What follows belongs to an exercise in optimizing a design on an open flow for small area; a production flow would make more cautious choices. Where RTL was checked, it was by simulation tests only, not by an equivalence proof against the original. Not every run is shown, and edits may drop behaviour that the tests do not exercise. No functional check of the RTL was part of runs 2, 3, 14 and 16. The clock port is modelled as an ideal driver; clocking choices that lean on that would not hold on a real chip.

`design.v`:
```
module Hough(
	input wire			nReset,
	input wire			Clk,
	input wire 	[7:0]	PixelIn,
	input wire			FrameIn,
	input wire			LineIn,
	output reg	[7:0]	PixelOut,
	output reg			FrameOut,
	output reg			LineOut
);
	localparam N = 105;
	reg [6*N-1:0] line;
	always @(posedge Clk)
		line <= {line[6*N-7:0], PixelIn[7:2]};
	reg [5:0] ci;		 
	reg [5:0] Wm1;		 
	reg [7:0] ri;		 
	reg [7:0] Hm1;		 
	always @(posedge Clk) begin
		if (LineIn) begin
			ci  <= 6'd0;
			Wm1 <= ci;
		end else
			ci  <= ci + 6'd1;
	end
	always @(posedge Clk or negedge nReset) begin
		if (!nReset)
			ri <= 8'd254;
		else if (FrameIn)
			ri <= 8'd0;
		else if (LineIn)
			ri <= ri + 8'd1;
	end
	always @(posedge Clk)
		if (FrameIn) Hm1 <= ri;
	reg [5:0] m1, m2;
	integer i;
	always @* begin
		m1 = 6'd0;
		m2 = 6'd0;
		for (i = 2; i <= 48; i = i + 1) begin
			if (Wm1 == i) begin
				m1 = m1 | line[6*(101-i) +: 6];
				m2 = m2 | line[6*(100-2*i) +: 6];
			end
		end
	end
	reg [5:0] T1, T2, U1, U2;
	always @(posedge Clk) begin
		T1 <= m1;
		T2 <= T1;
		U1 <= m2;
		U2 <= U1;
	end
	wire [5:0] p0 = line[6*104 +: 6];
	wire [5:0] p1 = line[6*103 +: 6];
	wire [5:0] p2 = line[6*102 +: 6];
	function [5:0] absd(input [5:0] a, input [5:0] b);
		absd = (a > b) ? a - b : b - a;
	endfunction
	wire [5:0] ha = absd(p0, p2);
	wire [5:0] hb = absd(T2, m1);
	wire [5:0] hc = absd(U2, m2);
	wire [5:0] vd = absd(p0, U2);
	wire [5:0] ve = absd(p1, U1);
	wire [5:0] vf = absd(p2, m2);
	wire [7:0] sum = ha[5:1] + hb + hc[5:1] + vd[5:1] + ve + vf[5:1];
	reg [6:0] s;
	reg [5:0] co;
	reg [7:0] ro;
	reg       q;
	always @(posedge Clk or negedge nReset) begin
		if (!nReset)
			s <= 7'd0;
		else if (s != 7'd105)
			s <= s + 7'd1;
	end
	always @(posedge Clk) begin
		if (s == 7'd104) begin
			co <= 6'd0;
			ro <= 8'd0;
		end else if (co == Wm1) begin
			co <= 6'd0;
			ro <= (ro == Hm1) ? 8'd0 : ro + 8'd1;
		end else
			co <= co + 6'd1;
	end
	wire mask = ({1'b0, co} + 7'd1 >= {1'b0, Wm1}) | ({1'b0, ro} + 9'd1 >= {1'b0, Hm1});
	always @(posedge Clk) begin
		q        <= (ro == {2'b0, co} + 8'd1);
		FrameOut <= (co == 6'd0) && (ro == 8'd0);
		LineOut  <= (co == 6'd0);
		PixelOut <= q ? 8'hFF : (mask ? 8'h00 : sum);
	end
endmodule
```
`run.sh`:
```
#!/bin/bash
# synth_recipe.tcl (not shown) runs the flow's synth.tcl, then flattens the netlist and writes it again
# the make line also repeats each setting of config.mk as NAME=value (left out here)
make -C /OpenROAD-flow-scripts/flow DESIGN_CONFIG=/design/flow/config.mk WORK_HOME=/design/flow/orfs CLKGATE_MAP_FILE= SYNTH_SCRIPT=/design/flow/synth_recipe.tcl finish
```
`config.mk`:
```
export PLATFORM = sky130hd
export DESIGN_NAME = Hough
export DESIGN_NICKNAME = Hough
export VERILOG_FILES = /design/flow/design.v
export SDC_FILE = /design/flow/constraint.sdc
export NUM_CORES = 8
export LEC_CHECK = 0
export CAP_MARGIN = 40
export CORE_MARGIN = 2
export CORE_UTILIZATION = 30
export SLEW_MARGIN = 40
```
`constraint.sdc`:
```
create_clock -name core_clock -period 10.0 [get_ports {Clk}]
set_input_delay 2.0000 -clock core_clock [delete_from_list [all_inputs] [get_ports {Clk}]]
set_output_delay 2.0000 -clock core_clock [all_outputs]
set_load 0.01 [all_outputs]
```
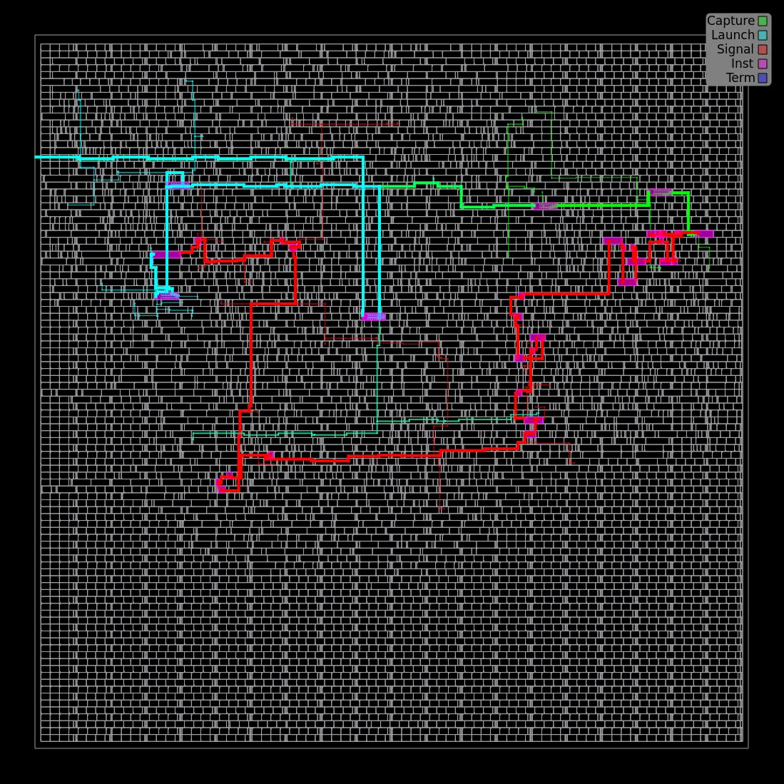
**Above:** run 1 (path with the least slack).
Final Util: 35.6%
post-layout min period: 8.02 ns
Total Neg Setup Slack: 0 ns
setup slack after layout: 1.98 ns

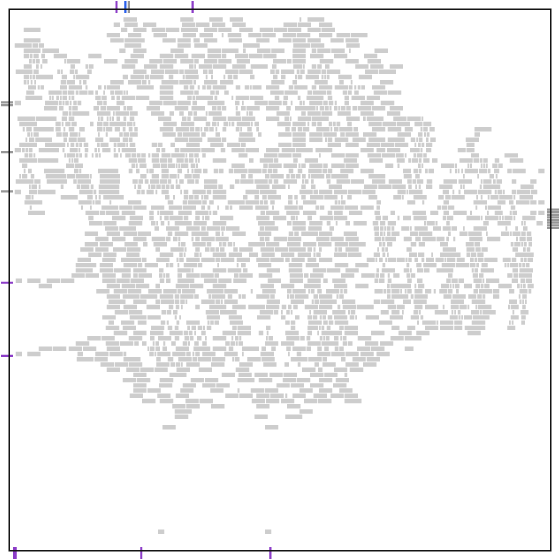
**Above:** run 1 (pin map).
Pins as bars across the die edge, other pins in gray.
Blue shows `LineOut`, pins 1, direction output, edge top. Purple shows `PixelIn`, pins 8, direction input, edge 4 bottom, 2 left, 2 top.

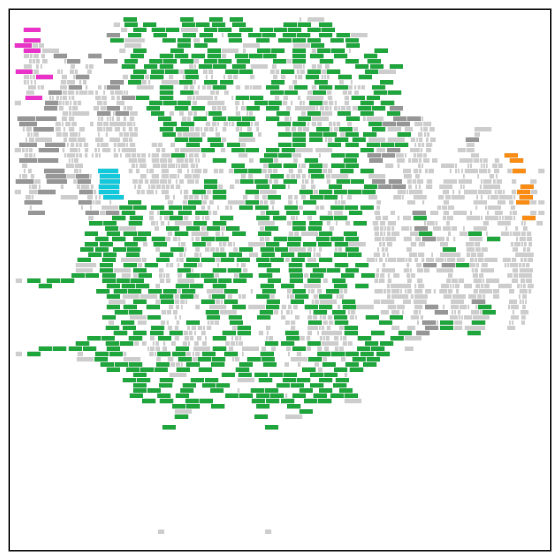
**Above:** run 1 (sequential cells colored by netlist name).
Other sequential cells in the stronger gray, the rest of the logic in the fainter gray.
Magenta shows `s`, flops 7, where top left. Green shows `line`, flops 630. Cyan shows `Wm1`, flops 6. Orange shows `PixelOut`, flops 8.
Another 63 sequential cells are not colored.

==> impl_metrics.ini, run 1 <==
[grt]
grt_util_met1_pct = 20.9
grt_max_degree = 19
met3_usage_pct = 3.97
track_usage_pct = 16.1

[finish]
finalNonFillerCells = 3065
largest_register_ffs = 630
final_area_um2 = 27000
clockNetworkAreaShare_pct = 9.03
multi_input_area_um2 = 7920
final_layout_size_suffix_gt1_share_pct = 10.0

[outcome]
run_status = finished clean

[pwr]
netSwitchingPower_mw = 1.75
pg_clk_mw = 2.75
power_frac_clock_pct = 40.4

[drt]
drc_errors = 0
drtIter0Drc = 1581

[worst_hold_path]
whs_endpoint = line[100]

[critical_path]
reg2reg_to = PixelOut[7]
cp.depth = 27
r2r-start = Wm1[1]

[placed_design]
placed_cell_area_um2 = 24600

[logic_synthesis]
yosys.area_share.adder_pct = 8.20
synth_nets = 2066
avgSynthCellArea_um2 = 12.0
synthTopCellsByArea = dfxtp_1 (60%), a22oi_1 (9.1%), ha_1 (5.3%)

[timing]
period_share_pct = 80.2
worst_pin_slew_ns = 0.795
**Run 1: logic cells by family**

The bar under the picture is 100 µm long.
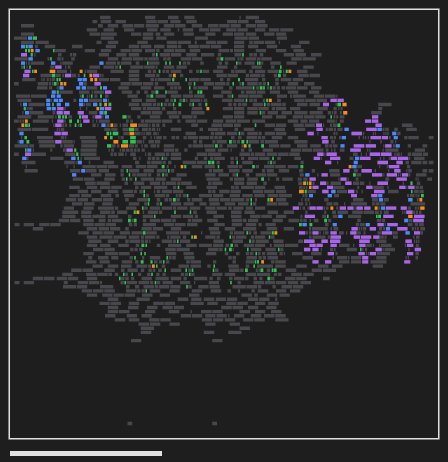

==> run 2, diff against run 1 <==
--- a/design.v
+++ b/design.v
@@ -57,12 +57,16 @@
 	wire [5:0] p2 = line[6*102 +: 6];
-	function [5:0] absd(input [5:0] a, input [5:0] b);
-		absd = (a > b) ? a - b : b - a;
-	endfunction
-	wire [5:0] ha = absd(p0, p2);
-	wire [5:0] hb = absd(T2, m1);
-	wire [5:0] hc = absd(U2, m2);
-	wire [5:0] vd = absd(p0, U2);
-	wire [5:0] ve = absd(p1, U1);
-	wire [5:0] vf = absd(p2, m2);
-	wire [7:0] sum = ha[5:1] + hb + hc[5:1] + vd[5:1] + ve + vf[5:1];
+	wire [6:0] ta = {1'b0, p0} + {1'b0, ~p2};
+	wire [6:0] tb = {1'b0, T2} + {1'b0, ~m1};
+	wire [6:0] tc = {1'b0, U2} + {1'b0, ~m2};
+	wire [6:0] td = {1'b0, p0} + {1'b0, ~U2};
+	wire [6:0] te = {1'b0, p1} + {1'b0, ~U1};
+	wire [6:0] tf = {1'b0, p2} + {1'b0, ~m2};
+	wire [4:0] xa = ta[5:1] ^ {5{~ta[6]}};
+	wire [5:0] xb = tb[5:0] ^ {6{~tb[6]}};
+	wire [4:0] xc = tc[5:1] ^ {5{~tc[6]}};
+	wire [4:0] xd = td[5:1] ^ {5{~td[6]}};
+	wire [5:0] xe = te[5:0] ^ {6{~te[6]}};
+	wire [4:0] xf = tf[5:1] ^ {5{~tf[6]}};
+	wire [5:0] cin = {ta[6] & ta[0], tb[6], tc[6] & tc[0], td[6] & td[0], te[6], tf[6] & tf[0]};
+	wire [7:0] sum = xa + xb + xc + xd + xe + xf + cin[0] + cin[1] + cin[2] + cin[3] + cin[4] + cin[5];
 	reg [6:0] s;
--- a/config.mk
+++ b/config.mk
@@ -10,2 +10,4 @@
 export CORE_UTILIZATION = 30
+export CTS_BUF_LIST = sky130_fd_sc_hd__clkbuf_4
+export CTS_CLUSTER_SIZE = 20
 export SLEW_MARGIN = 40
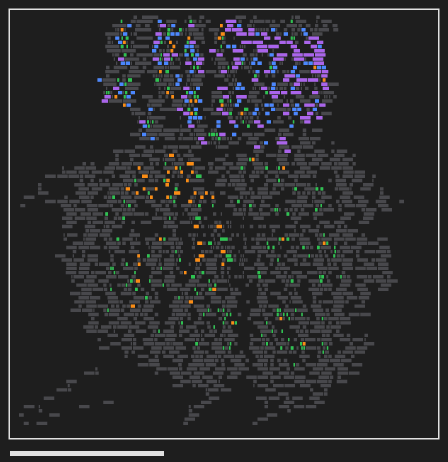
**Above:** run 2 (logic cells by family).
The bar under the picture is 100 µm long.
Purple shows fa/ha/maj cells, cells 103. Green shows nand cells, cells 184. Blue shows xor and xnor cells, cells 97, where top middle. Orange shows and/or cells, cells 66.

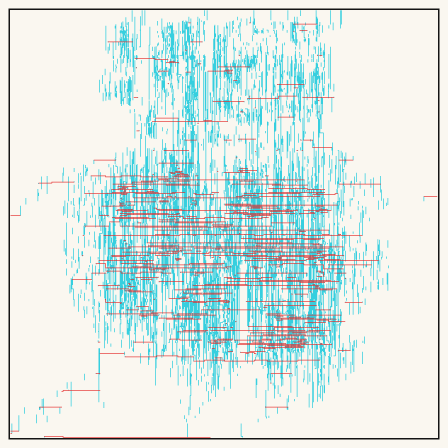
**Above:** run 2 (wiring by layer).
Only two layers are drawn.
Cyan shows M2, wire length 28.9 mm. Red shows M3, wire length 6,310 µm.

==> impl_metrics.ini, run 2 <==
[outcome]
run_status = finished clean

[pwr]
ir_worst_vdd_uv = 326
netSwitchingPower_mw = 2.09
power_frac_clock_pct = 33.3
combinationalPowerShare_pct = 23.0
pg_clk_mw = 2.33

[logic_synthesis]
synthTopCellsByArea = dfxtp_1 (61%), a22oi_1 (8.3%), ha_1 (4.1%)
synth_top_family_by_area = compound AO/OA/AOI/OAI gates
synthMuxAreaShare_pct = 0.700
synthCells = 1861
yosys.area_share.adder_pct = 6.72
synth_nets = 1976
avgSynthCellArea_um2 = 12.1
synth_edf_count = 14

[placed_design]
port_buffers = 19
placed_cell_area_um2 = 24100

[drt]
drc_errors = 0
drtIter0Drc = 1173
postRouteAntennaNets = 0
routed.top_layer = met4

[timing]
period_share_pct = 86.3
setup_tns_ns = 0
worst_pin_slew_ns = 0.901
period_needed_ns = 8.63
setup_ws_ns = 1.37
drv_slew = 0

[critical_path]
r2r-start = Wm1[2]
reg2reg_to = PixelOut[6]
path_max_fanout = 19
cp.depth = 26

[finish]
final_cell_mix = dfxtp_1 (685), a22oi_1 (250), clkbuf_4 (241)
fin_util_pct = 35.3
multi_input_cells = 997
final_area_um2 = 26300
final_layout_size_suffix_gt1_share_pct = 17.1
clockNetworkAreaShare_pct = 8.24
multi_input_area_um2 = 7460
finalNonFillerCells = 3141
largest_register_ffs = 630

[worst_hold_path]
whs_endpoint = line[172]

[grt]
grt-ovfl-total = 0
grt_max_degree = 20
grt_util_met1_pct = 21.2
met3_usage_pct = 5.35
track_usage_pct = 17.2

[clocking]
clock-sinks = 714
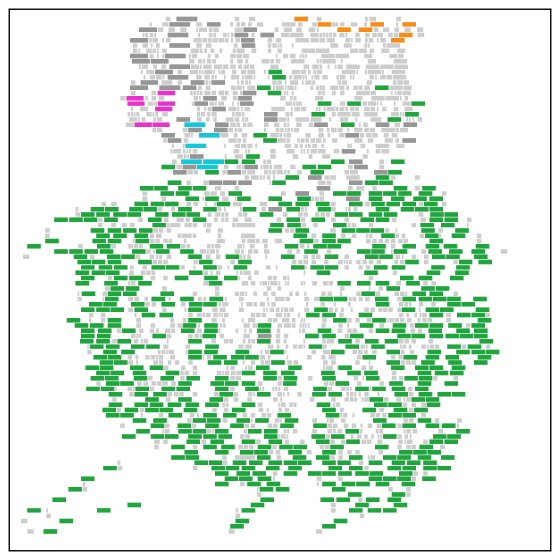
**Above:** run 2 (sequential cells colored by netlist name).
Other sequential cells in the stronger gray, the rest of the logic in the fainter gray.
Green shows `line`, flops 630. Magenta shows `s`, flops 7, where top left. Orange shows `PixelOut`, flops 8. Cyan shows `Wm1`, flops 6.
Another 63 sequential cells are not colored.

**Run 2: pin map**

Pins as bars across the die edge, other pins in gray.
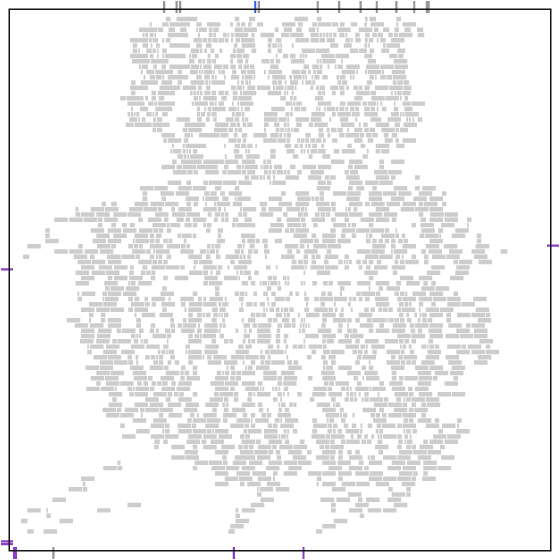

==> run 3, diff against run 2 <==
--- a/config.mk
+++ b/config.mk
@@ -10,4 +10,4 @@
 export CORE_UTILIZATION = 30
-export CTS_BUF_LIST = sky130_fd_sc_hd__clkbuf_4
-export CTS_CLUSTER_SIZE = 20
+export CTS_BUF_LIST = sky130_fd_sc_hd__clkbuf_8
+export CTS_CLUSTER_SIZE = 30
 export SLEW_MARGIN = 40
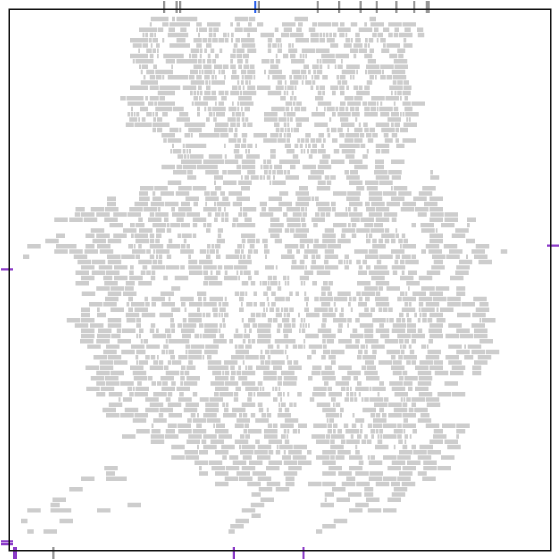
**Above:** run 3 (pin map).
Pins as bars across the die edge, other pins in gray.
Die Y: 278 µm
Die W: 278 µm
number of buffers added on ports: 19

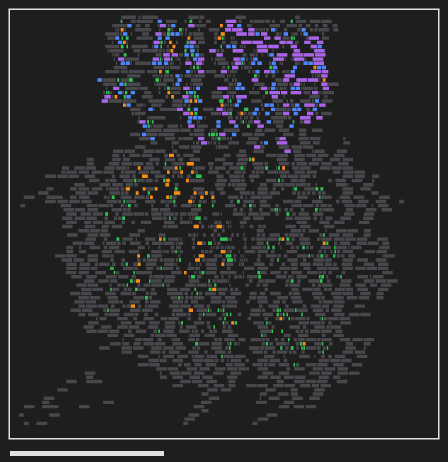
**Above:** run 3 (logic cells by family).
The bar under the picture is 100 µm long.
Green shows nand cells, cells 184. Orange shows and/or cells, cells 66. Purple shows fa/ha/maj cells, cells 103. Blue shows xor and xnor cells, cells 97, where top middle.

==> impl_metrics.ini, run 3 <==
[outcome]
run_status = finished clean

[finish]
largest_register_ffs = 630
final_cell_mix = dfxtp_1 (685), a22oi_1 (250), clkbuf_8 (142)
final_layout_size_suffix_gt1_share_pct = 14.0
final_area_um2 = 26600
clockNetworkAreaShare_pct = 9.46
multi_input_area_um2 = 7460
finalNonFillerCells = 3045
fin_util_pct = 35.8

[timing]
setup_tns_ns = 0
worst_pin_slew_ns = 0.923
drv_slew = 0
period_needed_ns = 8.59
setup_ws_ns = 1.41
period_share_pct = 85.9

[logic_synthesis]
synthTopCellsByArea = dfxtp_1 (61%), a22oi_1 (8.3%), ha_1 (4.1%)
synthMuxAreaShare_pct = 0.700
synthCells = 1861
synth_nets = 1976
synth_top_family_by_area = compound AO/OA/AOI/OAI gates

[critical_path]
path_max_fanout = 16
r2r-start = Wm1[5]
cp.depth = 26

[drt]
drtIter0Drc = 1225
postRouteAntennaNets = 0

[clocking]
clock-sinks = 714

[pwr]
combinationalPowerShare_pct = 21.9
netSwitchingPower_mw = 2.09
pg_clk_mw = 2.67

[placed_design]
placed_cell_area_um2 = 24100

[grt]
grt_util_met1_pct = 21.3
grt-ovfl-total = 0
grt_max_degree = 20
met3_usage_pct = 4.42
track_usage_pct = 16.9

[worst_hold_path]
whs_endpoint = line[290]
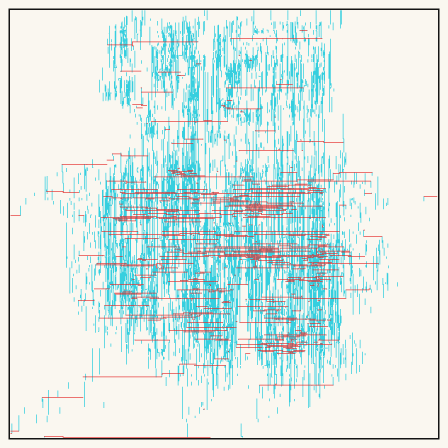
**Above:** run 3 (wiring by layer).
Only two layers are drawn.
average wire per standard cell: 21.5 µm
Post-Route WL: 65,500 µm

**Run 3: path with the least slack**

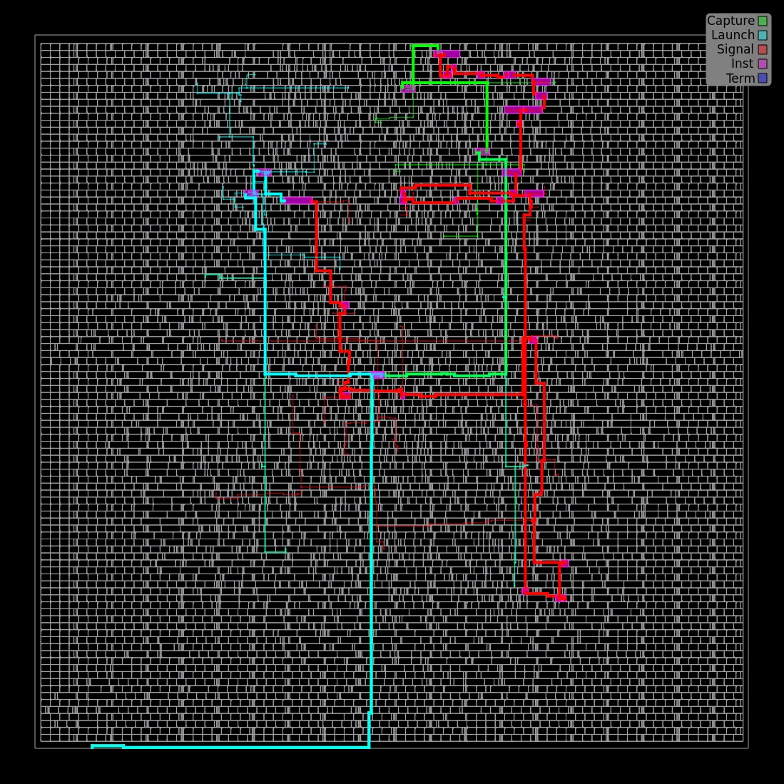

==> run 4: a larger rewrite; changed files in full <==
==> design.v <==
module Hough(
	input wire			nReset,
	input wire			Clk,
	input wire 	[7:0]	PixelIn,
	input wire			FrameIn,
	input wire			LineIn,
	output reg	[7:0]	PixelOut,
	output reg			FrameOut,
	output reg			LineOut
);
	localparam N = 105;
	reg [6*N-1:0] line;
	always @(posedge Clk)
		line <= {line[6*N-7:0], PixelIn[7:2]};
	reg [5:0] Wm1;
	reg [7:0] ri;
	reg [7:0] Hm1;
	always @(posedge Clk or negedge nReset) begin
		if (!nReset)
			ri <= 8'd254;
		else if (FrameIn)
			ri <= 8'd0;
		else if (LineIn)
			ri <= ri + 8'd1;
	end
	always @(posedge Clk)
		if (FrameIn) Hm1 <= ri;
	wire [4:0] a = Wm1[5:1];
	wire       b = Wm1[0];
	wire [24:1] sel;
	wire [5:0]  M1, M2;
	genvar g, k;
	generate
		for (g = 1; g <= 24; g = g + 1) begin : dec
			assign sel[g] = (a == g);
		end
		for (k = 0; k < 6; k = k + 1) begin : tap
			wire [24:1] d1, d2;
			for (g = 1; g <= 24; g = g + 1) begin : pos
				assign d1[g] = line[6*(100-2*g) + k];
				assign d2[g] = line[6*(98-4*g) + k];
			end
			Select24 s1 (.d(d1), .s(sel), .y(M1[k]));
			Select24 s2 (.d(d2), .s(sel), .y(M2[k]));
		end
	endgenerate
	reg  [5:0] Q1, P1, P2, Q2a, Q2b, S1, S2;
	wire [5:0] X1 = b ? M1 : Q1;	 
	wire [5:0] X2 = b ? M2 : Q2b;	 
	always @(posedge Clk) begin
		Q1  <= M1;
		P1  <= X1;
		P2  <= P1;	 
		Q2a <= M2;
		Q2b <= Q2a;
		S1  <= X2;	 
		S2  <= S1;	 
	end
	wire [5:0] p0 = line[6*104 +: 6];	 
	wire [5:0] p1 = line[6*103 +: 6];	 
	wire [5:0] p2 = line[6*102 +: 6];	 
	wire [7:0] sum;
	EdgeSum es (.p0(p0), .p1(p1), .p2(p2), .X1(X1), .P2(P2), .X2(X2), .S1(S1), .S2(S2), .sum(sum));
	reg       run;
	reg [5:0] co;
	reg [7:0] ro;
	reg       q;
	wire start = !run && (ro == 8'd104);
	wire rowend = !run || (co == Wm1);
	wire [7:0] rolast = run ? Hm1 : 8'd104;
	always @(posedge Clk or negedge nReset) begin
		if (!nReset) begin
			run <= 1'b0;
			ro  <= 8'd0;
		end else begin
			if (start) run <= 1'b1;
			if (rowend) ro <= (ro == rolast) ? 8'd0 : ro + 8'd1;
		end
	end
	always @(posedge Clk) begin
		if (run ? (co == Wm1) : (LineIn || start))
			co <= 6'd0;
		else
			co <= co + 6'd1;
		if (!run && LineIn)
			Wm1 <= co;
	end
	wire mask = ({1'b0, co} + 7'd1 >= {1'b0, Wm1}) | ({1'b0, ro} + 9'd1 >= {1'b0, Hm1});
	always @(posedge Clk) begin
		q        <= (ro == {2'b0, co} + 8'd1);
		FrameOut <= (co == 6'd0) && (ro == 8'd0);
		LineOut  <= (co == 6'd0);
		PixelOut <= q ? 8'hFF : (mask ? 8'h00 : sum);
	end
endmodule
module Select24(
	input wire [24:1] d,
	input wire [24:1] s,
	output wire y
);
	assign y = |(d & s);
endmodule
module EdgeSum(
	input wire [5:0] p0, p1, p2,	 
	input wire [5:0] X1, P2,	 
	input wire [5:0] X2, S1, S2,	 
	output wire [7:0] sum
);
	wire s0, c1, s2, c3, s4, c5, s6, c7, s8, c9, s10, c11, x12, x13, x14, x15, x16, k17, s18, c19, s20, c21, s22, c23, s24, c25, s26, c27, s28, c29, x30, x31, x32, x33, x34, x35, s36, c37, s38, c39, s40, c41, s42, c43, s44, c45, s46, c47, x48, x49, x50, x51, x52, k53, s54, c55, s56, c57, s58, c59, s60, c61, s62, c63, s64, c65, x66, x67, x68, x69, x70, k71, s72, c73, s74, c75, s76, c77, s78, c79, s80, c81, s82, c83, x84, x85, x86, x87, x88, x89, s90, c91, s92, c93, s94, c95, s96, c97, s98, c99, s100, c101, x102, x103, x104, x105, x106, k107, s108, c109, s110, c111, s112, c113, s114, c115, s116, c117, s118, c119, s120, c121, s122, c123, s124, c125, s126, c127, s128, c129, s130, c131, s132, c133, s134, c135, s136, c137, s138, c139, s140, c141, s142, c143, s144, c145, s146, c147, s148, c149, s150, c151, s152, c153, s154, c155, s156, c157, s158, c159, s160, c161, s162, c163, s164, c165, s166, c167, s168, c169, s170, c171, s172, c173, s174, c175, s176, c177, s178, c179, s180, c181, s182, c183, s184, c185, x186;
	HA ha1 (.a(p0[0]), .b(~p2[0]), .s(s0), .co(c1));
	FA fa1 (.a(p0[1]), .b(~p2[1]), .c(c1), .s(s2), .co(c3));
	FA fa2 (.a(p0[2]), .b(~p2[2]), .c(c3), .s(s4), .co(c5));
	FA fa3 (.a(p0[3]), .b(~p2[3]), .c(c5), .s(s6), .co(c7));
	FA fa4 (.a(p0[4]), .b(~p2[4]), .c(c7), .s(s8), .co(c9));
	FA fa5 (.a(p0[5]), .b(~p2[5]), .c(c9), .s(s10), .co(c11));
	assign x12 = ~(s2 ^ c11);
	assign x13 = ~(s4 ^ c11);
	assign x14 = ~(s6 ^ c11);
	assign x15 = ~(s8 ^ c11);
	assign x16 = ~(s10 ^ c11);
	assign k17 = c11 & s0;
	HA ha2 (.a(P2[0]), .b(~X1[0]), .s(s18), .co(c19));
	FA fa6 (.a(P2[1]), .b(~X1[1]), .c(c19), .s(s20), .co(c21));
	FA fa7 (.a(P2[2]), .b(~X1[2]), .c(c21), .s(s22), .co(c23));
	FA fa8 (.a(P2[3]), .b(~X1[3]), .c(c23), .s(s24), .co(c25));
	FA fa9 (.a(P2[4]), .b(~X1[4]), .c(c25), .s(s26), .co(c27));
	FA fa10 (.a(P2[5]), .b(~X1[5]), .c(c27), .s(s28), .co(c29));
	assign x30 = ~(s18 ^ c29);
	assign x31 = ~(s20 ^ c29);
	assign x32 = ~(s22 ^ c29);
	assign x33 = ~(s24 ^ c29);
	assign x34 = ~(s26 ^ c29);
	assign x35 = ~(s28 ^ c29);
	HA ha3 (.a(S2[0]), .b(~X2[0]), .s(s36), .co(c37));
	FA fa11 (.a(S2[1]), .b(~X2[1]), .c(c37), .s(s38), .co(c39));
	FA fa12 (.a(S2[2]), .b(~X2[2]), .c(c39), .s(s40), .co(c41));
	FA fa13 (.a(S2[3]), .b(~X2[3]), .c(c41), .s(s42), .co(c43));
	FA fa14 (.a(S2[4]), .b(~X2[4]), .c(c43), .s(s44), .co(c45));
	FA fa15 (.a(S2[5]), .b(~X2[5]), .c(c45), .s(s46), .co(c47));
	assign x48 = ~(s38 ^ c47);
	assign x49 = ~(s40 ^ c47);
	assign x50 = ~(s42 ^ c47);
	assign x51 = ~(s44 ^ c47);
	assign x52 = ~(s46 ^ c47);
	assign k53 = c47 & s36;
	HA ha4 (.a(p0[0]), .b(~S2[0]), .s(s54), .co(c55));
	FA fa16 (.a(p0[1]), .b(~S2[1]), .c(c55), .s(s56), .co(c57));
	FA fa17 (.a(p0[2]), .b(~S2[2]), .c(c57), .s(s58), .co(c59));
	FA fa18 (.a(p0[3]), .b(~S2[3]), .c(c59), .s(s60), .co(c61));
	FA fa19 (.a(p0[4]), .b(~S2[4]), .c(c61), .s(s62), .co(c63));
	FA fa20 (.a(p0[5]), .b(~S2[5]), .c(c63), .s(s64), .co(c65));
	assign x66 = ~(s56 ^ c65);
	assign x67 = ~(s58 ^ c65);
	assign x68 = ~(s60 ^ c65);
	assign x69 = ~(s62 ^ c65);
	assign x70 = ~(s64 ^ c65);
	assign k71 = c65 & s54;
	HA ha5 (.a(p1[0]), .b(~S1[0]), .s(s72), .co(c73));
	FA fa21 (.a(p1[1]), .b(~S1[1]), .c(c73), .s(s74), .co(c75));
	FA fa22 (.a(p1[2]), .b(~S1[2]), .c(c75), .s(s76), .co(c77));
	FA fa23 (.a(p1[3]), .b(~S1[3]), .c(c77), .s(s78), .co(c79));
	FA fa24 (.a(p1[4]), .b(~S1[4]), .c(c79), .s(s80), .co(c81));
	FA fa25 (.a(p1[5]), .b(~S1[5]), .c(c81), .s(s82), .co(c83));
	assign x84 = ~(s72 ^ c83);
	assign x85 = ~(s74 ^ c83);
	assign x86 = ~(s76 ^ c83);
	assign x87 = ~(s78 ^ c83);
	assign x88 = ~(s80 ^ c83);
	assign x89 = ~(s82 ^ c83);
	HA ha6 (.a(p2[0]), .b(~X2[0]), .s(s90), .co(c91));
	FA fa26 (.a(p2[1]), .b(~X2[1]), .c(c91), .s(s92), .co(c93));
	FA fa27 (.a(p2[2]), .b(~X2[2]), .c(c93), .s(s94), .co(c95));
	FA fa28 (.a(p2[3]), .b(~X2[3]), .c(c95), .s(s96), .co(c97));
	FA fa29 (.a(p2[4]), .b(~X2[4]), .c(c97), .s(s98), .co(c99));
	FA fa30 (.a(p2[5]), .b(~X2[5]), .c(c99), .s(s100), .co(c101));
	assign x102 = ~(s92 ^ c101);
	assign x103 = ~(s94 ^ c101);
	assign x104 = ~(s96 ^ c101);
	assign x105 = ~(s98 ^ c101);
	assign x106 = ~(s100 ^ c101);
	assign k107 = c101 & s90;
	FA fa31 (.a(x12), .b(k17), .c(x30), .s(s108), .co(c109));
	HA ha7 (.a(c29), .b(x48), .s(s110), .co(c111));
	FA fa32 (.a(k53), .b(x66), .c(k71), .s(s112), .co(c113));
	HA ha8 (.a(x84), .b(c83), .s(s114), .co(c115));
	FA fa33 (.a(x13), .b(x31), .c(x49), .s(s116), .co(c117));
	FA fa34 (.a(x67), .b(x85), .c(x103), .s(s118), .co(c119));
	FA fa35 (.a(x14), .b(x32), .c(x50), .s(s120), .co(c121));
	HA ha9 (.a(x15), .b(x33), .s(s122), .co(c123));
	HA ha10 (.a(x16), .b(x34), .s(s124), .co(c125));
	FA fa36 (.a(x102), .b(k107), .c(s108), .s(s126), .co(c127));
	FA fa37 (.a(c109), .b(c111), .c(c113), .s(s128), .co(c129));
	HA ha11 (.a(c115), .b(s116), .s(s130), .co(c131));
	FA fa38 (.a(x68), .b(x86), .c(x104), .s(s132), .co(c133));
	FA fa39 (.a(c117), .b(c119), .c(s120), .s(s134), .co(c135));
	FA fa40 (.a(x51), .b(x69), .c(x87), .s(s136), .co(c137));
	FA fa41 (.a(x105), .b(c121), .c(s122), .s(s138), .co(c139));
	FA fa42 (.a(x52), .b(x70), .c(x88), .s(s140), .co(c141));
	FA fa43 (.a(x106), .b(c123), .c(s124), .s(s142), .co(c143));
	HA ha12 (.a(x35), .b(x89), .s(s144), .co(c145));
	HA ha13 (.a(s110), .b(s112), .s(s146), .co(c147));
	FA fa44 (.a(s118), .b(c127), .c(s128), .s(s148), .co(c149));
	FA fa45 (.a(c129), .b(c131), .c(s132), .s(s150), .co(c151));
	FA fa46 (.a(c133), .b(c135), .c(s136), .s(s152), .co(c153));
	FA fa47 (.a(c137), .b(c139), .c(s140), .s(s154), .co(c155));
	FA fa48 (.a(c125), .b(c141), .c(c143), .s(s156), .co(c157));
	HA ha14 (.a(s114), .b(s126), .s(s158), .co(c159));
	FA fa49 (.a(s130), .b(c147), .c(s148), .s(s160), .co(c161));
	FA fa50 (.a(s134), .b(c149), .c(s150), .s(s162), .co(c163));
	FA fa51 (.a(s138), .b(c151), .c(s152), .s(s164), .co(c165));
	FA fa52 (.a(s142), .b(c153), .c(s154), .s(s166), .co(c167));
	FA fa53 (.a(s144), .b(c155), .c(s156), .s(s168), .co(c169));
	HA ha15 (.a(c145), .b(c157), .s(s170), .co(c171));
	HA ha16 (.a(s146), .b(s158), .s(s172), .co(c173));
	FA fa54 (.a(c159), .b(s160), .c(c173), .s(s174), .co(c175));
	FA fa55 (.a(c161), .b(s162), .c(c175), .s(s176), .co(c177));
	FA fa56 (.a(c163), .b(s164), .c(c177), .s(s178), .co(c179));
	FA fa57 (.a(c165), .b(s166), .c(c179), .s(s180), .co(c181));
	FA fa58 (.a(c167), .b(s168), .c(c181), .s(s182), .co(c183));
	FA fa59 (.a(c169), .b(s170), .c(c183), .s(s184), .co(c185));
	assign x186 = c171 ^ c185;
	assign sum = {x186, s184, s182, s180, s178, s176, s174, s172};
endmodule
module FA(input wire a, input wire b, input wire c, output wire s, output wire co);
	assign s = a ^ b ^ c;
	assign co = (a & b) | (a & c) | (b & c);
endmodule
module HA(input wire a, input wire b, output wire s, output wire co);
	assign s = a ^ b;
	assign co = a & b;
endmodule
==> config.mk <==
export PLATFORM = sky130hd
export DESIGN_NAME = Hough
export DESIGN_NICKNAME = Hough
export VERILOG_FILES = /design/flow/design.v
export SDC_FILE = /design/flow/constraint.sdc
export NUM_CORES = 8
export LEC_CHECK = 0
export CAP_MARGIN = 20
export CORE_MARGIN = 2
export CORE_UTILIZATION = 30
export CTS_BUF_LIST = sky130_fd_sc_hd__clkbuf_16
export CTS_CLUSTER_DIAMETER = 80
export CTS_CLUSTER_SIZE = 25
export GPL_TIMING_DRIVEN = 0
export SLEW_MARGIN = 20
export SYNTH_HIERARCHICAL = 1
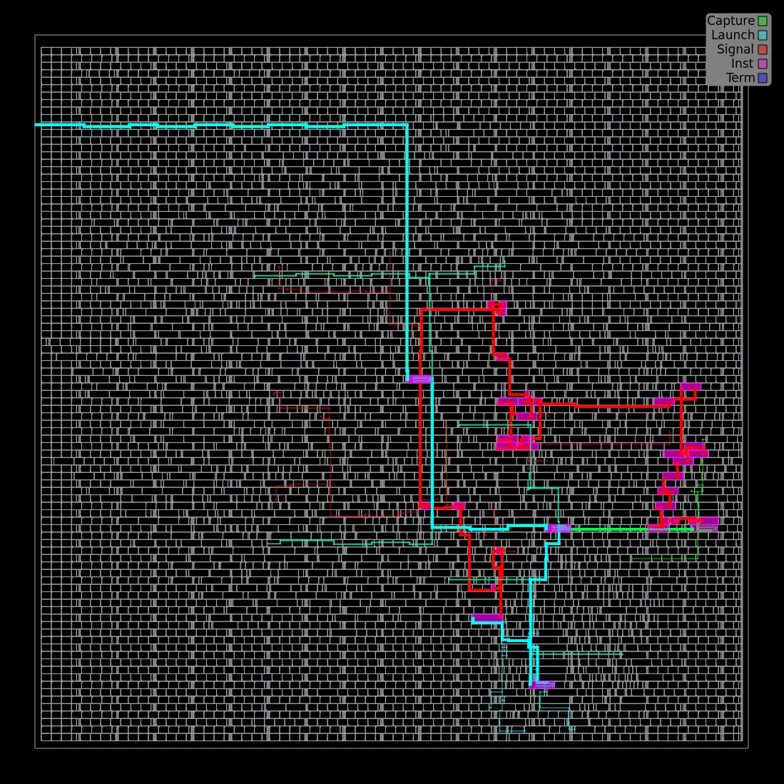
**Above:** run 4 (path with the least slack).
post-layout min period: 9.68 ns
Final Util: 35.2%
setup slack after layout: 0.324 ns

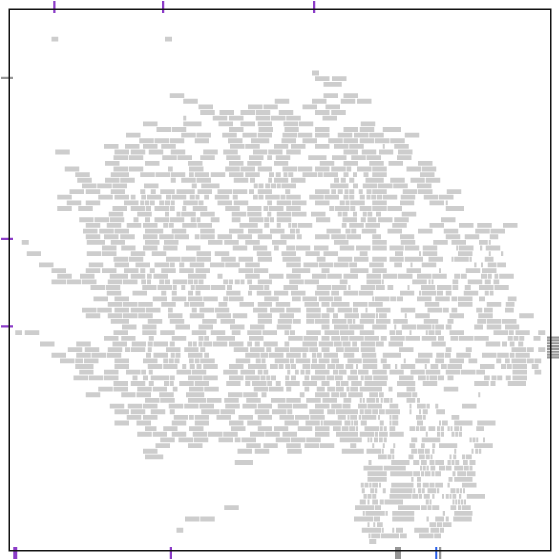
**Above:** run 4 (pin map).
Pins as bars across the die edge, other pins in gray.
Purple shows `PixelIn`, pins 8, direction input, edge 3 bottom, 3 top, 2 left. Blue shows `LineOut`, pins 1, direction output, edge bottom.
All pins by edge: 8 bottom, 8 right, 3 left, 3 top.

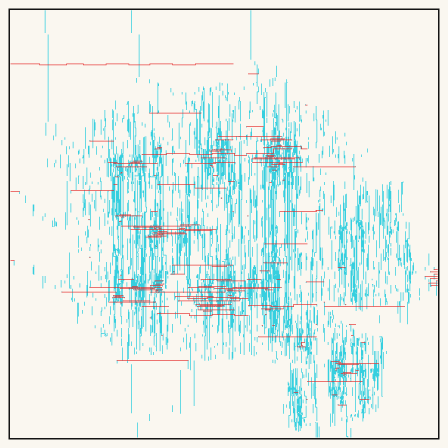
**Above:** run 4 (wiring by layer).
Only two layers are drawn.
average wire per standard cell: 16.7 µm
Total GRT Usage: 11.3%

==> impl_metrics.ini, run 4 <==
[placed_design]
port_buffers = 18

[logic_synthesis]
synth_edf_count = 14
avgSynthCellArea_um2 = 14.8
synthCells = 1328
synth_top_family_by_area = adder cells
synthMuxAreaShare_pct = 0.737
synth_nets = 1434

[finish]
multi_input_area_um2 = 4840
largest_register_ffs = 630
finalNonFillerCells = 2300
final_area_um2 = 22700
clockNetworkAreaShare_pct = 4.79
multi_input_cells = 527
final_cell_mix = dfxtp_1 (689), a22oi_1 (133), fa_1 (59)

[timing]
period_share_pct = 96.8
drv_slew = 0

[drt]
drc_errors = 0
postRouteAntennaNets = 0

[pwr]
combinationalPowerShare_pct = 7.7
pg_clk_mw = 1.61

[outcome]
run_status = finished clean

[grt]
grt_util_met1_pct = 14.8
met3_usage_pct = 2.64

[critical_path]
path_max_fanout = 7
cp.depth = 30

[floorplan]
fp.dieW_um = 260

[clocking]
clock-sinks = 720

[worst_hold_path]
whs_endpoint = line[11]
**Run 4: logic cells by family**

The bar under the picture is 100 µm long.
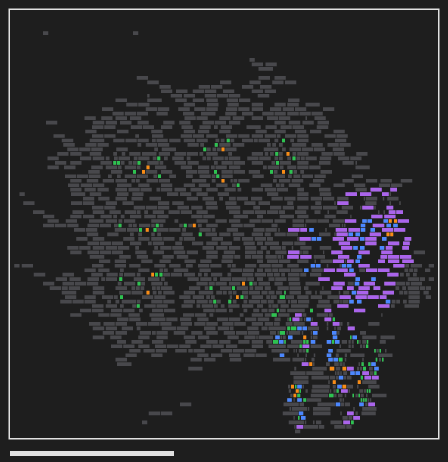

==> run 5, diff against run 4 <==
--- a/config.mk
+++ b/config.mk
@@ -9,7 +9,6 @@
 export CORE_MARGIN = 2
-export CORE_UTILIZATION = 30
+export CORE_UTILIZATION = 50
 export CTS_BUF_LIST = sky130_fd_sc_hd__clkbuf_16
-export CTS_CLUSTER_DIAMETER = 80
-export CTS_CLUSTER_SIZE = 25
-export GPL_TIMING_DRIVEN = 0
+export CTS_CLUSTER_DIAMETER = 100
+export CTS_CLUSTER_SIZE = 30
 export SLEW_MARGIN = 20
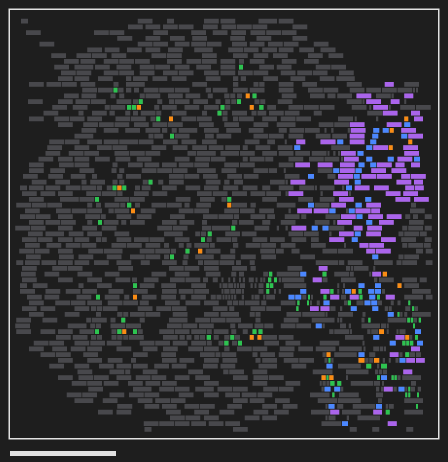
**Above:** run 5 (logic cells by family).
The bar under the picture is 50 µm long.
Purple shows fa/ha/maj cells, cells 94. Orange shows and/or cells, cells 26. Green shows nand cells, cells 82, where widely spread. Blue shows xor and xnor cells, cells 64.

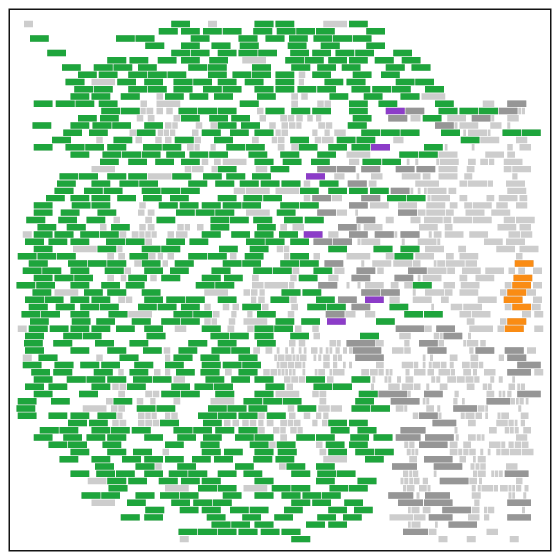
**Above:** run 5 (sequential cells colored by netlist name).
Other sequential cells in the stronger gray, the rest of the logic in the fainter gray.
Green shows `line`, flops 630. Purple shows `Q2a`, flops 6. Orange shows `PixelOut`, flops 8, where right middle.
Another 76 sequential cells are not colored.

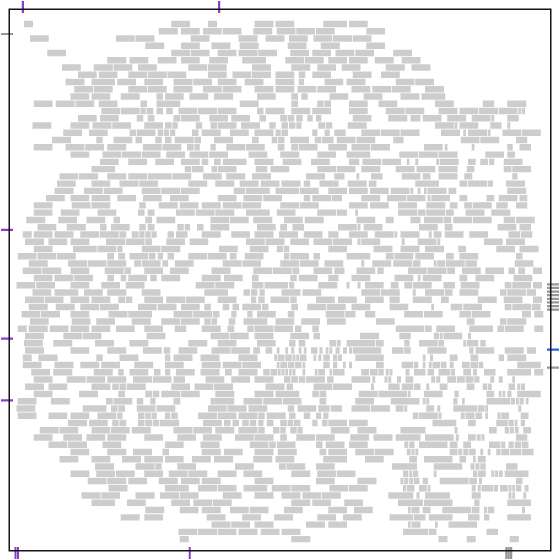
**Above:** run 5 (pin map).
Pins as bars across the die edge, other pins in gray.
Die W: 202 µm
Die Y: 202 µm

==> impl_metrics.ini, run 5 <==
[pwr]
netSwitchingPower_mw = 0.993
combinationalPowerShare_pct = 6.5
pg_clk_mw = 1.34
ir_worst_vdd_uv = 165
power_frac_clock_pct = 28.8

[logic_synthesis]
yosys.area_share.adder_pct = 8.22
yosys.area.top_type = dfxtp_1
synth_nets = 1434
synthCells = 1328
synth_top_family_by_area = adder cells
synth_edf_count = 14
avgSynthCellArea_um2 = 14.8
yosys-top-cells-count = dfxtp_1 (689), a22oi_1 (133), fa_1 (59), inv_1 (53), xnor2_1 (43)
synthMuxAreaShare_pct = 0.737
synthTopCellsByArea = dfxtp_1 (70%), fa_1 (6.0%), a22oi_1 (5.1%)

[critical_path]
cp.depth = 28
reg2reg_to = PixelOut[7]
path_buf_inv = 3
r2r-start = Wm1[4]
path_max_fanout = 10

[drt]
wl_per_cell_um = 18.8
postRouteAntennaNets = 0
drtIter0Drc = 758
wl_um = 35900
drc_errors = 0
routed.top_layer = met4

[grt]
track_usage_pct = 17.5
grt-ovfl-total = 0
met3_usage_pct = 2.70
grt_util_met1_pct = 25.2
grt_max_degree = 32

[finish]
final_cell_mix = dfxtp_1 (689), a22oi_1 (133), fa_1 (59)
final_area_um2 = 21300
multi_input_area_um2 = 4640
clockNetworkAreaShare_pct = 3.61
fin_util_pct = 55.1
finalNonFillerCells = 1903
final_layout_size_suffix_gt1_share_pct = 7.00
multi_input_cells = 527

[floorplan]
ios = 22

[worst_hold_path]
hold_start = line[415]
whs_endpoint = line[421]

[timing]
drv_slew = 0
period_needed_ns = 9.28
setup_tns_ns = 0
period_share_pct = 92.8
skew_ns = 0.0381

[placed_design]
port_buffers = 19
place_ws_ns = 0.740

[clocking]
htree_levels = 1
clock-sinks = 720
clock_latency_ns = 0.60

[outcome]
run_status = finished clean
**Run 5: path with the least slack**

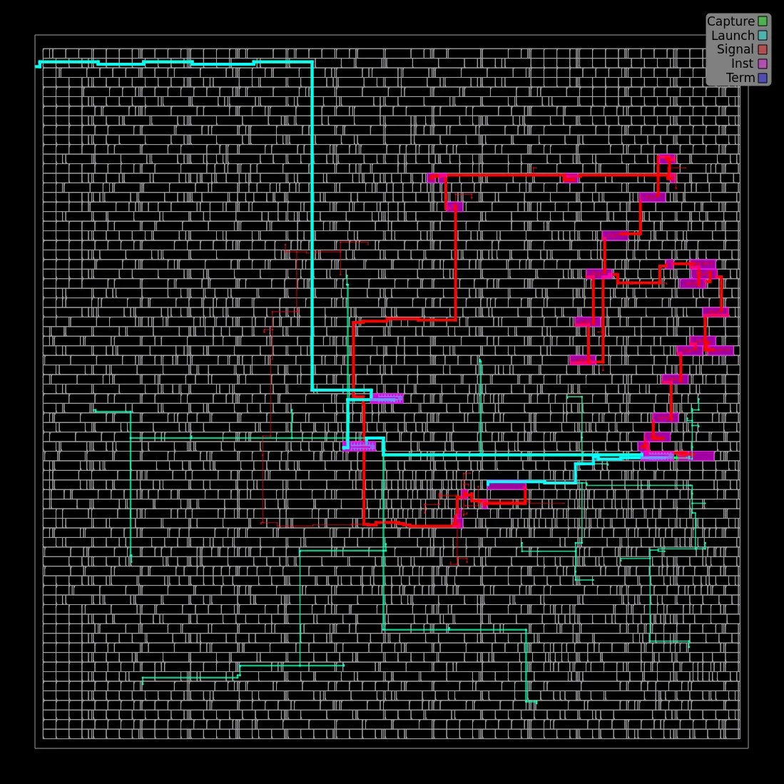

==> run 6, diff against run 5 <==
--- a/config.mk
+++ b/config.mk
@@ -9,3 +9,3 @@
 export CORE_MARGIN = 2
-export CORE_UTILIZATION = 50
+export CORE_UTILIZATION = 65
 export CTS_BUF_LIST = sky130_fd_sc_hd__clkbuf_16
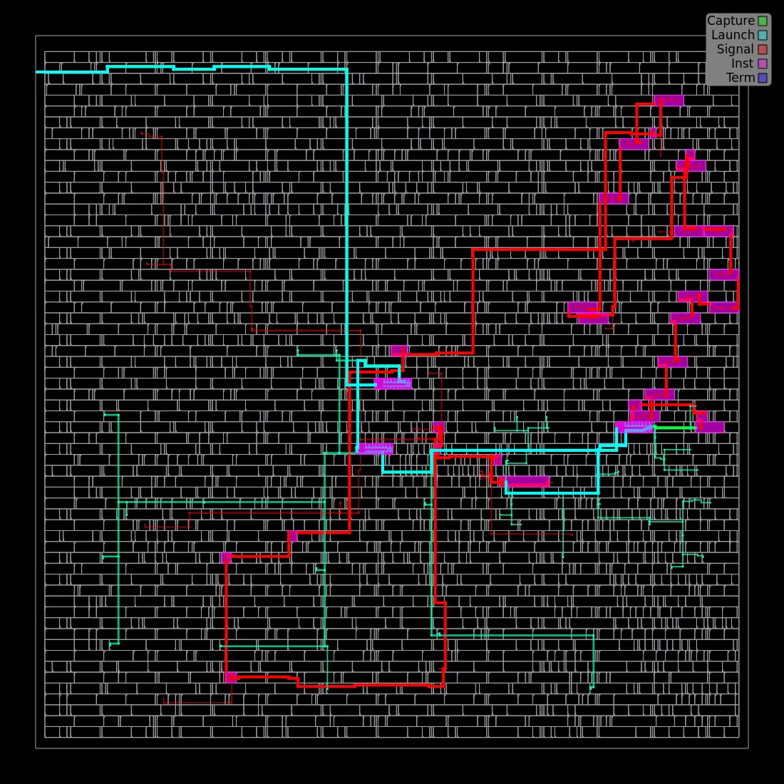
**Above:** run 6 (path with the least slack).
post-layout min period: 9.31 ns
final std cells w/o fill: 1,774
setup slack after layout: 0.695 ns
Final Util: 71.2%

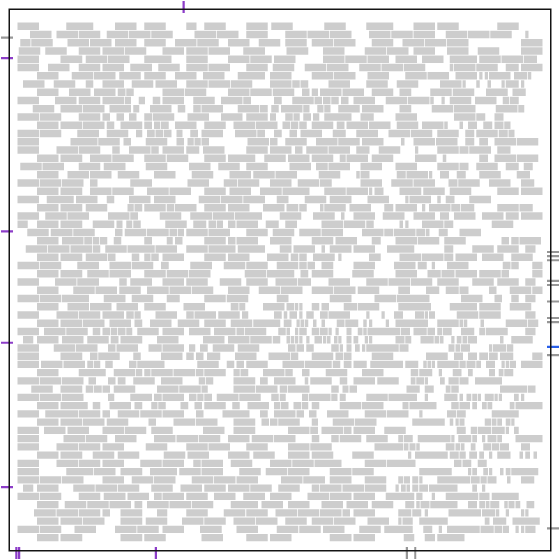
**Above:** run 6 (pin map).
Pins as bars across the die edge, other pins in gray.
Die Y: 178 µm
Die W: 178 µm

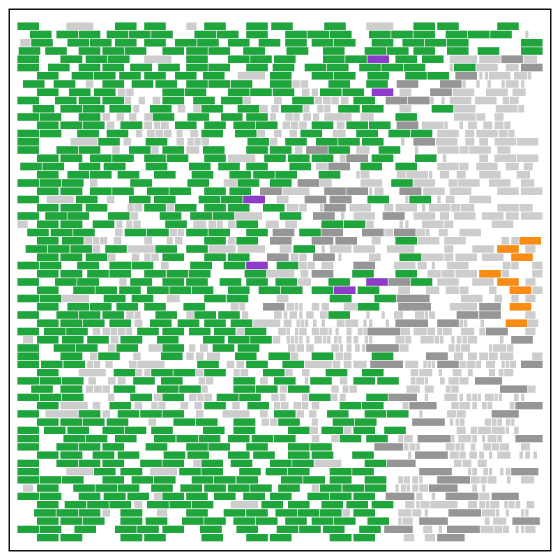
**Above:** run 6 (sequential cells colored by netlist name).
Other sequential cells in the stronger gray, the rest of the logic in the fainter gray.
Green shows `line`, flops 630. Orange shows `PixelOut`, flops 8, where right middle. Purple shows `Q2a`, flops 6.
Another 76 sequential cells are not colored.

==> impl_metrics.ini, run 6 <==
[finish]
final_layout_size_suffix_gt1_share_pct = 6.86
clockNetworkAreaShare_pct = 3.64
final_cell_mix = dfxtp_1 (689), a22oi_1 (133), fa_1 (59)
multi_input_area_um2 = 4640
largest_register_ffs = 630

[grt]
grt-ovfl-total = 0
grt_max_degree = 32

[logic_synthesis]
synthCells = 1328
yosys-top-cells-count = dfxtp_1 (689), a22oi_1 (133), fa_1 (59), inv_1 (53), xnor2_1 (43)
synthMuxAreaShare_pct = 0.737
synth_nets = 1434
yosys.area.top_type = dfxtp_1
synthTopCellsByArea = dfxtp_1 (70%), fa_1 (6.0%), a22oi_1 (5.1%)
synth_edf_count = 14
yosys.area_share.adder_pct = 8.22

[pwr]
power_frac_clock_pct = 28.7
combinationalPowerShare_pct = 6.5
ir_worst_vdd_uv = 177

[timing]
period_share_pct = 93.1
drv_slew = 0
worst_pin_slew_ns = 0.808

[critical_path]
reg2reg_to = PixelOut[7]
path_buf_inv = 3
r2r-start = Wm1[5]

[outcome]
run_status = finished clean

[placed_design]
placed_cell_area_um2 = 20400
port_buffers = 19

[drt]
wl_um = 35800
wl_per_cell_um = 20.2
routed.top_layer = met4
postRouteAntennaNets = 0

[clocking]
clock_latency_ns = 0.59
**Run 6: wiring by layer**

Only two layers are drawn.
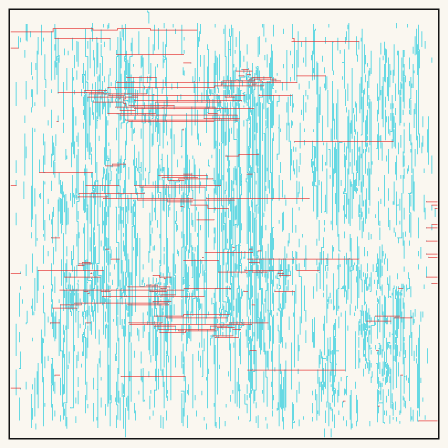

==> run 7, diff against run 6 <==
--- a/config.mk
+++ b/config.mk
@@ -9,3 +9,3 @@
 export CORE_MARGIN = 2
-export CORE_UTILIZATION = 65
+export CORE_UTILIZATION = 30
 export CTS_BUF_LIST = sky130_fd_sc_hd__clkbuf_16
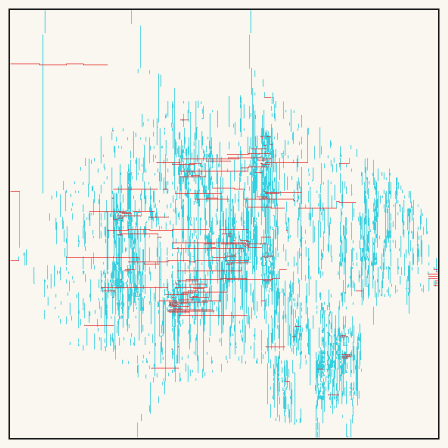
**Above:** run 7 (wiring by layer).
Only two layers are drawn.
Cyan shows M2, wire length 16,100 µm. Red shows M3, wire length 1,710 µm.

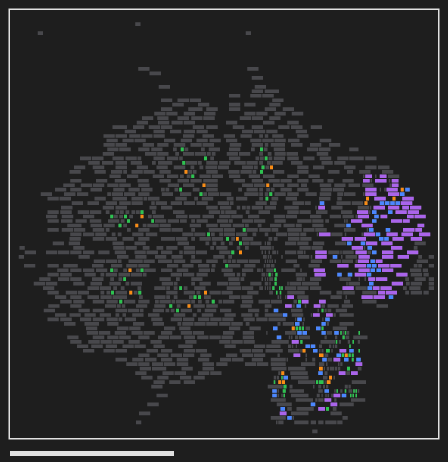
**Above:** run 7 (logic cells by family).
The bar under the picture is 100 µm long.
Purple shows fa/ha/maj cells, cells 94. Green shows nand cells, cells 82. Orange shows and/or cells, cells 26. Blue shows xor and xnor cells, cells 64.

==> impl_metrics.ini, run 7 <==
[drt]
drtIter0Drc = 862
drc_errors = 0
via_per_inst = 4.31
wl_um = 36100
wl_per_cell_um = 16.1
num_vias = 9663
dr.pass1.iters = 5

[logic_synthesis]
synthMuxAreaShare_pct = 0.737
yosys-top-cells-count = dfxtp_1 (689), a22oi_1 (133), fa_1 (59), inv_1 (53), xnor2_1 (43)
synthTopCellsByArea = dfxtp_1 (70%), fa_1 (6.0%), a22oi_1 (5.1%)
synth_top_family_by_area = adder cells
synthCells = 1328
synth_nets = 1434
yosys.area.top_type = dfxtp_1
avgSynthCellArea_um2 = 14.8

[worst_hold_path]
whs_endpoint = line[564]

[pwr]
power_frac_clock_pct = 29.2
ir_worst_vdd_uv = 128
pg_clk_mw = 1.36

[placed_design]
place_ws_ns = 0.661
port_buffers = 19

[grt]
track_usage_pct = 10.6
grt_max_degree = 32
grt_util_met1_pct = 15.0
grt_pass1_vias = 9678
met3_usage_pct = 1.42
grt-ovfl-total = 0

[clocking]
htree_levels = 1
clock_latency_ns = 0.61
clock-sinks = 720

[critical_path]
cp.depth = 27
r2r-start = Wm1[5]
reg2reg_to = PixelOut[7]
path_max_fanout = 8

[finish]
regMostFlops = line
fin_util_pct = 33.7
multi_input_area_um2 = 4640
multi_input_cells = 527
largest_register_ffs = 630
clockNetworkAreaShare_pct = 3.63
finalNonFillerCells = 2241
final_area_um2 = 21800

[timing]
worst_pin_slew_ns = 0.823
setup_ws_ns = 0.588
period_needed_ns = 9.41
drv_slew = 0
skew_ns = 0.0257
setup_tns_ns = 0
period_share_pct = 94.1

[floorplan]
ios = 22
die_h_um = 260
fp.dieW_um = 260

[outcome]
run_status = finished clean
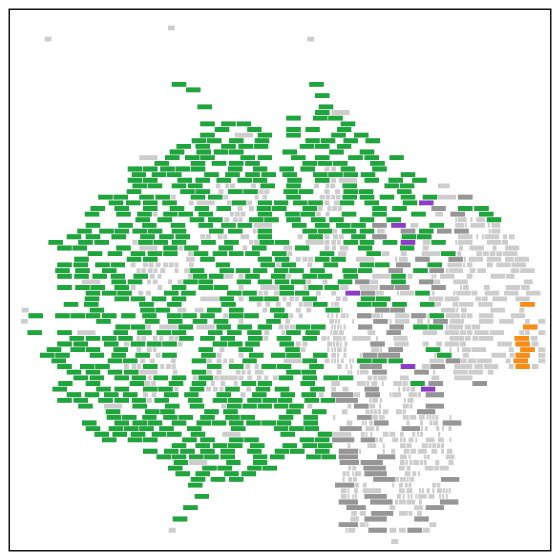
**Above:** run 7 (sequential cells colored by netlist name).
Other sequential cells in the stronger gray, the rest of the logic in the fainter gray.
Purple shows `Q2a`, flops 6, where right middle. Orange shows `PixelOut`, flops 8. Green shows `line`, flops 630.
Another 76 sequential cells are not colored.

**Run 7: path with the least slack**

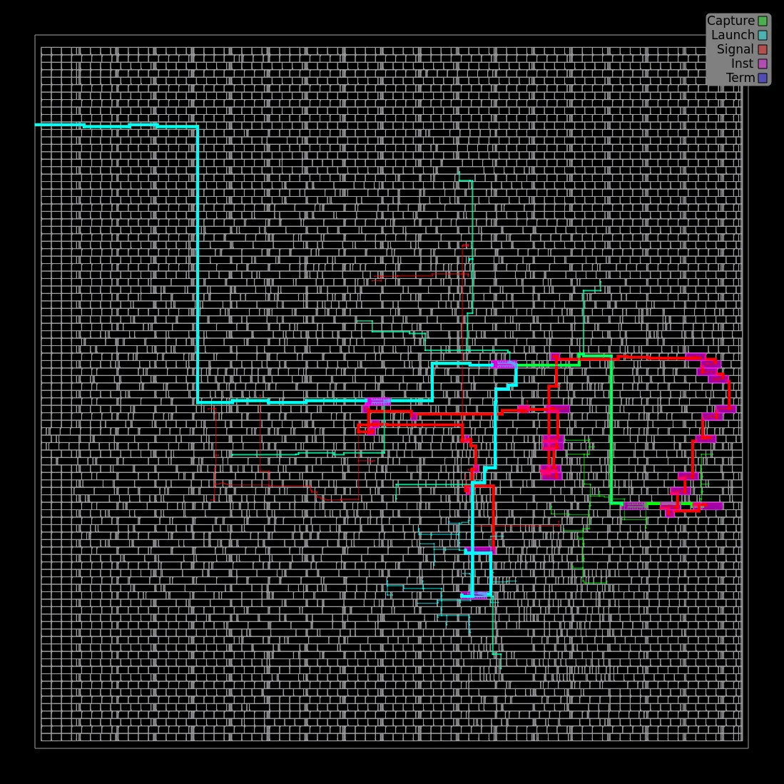

## Run 8: files that changed since run 7, shown whole
removed: run.sh
==> design.v <==
module Hough(
	input wire			nReset,
	input wire			Clk,
	input wire 	[7:0]	PixelIn,
	input wire			FrameIn,
	input wire			LineIn,
	output reg	[7:0]	PixelOut,
	output reg			FrameOut,
	output reg			LineOut
);
	localparam N = 105;
	reg [6*N-1:0] line;
	always @(posedge Clk)
		line <= {line[6*N-7:0], PixelIn[7:2]};
	reg [5:0] Wm1;
	reg [7:0] ri;
	reg [7:0] Hm1;
	always @(posedge Clk or negedge nReset) begin
		if (!nReset)
			ri <= 8'd254;
		else if (FrameIn)
			ri <= 8'd0;
		else if (LineIn)
			ri <= ri + 8'd1;
	end
	always @(posedge Clk)
		if (FrameIn) Hm1 <= ri;
	wire [4:0] a = Wm1[5:1];
	wire       b = Wm1[0];
	wire [24:1] sel;
	wire [5:0]  M1, M2;
	genvar g, k;
	generate
		for (g = 1; g <= 24; g = g + 1) begin : dec
			assign sel[g] = (a == g);
		end
		for (k = 0; k < 6; k = k + 1) begin : tap
			wire [24:1] d1, d2;
			for (g = 1; g <= 24; g = g + 1) begin : pos
				assign d1[g] = line[6*(100-2*g) + k];
				assign d2[g] = line[6*(98-4*g) + k];
			end
			Select24 s1 (.d(d1), .s(sel), .y(M1[k]));
			Select24 s2 (.d(d2), .s(sel), .y(M2[k]));
		end
	endgenerate
	reg  [5:0] Q1, P1, P2, Q2a, Q2b, S1, S2;
	wire [5:0] X1 = b ? M1 : Q1;	 
	wire [5:0] X2 = b ? M2 : Q2b;	 
	always @(posedge Clk) begin
		Q1  <= M1;
		P1  <= X1;
		P2  <= P1;	 
		Q2a <= M2;
		Q2b <= Q2a;
		S1  <= X2;	 
		S2  <= S1;	 
	end
	wire [5:0] p0 = line[6*104 +: 6];	 
	wire [5:0] p2 = line[6*102 +: 6];	 
	wire [5:0] dv;
	reg  [5:0] ve;
	reg  [4:0] vd;
	always @(posedge Clk) begin
		ve <= dv;
		vd <= ve[5:1];
	end
	wire [7:0] sum;
	EdgeSum es (.p0(p0), .p2(p2), .X1(X1), .P2(P2), .X2(X2), .S2(S2),
		.ve(ve), .vd(vd), .dv(dv), .sum(sum));
	reg       run;
	reg [5:0] co;
	reg [7:0] ro;
	reg       Lc;		 
	reg       Lr;		 
	reg       q;
	wire [5:0] co1 = co + 6'd1;
	wire [7:0] ro1 = ro + 8'd1;
	wire       E = (co1 == Wm1);	 
	wire       F = (ro1 == Hm1);	 
	wire start = !run && (ro == 8'd104);
	always @(posedge Clk or negedge nReset) begin
		if (!nReset) begin
			run <= 1'b0;
			ro  <= 8'd0;
		end else if (!run) begin
			run <= start;
			ro  <= start ? 8'd0 : ro1;
		end else if (Lc)
			ro  <= Lr ? 8'd0 : ro1;
	end
	always @(posedge Clk) begin
		if (!run) begin
			co <= (LineIn || start) ? 6'd0 : co1;
			if (LineIn) Wm1 <= co;
			Lc <= 1'b0;
			Lr <= 1'b0;
		end else begin
			co <= Lc ? 6'd0 : co1;
			Lc <= !Lc && E;
			if (Lc) Lr <= !Lr && F;
		end
	end
	wire mask = Lc | E | Lr | F;
	always @(posedge Clk) begin
		q        <= (ro == {2'b0, co1});
		FrameOut <= (co == 6'd0) && (ro == 8'd0);
		LineOut  <= (co == 6'd0);
		PixelOut <= q ? 8'hFF : (mask ? 8'h00 : sum);
	end
endmodule
module Select24(
	input wire [24:1] d,
	input wire [24:1] s,
	output wire y
);
	assign y = |(d & s);
endmodule
module EdgeSum(
	input wire [5:0] p0, p2,	 
	input wire [5:0] X1, P2,	 
	input wire [5:0] X2, S2,	 
	input wire [5:0] ve,		 
	input wire [4:0] vd,		 
	output wire [5:0] dv,		 
	output wire [7:0] sum
);
	wire n0, s1, c2, n3, s4, c5, n6, s7, c8, n9, s10, c11, n12, s13, c14, n15, s16, c17, x18, x19, x20, x21, x22, k23, n24, s25, c26, n27, s28, c29, n30, s31, c32, n33, s34, c35, n36, s37, c38, n39, s40, c41, x42, x43, x44, x45, x46, x47, n48, s49, c50, n51, s52, c53, n54, s55, c56, n57, s58, c59, n60, s61, c62, n63, s64, c65, x66, x67, x68, x69, x70, k71, n72, s73, c74, n75, s76, c77, n78, s79, c80, n81, s82, c83, n84, s85, c86, n87, s88, c89, x90, x91, x92, x93, x94, x95, s96, c97, s98, c99, s100, c101, s102, c103, s104, c105, s106, s107, c108, s109, c110, s111, c112, s113, c114, s115, c116, s117, c118, s119, c120, s121, c122, s123, c124, s125, c126, s127, c128, s129, c130, s131, c132, s133, c134, s135, c136, s137, c138, s139, c140, s141, c142, s143, c144, s145, c146, s147, c148, s149, c150, s151, c152, s153, c154, s155, c156, s157, c158, s159, c160, s161, c162, s163, c164, s165, c166, s167, c168, s169, c170, s171, c172, s173, c174, s175, c176, s177, c178, x179;
	assign n0 = ~p2[0];
	HA ha1 (.a(p0[0]), .b(n0), .s(s1), .co(c2));
	assign n3 = ~p2[1];
	FA fa1 (.a(p0[1]), .b(n3), .c(c2), .s(s4), .co(c5));
	assign n6 = ~p2[2];
	FA fa2 (.a(p0[2]), .b(n6), .c(c5), .s(s7), .co(c8));
	assign n9 = ~p2[3];
	FA fa3 (.a(p0[3]), .b(n9), .c(c8), .s(s10), .co(c11));
	assign n12 = ~p2[4];
	FA fa4 (.a(p0[4]), .b(n12), .c(c11), .s(s13), .co(c14));
	assign n15 = ~p2[5];
	FA fa5 (.a(p0[5]), .b(n15), .c(c14), .s(s16), .co(c17));
	assign x18 = ~(s4 ^ c17);
	assign x19 = ~(s7 ^ c17);
	assign x20 = ~(s10 ^ c17);
	assign x21 = ~(s13 ^ c17);
	assign x22 = ~(s16 ^ c17);
	assign k23 = c17 & s1;
	assign n24 = ~X1[0];
	HA ha2 (.a(P2[0]), .b(n24), .s(s25), .co(c26));
	assign n27 = ~X1[1];
	FA fa6 (.a(P2[1]), .b(n27), .c(c26), .s(s28), .co(c29));
	assign n30 = ~X1[2];
	FA fa7 (.a(P2[2]), .b(n30), .c(c29), .s(s31), .co(c32));
	assign n33 = ~X1[3];
	FA fa8 (.a(P2[3]), .b(n33), .c(c32), .s(s34), .co(c35));
	assign n36 = ~X1[4];
	FA fa9 (.a(P2[4]), .b(n36), .c(c35), .s(s37), .co(c38));
	assign n39 = ~X1[5];
	FA fa10 (.a(P2[5]), .b(n39), .c(c38), .s(s40), .co(c41));
	assign x42 = ~(s25 ^ c41);
	assign x43 = ~(s28 ^ c41);
	assign x44 = ~(s31 ^ c41);
	assign x45 = ~(s34 ^ c41);
	assign x46 = ~(s37 ^ c41);
	assign x47 = ~(s40 ^ c41);
	assign n48 = ~X2[0];
	HA ha3 (.a(S2[0]), .b(n48), .s(s49), .co(c50));
	assign n51 = ~X2[1];
	FA fa11 (.a(S2[1]), .b(n51), .c(c50), .s(s52), .co(c53));
	assign n54 = ~X2[2];
	FA fa12 (.a(S2[2]), .b(n54), .c(c53), .s(s55), .co(c56));
	assign n57 = ~X2[3];
	FA fa13 (.a(S2[3]), .b(n57), .c(c56), .s(s58), .co(c59));
	assign n60 = ~X2[4];
	FA fa14 (.a(S2[4]), .b(n60), .c(c59), .s(s61), .co(c62));
	assign n63 = ~X2[5];
	FA fa15 (.a(S2[5]), .b(n63), .c(c62), .s(s64), .co(c65));
	assign x66 = ~(s52 ^ c65);
	assign x67 = ~(s55 ^ c65);
	assign x68 = ~(s58 ^ c65);
	assign x69 = ~(s61 ^ c65);
	assign x70 = ~(s64 ^ c65);
	assign k71 = c65 & s49;
	assign n72 = ~X2[0];
	HA ha4 (.a(p2[0]), .b(n72), .s(s73), .co(c74));
	assign n75 = ~X2[1];
	FA fa16 (.a(p2[1]), .b(n75), .c(c74), .s(s76), .co(c77));
	assign n78 = ~X2[2];
	FA fa17 (.a(p2[2]), .b(n78), .c(c77), .s(s79), .co(c80));
	assign n81 = ~X2[3];
	FA fa18 (.a(p2[3]), .b(n81), .c(c80), .s(s82), .co(c83));
	assign n84 = ~X2[4];
	FA fa19 (.a(p2[4]), .b(n84), .c(c83), .s(s85), .co(c86));
	assign n87 = ~X2[5];
	FA fa20 (.a(p2[5]), .b(n87), .c(c86), .s(s88), .co(c89));
	assign x90 = ~(s73 ^ c89);
	assign x91 = ~(s76 ^ c89);
	assign x92 = ~(s79 ^ c89);
	assign x93 = ~(s82 ^ c89);
	assign x94 = ~(s85 ^ c89);
	assign x95 = ~(s88 ^ c89);
	HA ha5 (.a(x90), .b(c89), .s(s96), .co(c97));
	HA ha6 (.a(x91), .b(c97), .s(s98), .co(c99));
	HA ha7 (.a(x92), .b(c99), .s(s100), .co(c101));
	HA ha8 (.a(x93), .b(c101), .s(s102), .co(c103));
	HA ha9 (.a(x94), .b(c103), .s(s104), .co(c105));
	assign s106 = x95 ^ c105;
	FA fa21 (.a(x18), .b(k23), .c(x42), .s(s107), .co(c108));
	HA ha10 (.a(c41), .b(x66), .s(s109), .co(c110));
	FA fa22 (.a(x19), .b(x43), .c(x67), .s(s111), .co(c112));
	HA ha11 (.a(x20), .b(x44), .s(s113), .co(c114));
	HA ha12 (.a(x21), .b(x45), .s(s115), .co(c116));
	HA ha13 (.a(x22), .b(x46), .s(s117), .co(c118));
	FA fa23 (.a(k71), .b(s98), .c(ve[0]), .s(s119), .co(c120));
	FA fa24 (.a(s100), .b(ve[1]), .c(vd[1]), .s(s121), .co(c122));
	HA ha14 (.a(c108), .b(c110), .s(s123), .co(c124));
	FA fa25 (.a(x68), .b(s102), .c(ve[2]), .s(s125), .co(c126));
	FA fa26 (.a(vd[2]), .b(c112), .c(s113), .s(s127), .co(c128));
	FA fa27 (.a(x69), .b(s104), .c(ve[3]), .s(s129), .co(c130));
	FA fa28 (.a(vd[3]), .b(c114), .c(s115), .s(s131), .co(c132));
	FA fa29 (.a(x70), .b(s106), .c(ve[4]), .s(s133), .co(c134));
	FA fa30 (.a(vd[4]), .b(c116), .c(s117), .s(s135), .co(c136));
	HA ha15 (.a(x47), .b(ve[5]), .s(s137), .co(c138));
	HA ha16 (.a(vd[0]), .b(s107), .s(s139), .co(c140));
	FA fa31 (.a(s111), .b(c120), .c(s121), .s(s141), .co(c142));
	FA fa32 (.a(c122), .b(c124), .c(s125), .s(s143), .co(c144));
	FA fa33 (.a(c126), .b(c128), .c(s129), .s(s145), .co(c146));
	FA fa34 (.a(c130), .b(c132), .c(s133), .s(s147), .co(c148));
	FA fa35 (.a(c118), .b(c134), .c(c136), .s(s149), .co(c150));
	HA ha17 (.a(s109), .b(s119), .s(s151), .co(c152));
	FA fa36 (.a(s123), .b(c140), .c(s141), .s(s153), .co(c154));
	FA fa37 (.a(s127), .b(c142), .c(s143), .s(s155), .co(c156));
	FA fa38 (.a(s131), .b(c144), .c(s145), .s(s157), .co(c158));
	FA fa39 (.a(s135), .b(c146), .c(s147), .s(s159), .co(c160));
	FA fa40 (.a(s137), .b(c148), .c(s149), .s(s161), .co(c162));
	HA ha18 (.a(c138), .b(c150), .s(s163), .co(c164));
	HA ha19 (.a(s139), .b(s151), .s(s165), .co(c166));
	FA fa41 (.a(c152), .b(s153), .c(c166), .s(s167), .co(c168));
	FA fa42 (.a(c154), .b(s155), .c(c168), .s(s169), .co(c170));
	FA fa43 (.a(c156), .b(s157), .c(c170), .s(s171), .co(c172));
	FA fa44 (.a(c158), .b(s159), .c(c172), .s(s173), .co(c174));
	FA fa45 (.a(c160), .b(s161), .c(c174), .s(s175), .co(c176));
	FA fa46 (.a(c162), .b(s163), .c(c176), .s(s177), .co(c178));
	assign x179 = c164 ^ c178;
	assign dv = {s106, s104, s102, s100, s98, s96};
	assign sum = {x179, s177, s175, s173, s171, s169, s167, s165};
endmodule
module FA(input wire a, input wire b, input wire c, output wire s, output wire co);
	assign s = a ^ b ^ c;
	assign co = (a & b) | (a & c) | (b & c);
endmodule
module HA(input wire a, input wire b, output wire s, output wire co);
	assign s = a ^ b;
	assign co = a & b;
endmodule
==> flow/run.sh <==
#!/bin/bash
# Own layout flow: the standard flow (standard.sh) with a clock tree
# built without dummy loads, small port buffers and power recovery
# (down-sizing of gates off the critical paths) after global routing.
set -euo pipefail
export CTS_ARGS="-sink_clustering_enable -repair_clock_nets -dont_use_dummy_load -sink_clustering_size 30 -sink_clustering_max_diameter 100 -buf_list sky130_fd_sc_hd__clkbuf_16"
export BUFFER_PORTS_ARGS="-buffer_cell sky130_fd_sc_hd__buf_1"
export RECOVER_POWER=100
bash standard.sh > standard.log 2>&1
==> standard.sh <==
#!/bin/bash
# synth_recipe.tcl (not shown) runs the flow's synth.tcl, then flattens the netlist and writes it again
# the make line also repeats each setting of config.mk as NAME=value (left out here)
make -C /OpenROAD-flow-scripts/flow DESIGN_CONFIG=/design/flow/config.mk WORK_HOME=/design/flow/orfs CLKGATE_MAP_FILE= SYNTH_SCRIPT=/design/flow/synth_recipe.tcl "${@:-finish}"
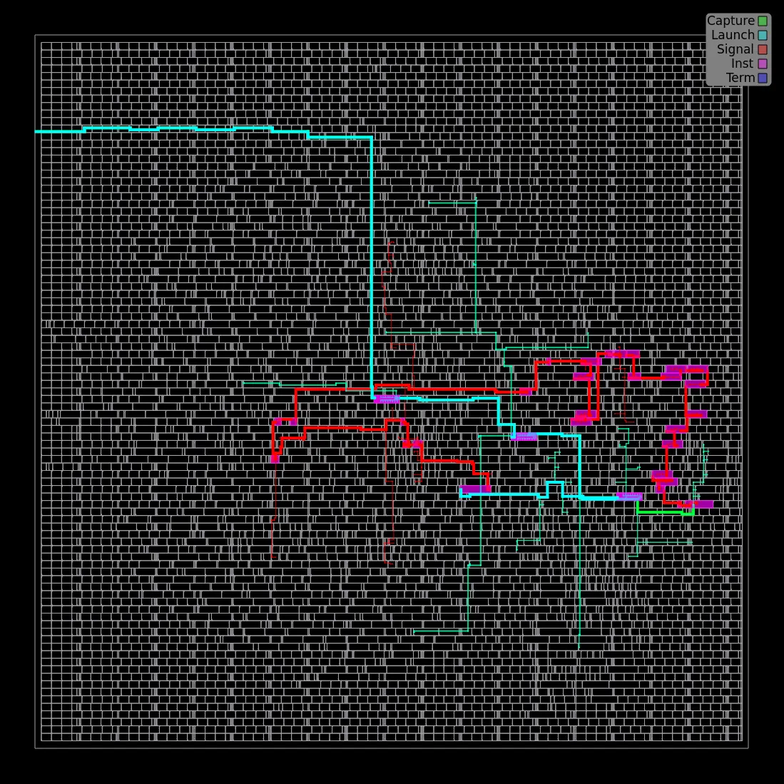
**Above:** run 8 (path with the least slack).
Final Util: 33.2%
post-layout min period: 9.59 ns

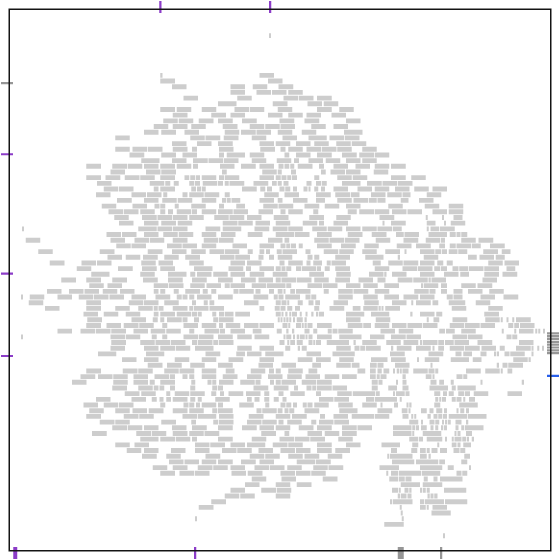
**Above:** run 8 (pin map).
Pins as bars across the die edge, other pins in gray.
Blue shows `LineOut`, pins 1, direction output, edge right. Purple shows `PixelIn`, pins 8, direction input, edge 3 bottom, 3 left, 2 top.
All pins by edge: 9 right, 7 bottom, 4 left, 2 top.

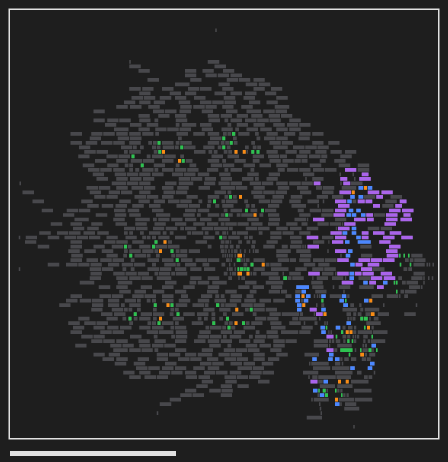
**Above:** run 8 (logic cells by family).
The bar under the picture is 100 µm long.
Purple shows fa/ha/maj cells, cells 70, where right middle. Green shows nand cells, cells 72. Orange shows and/or cells, cells 30. Blue shows xor and xnor cells, cells 53.

==> impl_metrics.ini, run 8 <==
[timing]
period_share_pct = 95.9
setup_tns_ns = 0
drv_slew = 10
worst_pin_slew_ns = 2.41

[critical_path]
path_buf_inv = 3
path_max_fanout = 7
reg2reg_to = PixelOut[7]

[logic_synthesis]
synthTopCellsByArea = dfxtp_1 (72%), a22oi_1 (5.1%), fa_1 (4.7%)
yosys.area_share.adder_pct = 6.29
synth_nets = 1356

[worst_hold_path]
whs_endpoint = line[533]
hold_start = line[527]

[grt]
grt-ovfl-total = 0
grt_max_degree = 31
grt_util_met1_pct = 14.3

[outcome]
check-failures = capacitance limit, slew limit
run_status = complete, but fails checks

[drt]
wl_per_cell_um = 15.8
drtIter0Drc = 681
wl_um = 34600
routed.top_layer = met4
postRouteAntennaNets = 0

[pwr]
pg_clk_mw = 1.30
ir_worst_vdd_uv = 128
power_frac_clock_pct = 27.9

[floorplan]
die_h_um = 258
fp.dieW_um = 258

[placed_design]
port_buffers = 19
place_ws_ns = 0.489

[finish]
final_layout_size_suffix_gt1_share_pct = 6.58
finalNonFillerCells = 2193
largest_register_ffs = 630

[clocking]
clock-sinks = 733
clock_latency_ns = 0.59

[flow_run]
drv_cap = 1
**Run 8: sequential cells colored by netlist name**

Other sequential cells in the stronger gray, the rest of the logic in the fainter gray.
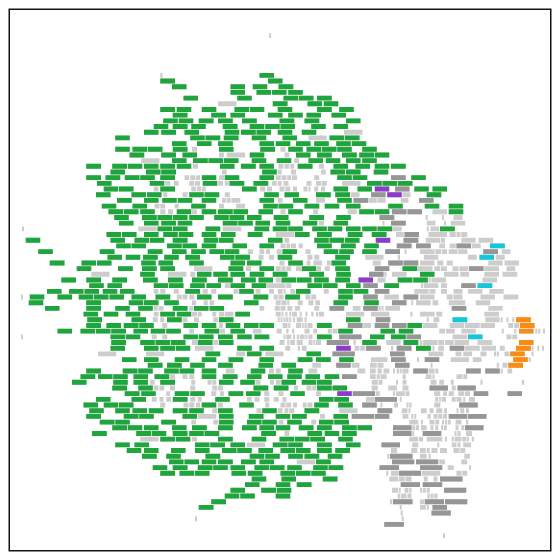

==> run 9, diff against run 8 <==
==> flow/run.sh (replaced) <==
#!/bin/bash
# Own layout flow: the standard flow (standard.sh) with a clock tree
# built without dummy loads and small port buffers

set -euo pipefail
export CTS_ARGS="-sink_clustering_enable -repair_clock_nets -dont_use_dummy_load -sink_clustering_size 30 -sink_clustering_max_diameter 100 -buf_list sky130_fd_sc_hd__clkbuf_16"
export BUFFER_PORTS_ARGS="-buffer_cell sky130_fd_sc_hd__buf_1"
bash standard.sh > standard.log 2>&1
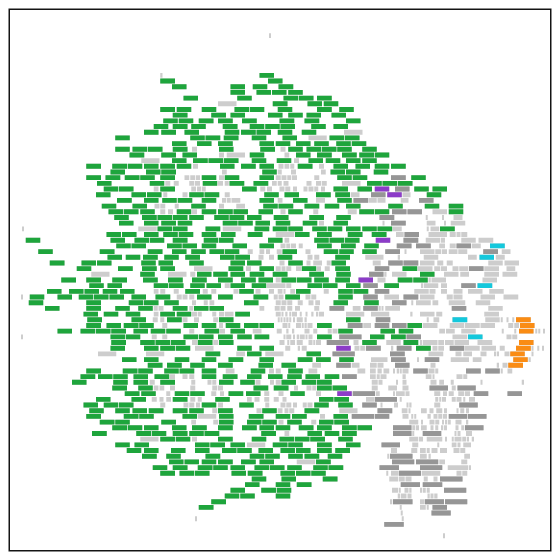
**Above:** run 9 (sequential cells colored by netlist name).
Other sequential cells in the stronger gray, the rest of the logic in the fainter gray.
Green shows `line`, flops 630. Purple shows `Q2a`, flops 6. Cyan shows `vd`, flops 5, where right middle. Orange shows `PixelOut`, flops 8.
Another 84 sequential cells are not colored.

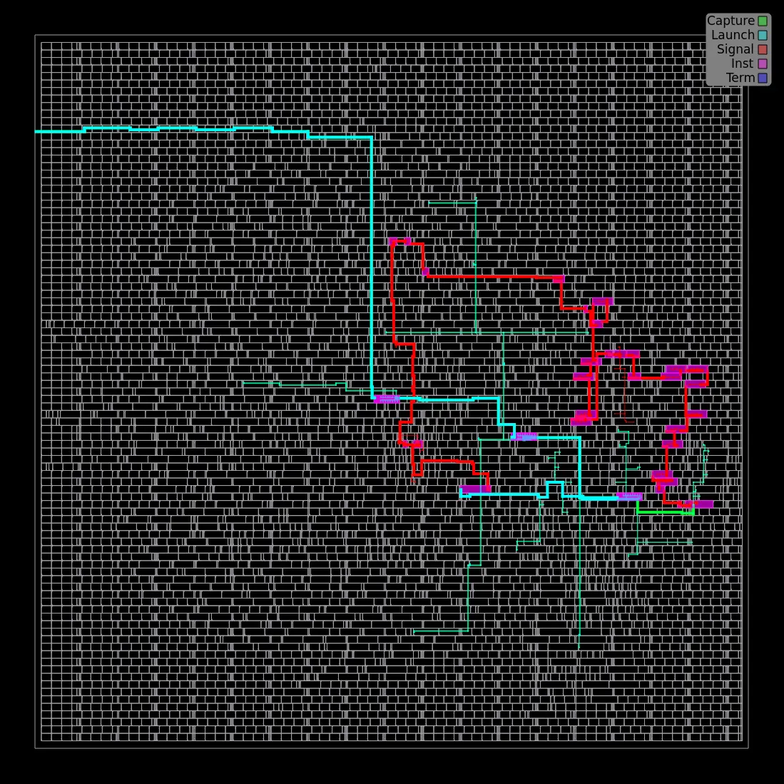
**Above:** run 9 (path with the least slack).
setup slack after layout: 0.455 ns
post-layout min period: 9.55 ns

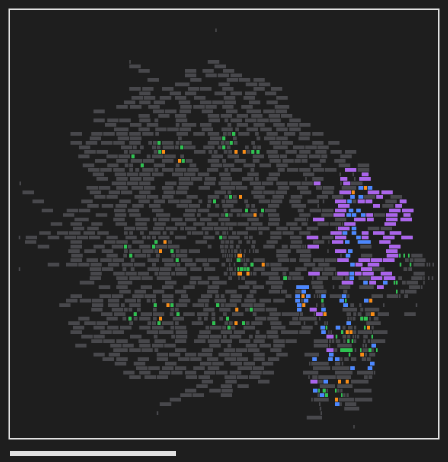
**Above:** run 9 (logic cells by family).
The bar under the picture is 100 µm long.
Blue shows xor and xnor cells, cells 53. Purple shows fa/ha/maj cells, cells 70, where right middle. Orange shows and/or cells, cells 30. Green shows nand cells, cells 72.

==> impl_metrics.ini, run 9 <==
[critical_path]
path_max_fanout = 7
r2r-start = Wm1[4]
cp_top_family = adder cells
cp.depth = 29

[drt]
via_per_inst = 4.28
wl_um = 34600
routed.top_layer = met4
dr.pass1.iters = 5
wl_per_cell_um = 15.8
postRouteAntennaNets = 0
drtIter0Drc = 722
drc_errors = 0

[logic_synthesis]
avgSynthCellArea_um2 = 15.2
synthCells = 1274
synth_top_family_by_area = compound AO/OA/AOI/OAI gates
yosys-top-cells-count = dfxtp_1 (702), a22oi_1 (132), fa_1 (46), nor2_1 (43), xnor2_1 (41)
synth_nets = 1356
yosys.area_share.adder_pct = 6.29
synthTopCellsByArea = dfxtp_1 (72%), a22oi_1 (5.1%), fa_1 (4.7%)
synth_edf_count = 14

[pwr]
combinationalPowerShare_pct = 6.4
netSwitchingPower_mw = 0.998
p_seq_mw = 3.07
power_frac_clock_pct = 27.9
ir_worst_vdd_uv = 129
pg_clk_mw = 1.30

[timing]
period_share_pct = 95.5
setup_tns_ns = 0
drv_slew = 0
skew_ns = 0.0481
worst_pin_slew_ns = 0.950

[worst_hold_path]
hold_start = line[600]
whs_endpoint = line[606]

[finish]
multi_input_cells = 484
largest_class = registers
final_cell_mix = dfxtp_1 (702), a22oi_1 (132), fa_1 (46)
finalNonFillerCells = 2194
final_layout_size_suffix_gt1_share_pct = 8.37
largest_register_ffs = 630
fin_util_pct = 33.3
regMostFlops = line
clockNetworkAreaShare_pct = 3.28
final_area_um2 = 21400
multi_input_area_um2 = 4190

[grt]
grt_max_degree = 31
met3_usage_pct = 1.62
grt_pass1_vias = 9609
track_usage_pct = 10.3
grt-ovfl-total = 0
grt_util_met1_pct = 14.3

[placed_design]
placed_cell_area_um2 = 20700
port_buffers = 19
place_ws_ns = 0.489

[floorplan]
ios = 22

[clocking]
clock_latency_ns = 0.59
htree_levels = 1
clock-sinks = 733
cts_tree = done

[flow_run]
drv_cap = 0

[outcome]
run_status = finished clean
**Run 9: pin map**

Pins as bars across the die edge, other pins in gray.
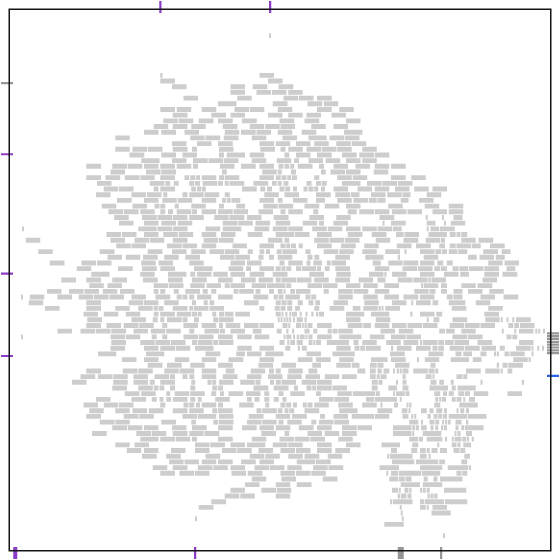

==> run 10, diff against run 9 <==
==> run.sh (new file) <==
#!/bin/bash
# synth_recipe.tcl (not shown) runs the flow's synth.tcl, then flattens the netlist and writes it again
# the make line also repeats each setting of config.mk as NAME=value (left out here)
make -C /OpenROAD-flow-scripts/flow DESIGN_CONFIG=/design/flow/config.mk WORK_HOME=/design/flow/orfs CLKGATE_MAP_FILE= SYNTH_SCRIPT=/design/flow/synth_recipe.tcl finish
--- a/config.mk
+++ b/config.mk
@@ -7,3 +7,3 @@
 export LEC_CHECK = 0
-export CAP_MARGIN = 20
+export CAP_MARGIN = 10
 export CORE_MARGIN = 2
@@ -13,3 +13,3 @@
 export CTS_CLUSTER_SIZE = 30
-export SLEW_MARGIN = 20
+export SLEW_MARGIN = 10
 export SYNTH_HIERARCHICAL = 1
removed: flow/run.sh
removed: standard.sh
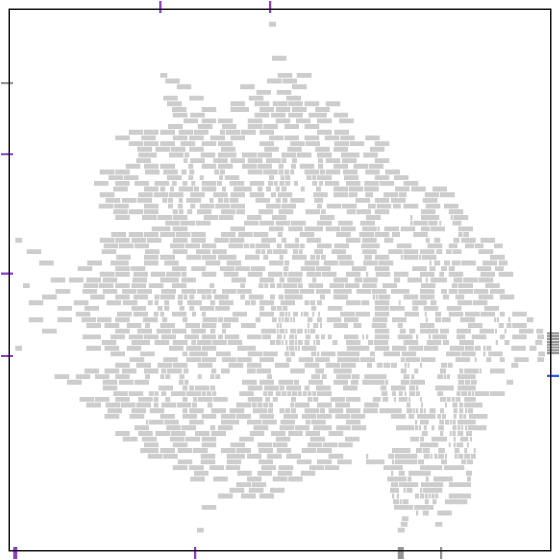
**Above:** run 10 (pin map).
Pins as bars across the die edge, other pins in gray.
Purple shows `PixelIn`, pins 8, direction input, edge 3 bottom, 3 left, 2 top. Blue shows `LineOut`, pins 1, direction output, edge right.

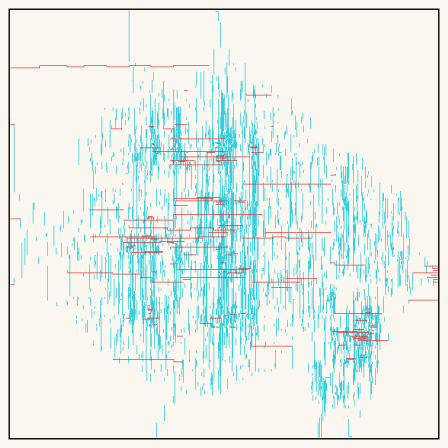
**Above:** run 10 (wiring by layer).
Only two layers are drawn.
Post-Route WL: 34,600 µm
average wire per standard cell: 15.7 µm
Total GRT Usage: 10.2%
total number of vias: 9,324

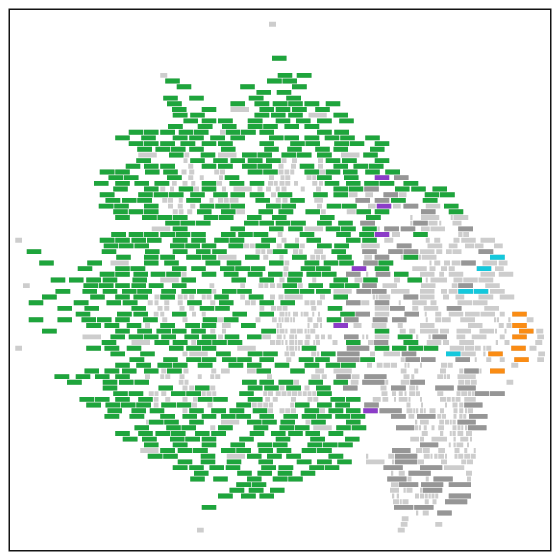
**Above:** run 10 (sequential cells colored by netlist name).
Other sequential cells in the stronger gray, the rest of the logic in the fainter gray.
Orange shows `PixelOut`, flops 8, where right middle. Purple shows `Q2a`, flops 6. Green shows `line`, flops 630. Cyan shows `vd`, flops 5, where right middle.
Another 84 sequential cells are not colored.

==> impl_metrics.ini, run 10 <==
[floorplan]
die_h_um = 258
fp.dieW_um = 258

[drt]
postRouteAntennaNets = 0
routed.top_layer = met4
drc_errors = 0
via_per_inst = 4.24
drtIter0Drc = 765

[clocking]
clock_latency_ns = 0.59
htree_levels = 1
clock-sinks = 733
cts_tree = done

[finish]
final_layout_size_suffix_gt1_share_pct = 8.56
final_cell_mix = dfxtp_1 (702), a22oi_1 (132), fa_1 (46)
largest_class = registers
largest_register_ffs = 630
multi_input_cells = 484

[logic_synthesis]
avgSynthCellArea_um2 = 15.2
yosys.area.top_type = dfxtp_1
synthTopCellsByArea = dfxtp_1 (72%), a22oi_1 (5.1%), fa_1 (4.7%)
yosys-top-cells-count = dfxtp_1 (702), a22oi_1 (132), fa_1 (46), nor2_1 (43), xnor2_1 (41)
synth_edf_count = 14
synthMuxAreaShare_pct = 0.806
synth_top_family_by_area = compound AO/OA/AOI/OAI gates
yosys.area_share.adder_pct = 6.29

[flow_run]
drv_cap = 0

[critical_path]
cp_top_family = adder cells
path_max_fanout = 7
path_buf_inv = 2
r2r-start = Wm1[4]

[timing]
drv_slew = 0
setup_ws_ns = 0.516
setup_tns_ns = 0
worst_pin_slew_ns = 0.808
period_needed_ns = 9.48
period_share_pct = 94.8

[pwr]
combinationalPowerShare_pct = 6.7
netSwitchingPower_mw = 1.02
p_seq_mw = 3.07

[grt]
met3_usage_pct = 1.54
grt_util_met1_pct = 14.4
grt_pass1_vias = 9547

[outcome]
run_status = finished clean

[worst_hold_path]
whs_endpoint = line[531]
==> run 11, diff against run 10 <==
--- a/config.mk
+++ b/config.mk
@@ -7,3 +7,3 @@
 export LEC_CHECK = 0
-export CAP_MARGIN = 10
+export CAP_MARGIN = 0
 export CORE_MARGIN = 2
@@ -13,3 +13,3 @@
 export CTS_CLUSTER_SIZE = 30
-export SLEW_MARGIN = 10
+export SLEW_MARGIN = 0
 export SYNTH_HIERARCHICAL = 1
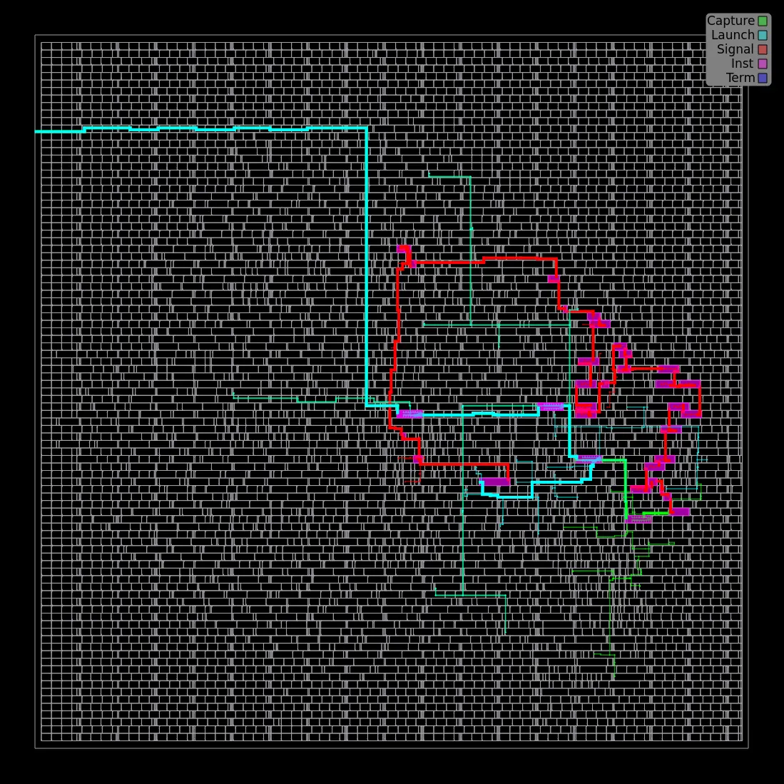
**Above:** run 11 (path with the least slack).
post-layout min period: 9.48 ns
Final Util: 33.6%

==> impl_metrics.ini, run 11 <==
[pwr]
combinationalPowerShare_pct = 6.7
netSwitchingPower_mw = 1.02
pg_clk_mw = 1.33

[placed_design]
placed_cell_area_um2 = 20800
port_buffers = 19

[floorplan]
fp.dieW_um = 258

[critical_path]
cp.depth = 29
path_max_fanout = 7
cp_top_family = adder cells
path_buf_inv = 2

[finish]
largest_register_ffs = 630
clockNetworkAreaShare_pct = 3.49
largest_class = registers
multi_input_cells = 484
multi_input_area_um2 = 4190

[drt]
num_vias = 9324
dr.pass1.iters = 5
wl_per_cell_um = 15.7
drtIter0Drc = 765
routed.top_layer = met4
wl_um = 34600
via_per_inst = 4.24

[timing]
drv_slew = 0
skew_ns = 0.0134
setup_ws_ns = 0.516
period_share_pct = 94.8
setup_tns_ns = 0

[grt]
grt_pass1_vias = 9547

[logic_synthesis]
synthMuxAreaShare_pct = 0.806
yosys.area.top_type = dfxtp_1
synthTopCellsByArea = dfxtp_1 (72%), a22oi_1 (5.1%), fa_1 (4.7%)
synth_nets = 1356
synth_top_family_by_area = compound AO/OA/AOI/OAI gates

[worst_hold_path]
whs_endpoint = line[531]

[clocking]
clock_latency_ns = 0.59

[outcome]
run_status = finished clean
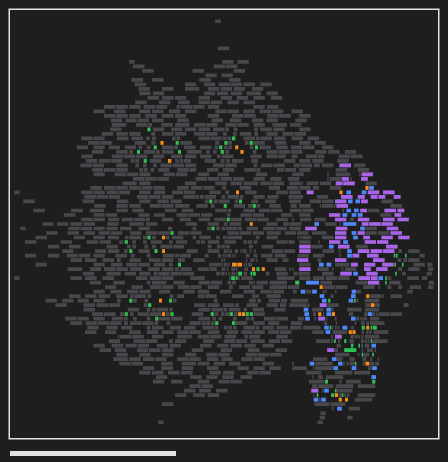
**Above:** run 11 (logic cells by family).
The bar under the picture is 100 µm long.
multi-input combinational area share: 19.4%
final std cells w/o fill: 2,199
commonest non-fill, non-tap cell in the layout: dfxtp_1

==> run 12, diff against run 11 <==
--- a/config.mk
+++ b/config.mk
@@ -13,2 +13,3 @@
 export CTS_CLUSTER_SIZE = 30
+export GPL_TIMING_DRIVEN = 0
 export SLEW_MARGIN = 0
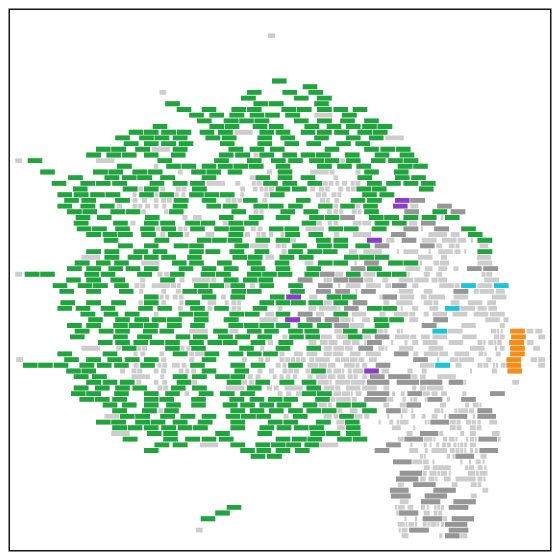
**Above:** run 12 (sequential cells colored by netlist name).
Other sequential cells in the stronger gray, the rest of the logic in the fainter gray.
Purple shows `Q2a`, flops 6. Cyan shows `vd`, flops 5, where right middle. Orange shows `PixelOut`, flops 8. Green shows `line`, flops 630.
Another 84 sequential cells are not colored.

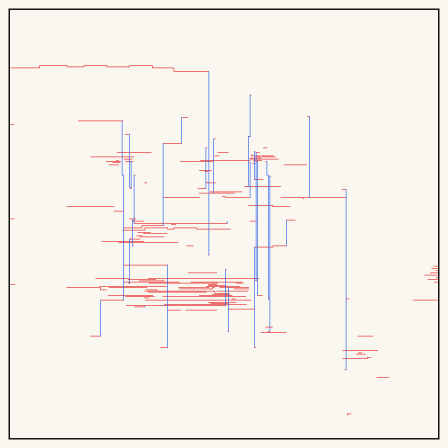
**Above:** run 12 (wiring by layer).
Only two layers are drawn.
Red shows M3, wire length 2,050 µm. Blue shows M4, wire length 1,250 µm.

==> impl_metrics.ini, run 12 <==
[drt]
routed.top_layer = met5
postRouteAntennaNets = 0
drtIter0Drc = 689
wl_um = 36900
drc_errors = 0
dr.pass1.iters = 5

[finish]
finalNonFillerCells = 2223
largest_class = registers
final_layout_size_suffix_gt1_share_pct = 12.1
multi_input_area_um2 = 4380
final_cell_mix = dfxtp_1 (702), a22oi_1 (132), fa_1 (45)
clockNetworkAreaShare_pct = 3.37
fin_util_pct = 34.4

[grt]
track_usage_pct = 10.9
met3_usage_pct = 2.30
grt_util_met1_pct = 14.2
grt_pass1_vias = 9707
grt-ovfl-total = 0

[critical_path]
path_max_fanout = 8
reg2reg_to = PixelOut[7]
cp_top_family = adder cells
cp.depth = 33

[logic_synthesis]
yosys-top-cells-count = dfxtp_1 (702), a22oi_1 (132), fa_1 (46), nor2_1 (43), xnor2_1 (41)
synthMuxAreaShare_pct = 0.806
synth_edf_count = 14
yosys.area.top_type = dfxtp_1
synthCells = 1274

[timing]
drv_slew = 0
setup_ws_ns = 0.353
period_needed_ns = 9.65
worst_pin_slew_ns = 0.795

[worst_hold_path]
whs_endpoint = line[205]

[pwr]
p_seq_mw = 3.07
netSwitchingPower_mw = 1.04
combinationalPowerShare_pct = 8.4

[clocking]
htree_levels = 1
clock_latency_ns = 0.61
cts_tree = done

[outcome]
run_status = finished clean

[flow_run]
drv_cap = 0

[placed_design]
placed_cell_area_um2 = 20900
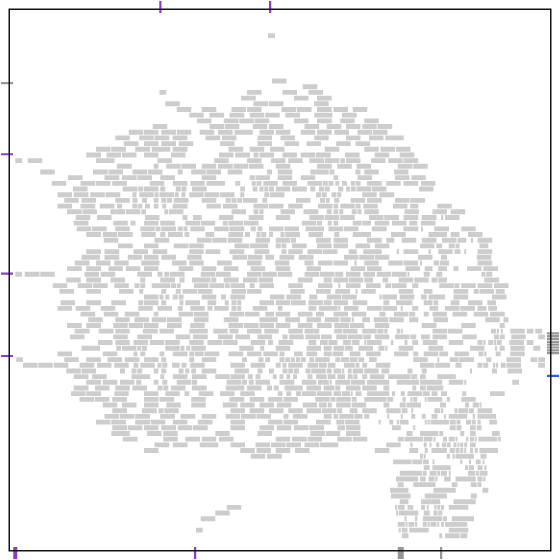
**Above:** run 12 (pin map).
Pins as bars across the die edge, other pins in gray.
Blue shows `LineOut`, pins 1, direction output, edge right. Purple shows `PixelIn`, pins 8, direction input, edge 3 bottom, 3 left, 2 top.
All pins by edge: 9 right, 7 bottom, 4 left, 2 top.

==> run 13, diff against run 12 <==
--- a/config.mk
+++ b/config.mk
@@ -7,3 +7,3 @@
 export LEC_CHECK = 0
-export CAP_MARGIN = 0
+export CAP_MARGIN = 20
 export CORE_MARGIN = 2
@@ -13,4 +13,3 @@
 export CTS_CLUSTER_SIZE = 30
-export GPL_TIMING_DRIVEN = 0
-export SLEW_MARGIN = 0
+export SLEW_MARGIN = 20
 export SYNTH_HIERARCHICAL = 1
==> impl_metrics.ini, run 13 <==
[outcome]
run_status = finished clean

[floorplan]
fp.dieW_um = 258
ios = 22
die_h_um = 258

[finish]
multi_input_cells = 484
final_cell_mix = dfxtp_1 (702), a22oi_1 (132), fa_1 (46)
largest_class = registers
multi_input_area_um2 = 4190
largest_register_ffs = 630
multi_input_area_share_pct = 19.4
regMostFlops = line

[placed_design]
place_ws_ns = 0.533
placed_cell_area_um2 = 20800

[drt]
wl_um = 34600
wl_per_cell_um = 15.7
num_vias = 9324
dr.pass1.iters = 5

[clocking]
clock-sinks = 733

[logic_synthesis]
synth_edf_count = 14
synthCells = 1274
synthTopCellsByArea = dfxtp_1 (72%), a22oi_1 (5.1%), fa_1 (4.7%)
yosys-top-cells-count = dfxtp_1 (702), a22oi_1 (132), fa_1 (46), nor2_1 (43), xnor2_1 (41)
yosys.area_share.adder_pct = 6.29
yosys.area.top_type = dfxtp_1

[pwr]
power_frac_clock_pct = 28.3
p_seq_mw = 3.07
netSwitchingPower_mw = 1.02

[worst_hold_path]
hold_start = line[525]

[critical_path]
path_max_fanout = 7
path_buf_inv = 2

[timing]
drv_slew = 0

[flow_run]
drv_cap = 0
==> run 14, diff against run 13 <==
--- a/design.v
+++ b/design.v
@@ -29,9 +29,8 @@
 	wire       b = Wm1[0];
-	wire [24:1] sel;
+	wire [24:1] sel1, sel2;
 	wire [5:0]  M1, M2;
+	Decode24 dec1 (.a(a), .s(sel1));
+	Decode24 dec2 (.a(a), .s(sel2));
 	genvar g, k;
 	generate
-		for (g = 1; g <= 24; g = g + 1) begin : dec
-			assign sel[g] = (a == g);
-		end
 		for (k = 0; k < 6; k = k + 1) begin : tap
@@ -42,4 +41,4 @@
 			end
-			Select24 s1 (.d(d1), .s(sel), .y(M1[k]));
-			Select24 s2 (.d(d2), .s(sel), .y(M2[k]));
+			Select24 s1 (.d(d1), .s(sel1), .y(M1[k]));
+			Select24 s2 (.d(d2), .s(sel2), .y(M2[k]));
 		end
@@ -110,2 +109,13 @@
 	end
+endmodule
+module Decode24(
+	input wire [4:0] a,
+	output wire [24:1] s
+);
+	genvar g;
+	generate
+		for (g = 1; g <= 24; g = g + 1) begin : dec
+			assign s[g] = (a == g);
+		end
+	endgenerate
 endmodule
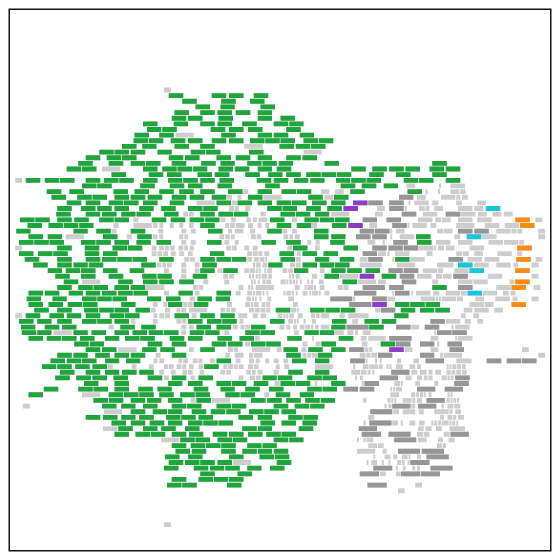
**Above:** run 14 (sequential cells colored by netlist name).
Other sequential cells in the stronger gray, the rest of the logic in the fainter gray.
Orange shows `PixelOut`, flops 8, where right middle. Green shows `line`, flops 630. Cyan shows `vd`, flops 5, where right middle. Purple shows `Q2a`, flops 6.

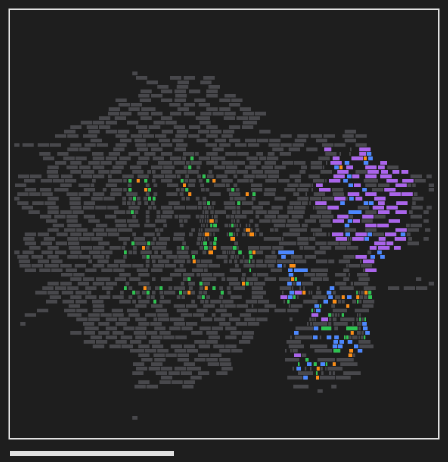
**Above:** run 14 (logic cells by family).
The bar under the picture is 100 µm long.
Orange shows and/or cells, cells 36. Purple shows fa/ha/maj cells, cells 70, where right middle. Blue shows xor and xnor cells, cells 59. Green shows nand cells, cells 74.

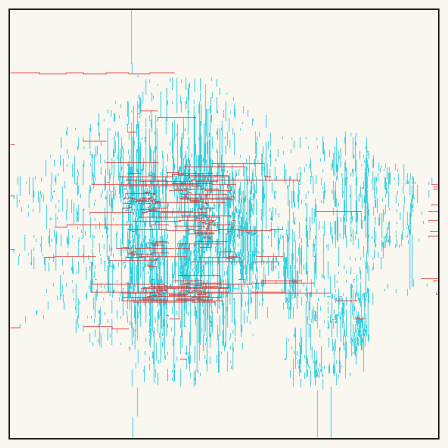
**Above:** run 14 (wiring by layer).
Only two layers are drawn.
Total GRT Usage: 11.4%
average wire per standard cell: 17.2 µm

==> impl_metrics.ini, run 14 <==
[drt]
drc_errors = 0
routed.top_layer = met4
wl_um = 38500
postRouteAntennaNets = 0
via_per_inst = 4.36
num_vias = 9751

[timing]
period_share_pct = 95.4
drv_slew = 0
skew_ns = 0.0586
worst_pin_slew_ns = 0.813
setup_ws_ns = 0.455
setup_tns_ns = 0

[pwr]
ir_worst_vdd_uv = 151
p_seq_mw = 3.07
combinationalPowerShare_pct = 6.7
power_frac_clock_pct = 28.4
netSwitchingPower_mw = 1.02
pg_clk_mw = 1.35

[finish]
largest_class = registers
finalNonFillerCells = 2236
multi_input_area_um2 = 4390
final_area_um2 = 21800
multi_input_cells = 512
final_common_cell = dfxtp_1
regMostFlops = line
clockNetworkAreaShare_pct = 3.52
fin_util_pct = 33.8

[grt]
grt-ovfl-total = 0
grt_max_degree = 32
grt_util_met1_pct = 15.8
met3_usage_pct = 2.53

[critical_path]
cp.depth = 28
r2r-start = Wm1[2]
reg2reg_to = PixelOut[7]
path_max_fanout = 10

[logic_synthesis]
yosys-top-cells-count = dfxtp_1 (702), a22oi_1 (133), nor2_1 (62), fa_1 (46), xnor2_1 (43)
synthTopCellsByArea = dfxtp_1 (71%), a22oi_1 (5.1%), fa_1 (4.7%)
synthCells = 1311
synthMuxAreaShare_pct = 0.737
yosys.area.top_type = dfxtp_1
synth_nets = 1393
yosys.area_share.adder_pct = 6.20

[worst_hold_path]
whs_endpoint = line[425]
hold_start = line[419]

[outcome]
run_status = finished clean

[placed_design]
place_ws_ns = 0.520
port_buffers = 19
placed_cell_area_um2 = 21100

[floorplan]
ios = 22
fp.dieW_um = 260

[flow_run]
drv_cap = 0

[clocking]
clock_latency_ns = 0.63
cts_tree = done
**Run 14: pin map**

Pins as bars across the die edge, other pins in gray.
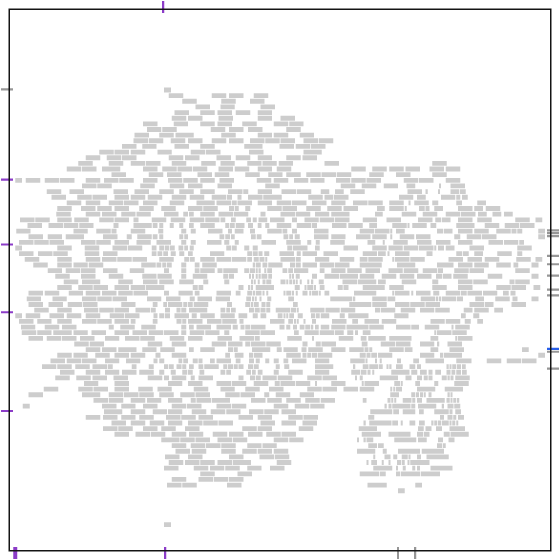

==> run 15, diff against run 14 <==
--- a/design.v
+++ b/design.v
@@ -29,8 +29,9 @@
 	wire       b = Wm1[0];
-	wire [24:1] sel1, sel2;
+	wire [24:1] sel;
 	wire [5:0]  M1, M2;
-	Decode24 dec1 (.a(a), .s(sel1));
-	Decode24 dec2 (.a(a), .s(sel2));
 	genvar g, k;
 	generate
+		for (g = 1; g <= 24; g = g + 1) begin : dec
+			assign sel[g] = (a == g);
+		end
 		for (k = 0; k < 6; k = k + 1) begin : tap
@@ -41,4 +42,4 @@
 			end
-			Select24 s1 (.d(d1), .s(sel1), .y(M1[k]));
-			Select24 s2 (.d(d2), .s(sel2), .y(M2[k]));
+			Select24 s1 (.d(d1), .s(sel), .y(M1[k]));
+			Select24 s2 (.d(d2), .s(sel), .y(M2[k]));
 		end
@@ -109,13 +110,2 @@
 	end
-endmodule
-module Decode24(
-	input wire [4:0] a,
-	output wire [24:1] s
-);
-	genvar g;
-	generate
-		for (g = 1; g <= 24; g = g + 1) begin : dec
-			assign s[g] = (a == g);
-		end
-	endgenerate
 endmodule
==> flow/run.sh (new file) <==
#!/bin/bash
# Own layout flow: the standard flow (standard.sh) with its own clock
# tree settings (no dummy loads) and small port buffers.
set -euo pipefail
export CTS_ARGS="-sink_clustering_enable -repair_clock_nets -dont_use_dummy_load -sink_clustering_size 20 -sink_clustering_max_diameter 60 -buf_list sky130_fd_sc_hd__clkbuf_8 -root_buf sky130_fd_sc_hd__clkbuf_16"
export BUFFER_PORTS_ARGS="-buffer_cell sky130_fd_sc_hd__buf_1"
bash standard.sh > standard.log 2>&1
==> standard.sh (new file) <==
#!/bin/bash
# synth_recipe.tcl (not shown) runs the flow's synth.tcl, then flattens the netlist and writes it again
# the make line also repeats each setting of config.mk as NAME=value (left out here)
make -C /OpenROAD-flow-scripts/flow DESIGN_CONFIG=/design/flow/config.mk WORK_HOME=/design/flow/orfs CLKGATE_MAP_FILE= SYNTH_SCRIPT=/design/flow/synth_recipe.tcl "${@:-finish}"
removed: run.sh
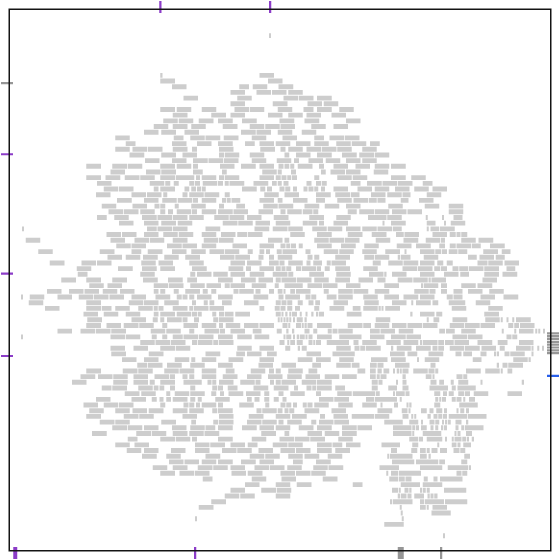
**Above:** run 15 (pin map).
Pins as bars across the die edge, other pins in gray.
Die W: 258 µm
Die Y: 258 µm

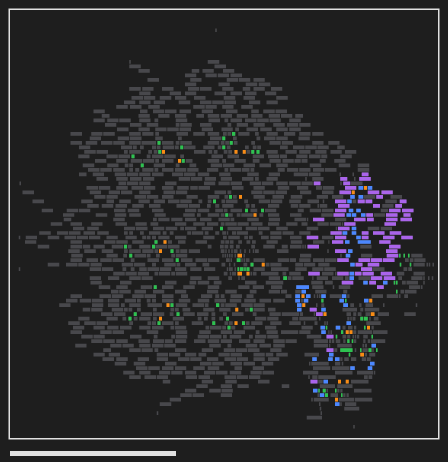
**Above:** run 15 (logic cells by family).
The bar under the picture is 100 µm long.
multi-input combinational area share: 19.6%
final std cells w/o fill: 2,212

==> impl_metrics.ini, run 15 <==
[outcome]
run_status = finished clean

[flow_run]
drv_cap = 0

[grt]
met3_usage_pct = 2.30
track_usage_pct = 10.5
grt-ovfl-total = 0
grt_max_degree = 21
grt_pass1_vias = 9817

[timing]
setup_ws_ns = 0.487
period_needed_ns = 9.51
period_share_pct = 95.1
worst_pin_slew_ns = 0.972
setup_tns_ns = 0

[drt]
dr.pass1.iters = 5
drtIter0Drc = 652
via_per_inst = 4.29
num_vias = 9488
postRouteAntennaNets = 0

[clocking]
clock_latency_ns = 0.57
clock-sinks = 733
htree_levels = 2

[logic_synthesis]
synth_nets = 1356
synthMuxAreaShare_pct = 0.806
yosys.area_share.adder_pct = 6.29
synthCells = 1274
avgSynthCellArea_um2 = 15.2

[critical_path]
path_buf_inv = 2
r2r-start = Wm1[4]
reg2reg_to = PixelOut[7]
cp.depth = 29

[finish]
regMostFlops = line
final_layout_size_suffix_gt1_share_pct = 9.65
fin_util_pct = 33.3
final_common_cell = dfxtp_1
multi_input_area_um2 = 4190
largest_register_ffs = 630
final_area_um2 = 21400

[placed_design]
port_buffers = 19
placed_cell_area_um2 = 20700

[worst_hold_path]
hold_start = line[81]

[pwr]
pg_clk_mw = 1.29
ir_worst_vdd_uv = 82.6
p_seq_mw = 3.07
netSwitchingPower_mw = 1.01

[floorplan]
ios = 22
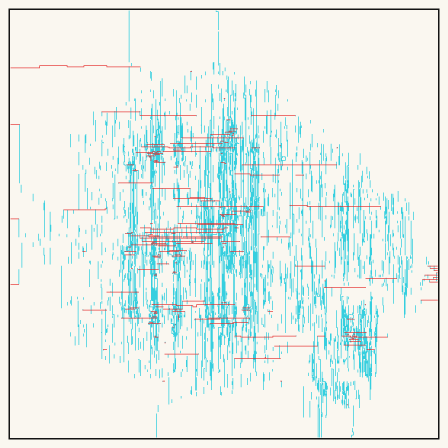
**Above:** run 15 (wiring by layer).
Only two layers are drawn.
Cyan shows M2, wire length 15,500 µm. Red shows M3, wire length 1,870 µm.

**Run 15: sequential cells colored by netlist name**

Other sequential cells in the stronger gray, the rest of the logic in the fainter gray.
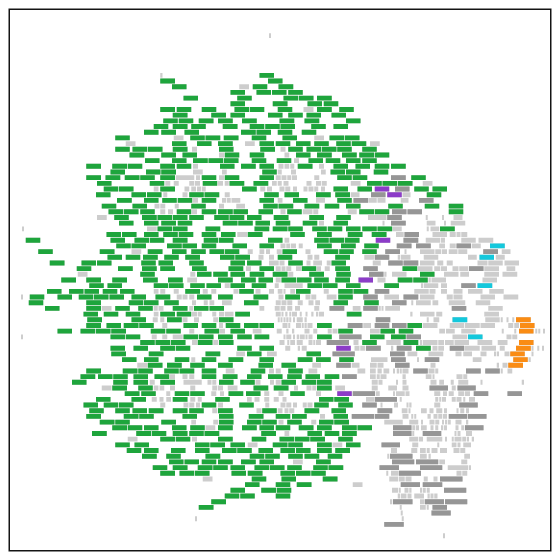

==> run 16, diff against run 15 <==
--- a/design.v
+++ b/design.v
@@ -116,3 +116,16 @@
 );
-	assign y = |(d & s);
+	wire [7:0] n;
+	genvar g;
+	generate
+		for (g = 0; g < 8; g = g + 1) begin : grp
+			AOI222 u (.d(d[3*g+3:3*g+1]), .s(s[3*g+3:3*g+1]), .y(n[g]));
+		end
+	endgenerate
+	Nand8 o (.a(n), .y(y));
+endmodule
+module AOI222(input wire [2:0] d, input wire [2:0] s, output wire y);
+	assign y = ~((d[0] & s[0]) | (d[1] & s[1]) | (d[2] & s[2]));
+endmodule
+module Nand8(input wire [7:0] a, output wire y);
+	assign y = ~&a;
 endmodule
==> run.sh (new file) <==
#!/bin/bash
# synth_recipe.tcl (not shown) runs the flow's synth.tcl, then flattens the netlist and writes it again
# the make line also repeats each setting of config.mk as NAME=value (left out here)
make -C /OpenROAD-flow-scripts/flow DESIGN_CONFIG=/design/flow/config.mk WORK_HOME=/design/flow/orfs CLKGATE_MAP_FILE= SYNTH_SCRIPT=/design/flow/synth_recipe.tcl finish
removed: flow/run.sh
removed: standard.sh
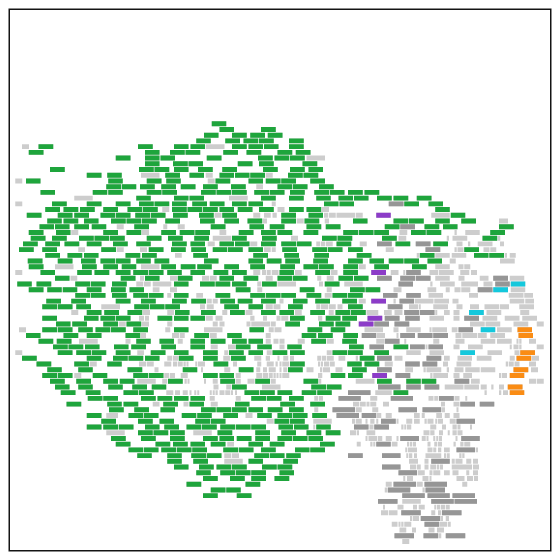
**Above:** run 16 (sequential cells colored by netlist name).
Other sequential cells in the stronger gray, the rest of the logic in the fainter gray.
Orange shows `PixelOut`, flops 8. Cyan shows `vd`, flops 5, where right middle. Purple shows `Q2a`, flops 6. Green shows `line`, flops 630.
Another 84 sequential cells are not colored.

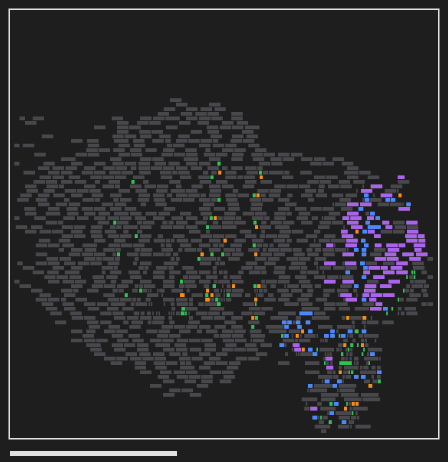
**Above:** run 16 (logic cells by family).
The bar under the picture is 100 µm long.
Purple shows fa/ha/maj cells, cells 70, where right middle. Orange shows and/or cells, cells 30. Blue shows xor and xnor cells, cells 53. Green shows nand cells, cells 60.

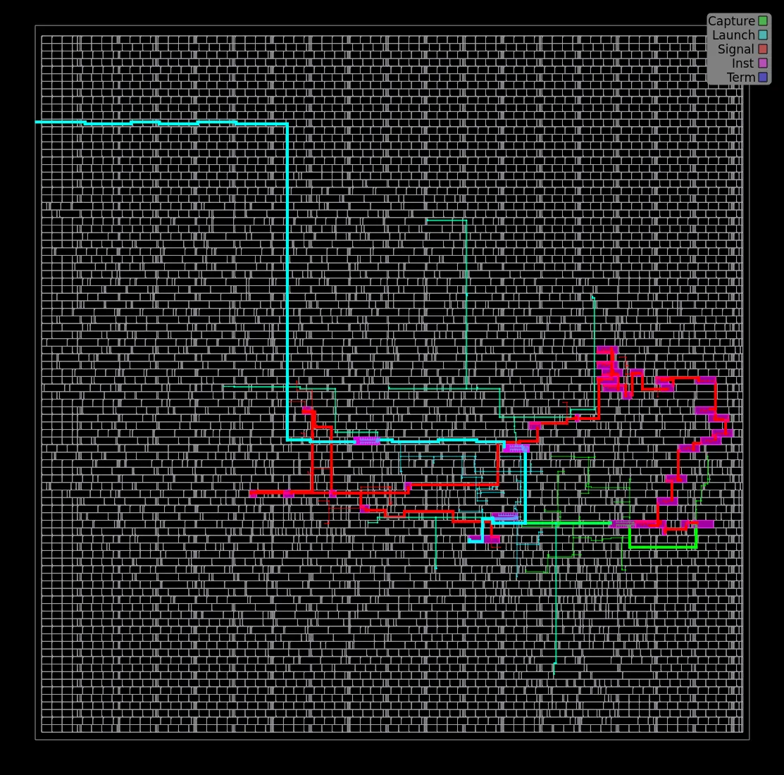
**Above:** run 16 (path with the least slack).
final std cells w/o fill: 2,136
post-layout min period: 9.56 ns
setup slack after layout: 0.436 ns
Final Util: 33.8%

==> impl_metrics.ini, run 16 <==
[placed_design]
port_buffers = 19

[drt]
drtIter0Drc = 966
dr.pass1.iters = 8
postRouteAntennaNets = 0

[timing]
period_share_pct = 95.6
setup_tns_ns = 0
worst_pin_slew_ns = 0.821
drv_slew = 0

[logic_synthesis]
synthCells = 1214
yosys.area.top_type = dfxtp_1
synthTopCellsByArea = dfxtp_1 (73%), a222oi_1 (5.0%), fa_1 (4.8%)
synthMuxAreaShare_pct = 0.816
synth_nets = 1296

[pwr]
netSwitchingPower_mw = 1.02
ir_worst_vdd_uv = 137
p_seq_mw = 3.06
pg_clk_mw = 1.34
power_frac_clock_pct = 28.3

[floorplan]
fp.dieW_um = 257
die_h_um = 257
ios = 22

[finish]
clockNetworkAreaShare_pct = 3.51
largest_class = registers
multi_input_area_um2 = 3940
largest_register_ffs = 630
final_common_cell = dfxtp_1
regMostFlops = line

[clocking]
clock-sinks = 733
clock_latency_ns = 0.61

[critical_path]
r2r-start = Wm1[4]
cp_top_family = adder cells

[grt]
track_usage_pct = 9.94
met3_usage_pct = 1.97

[worst_hold_path]
whs_endpoint = line[89]

[outcome]
run_status = finished clean

[flow_run]
drv_cap = 0

## Gallery

Wiring by layer.
Only two layers are drawn.
panel A
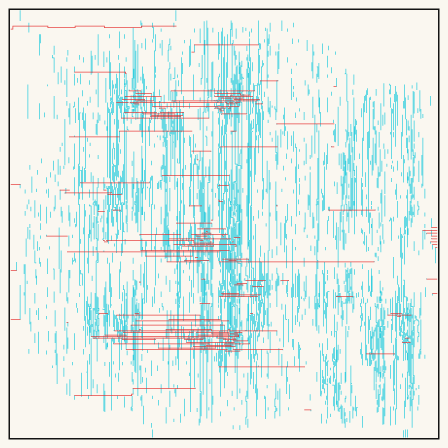
panel B
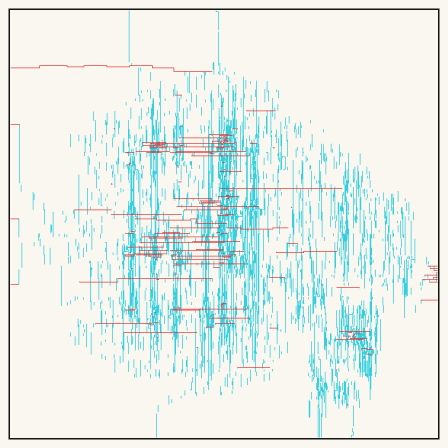
panel C
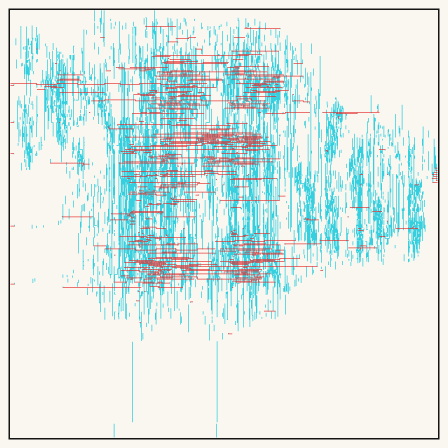
panel D
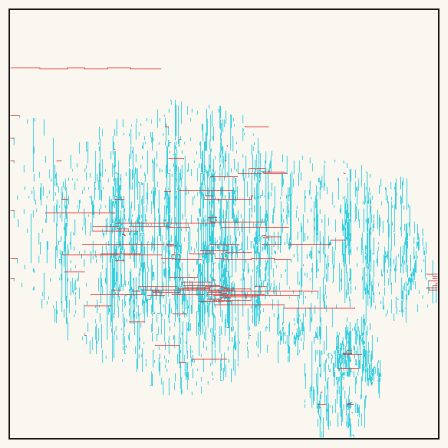
| picture | from |
|---|---|
| panel B | run 9 |
| panel A | run 5 |
| panel C | run 1 |
| panel D | run 16 |


==> gallery <==
Path with the least slack.
(a)
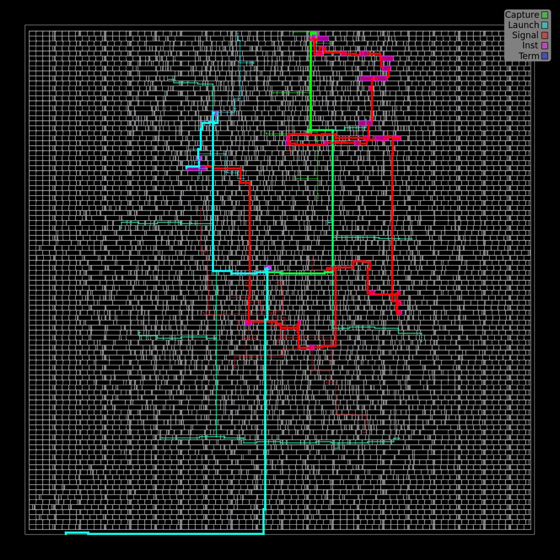
(b)
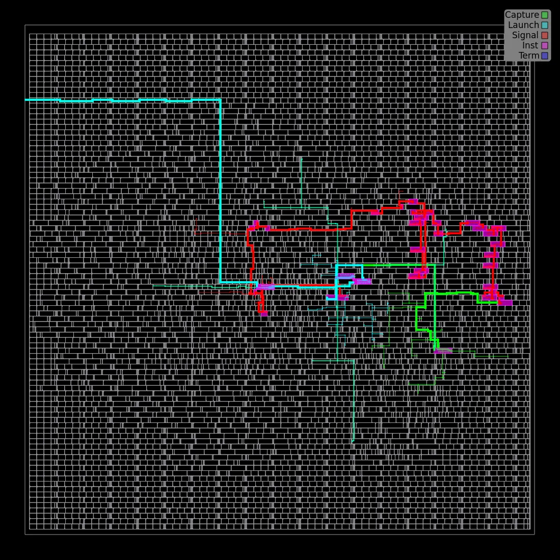
The one with the most cells is (a).
(b) comes from run 14.
(a) comes from run 2.

==> static timing again, ports no longer ideal <==
The flow's constraints put no driver on any port. The routed layouts listed below were extracted and timed again, unchanged, in two steps.
Step 1: set_driving_cell puts a clkbuf_16 on Clk and a buf_2 on each other input, an assumption about the parent block.
Step 2 adds t to the input delays and takes it off the output delays; t is the mean of the earliest and latest rising clock arrival at the registers after step 1. Input paths then give back, and output paths get back, about the clock's delay inside the block.
a / b / c = no drivers / after step 1 / after step 2; a / b = the first two.
run | shift t [ns] | setup slack, ns | worst slew at a driven data input, ns | pins driven straight from the clock port
run 1 | 0.661 | 1.985 / 1.985 / 1.985 | 0.03 | 1
run 2 | 1.071 | 1.371 / 1.371 / 1.371 | 0.04 | 1
run 3 | 0.772 | 1.411 / 1.411 / 1.411 | 0.04 | 1
run 4 | 0.630 | 0.324 / 0.324 / 0.324 | 0.04 | 1
run 5 | 0.633 | 0.718 / 0.718 / 0.718 | 0.04 | 1
run 6 | 0.627 | 0.695 / 0.695 / 0.695 | 0.03 | 1
run 7 | 0.649 | 0.588 / 0.588 / 0.588 | 0.04 | 1
run 8 | 0.629 | 0.415 / 0.415 / 0.415 | 0.04 | 1
run 9 | 0.629 | 0.455 / 0.455 / 0.455 | 0.04 | 1
run 10 | 0.643 | 0.516 / 0.516 / 0.516 | 0.04 | 1
run 11 | 0.643 | 0.516 / 0.516 / 0.516 | 0.04 | 1
run 12 | 0.661 | 0.353 / 0.353 / 0.353 | 0.04 | 1
run 13 | 0.643 | 0.516 / 0.516 / 0.516 | 0.04 | 1
run 14 | 0.661 | 0.455 / 0.455 / 0.455 | 0.07 | 1
run 15 | 0.593 | 0.487 / 0.487 / 0.487 | 0.04 | 1
run 16 | 0.653 | 0.436 / 0.436 / 0.436 | 0.03 | 1
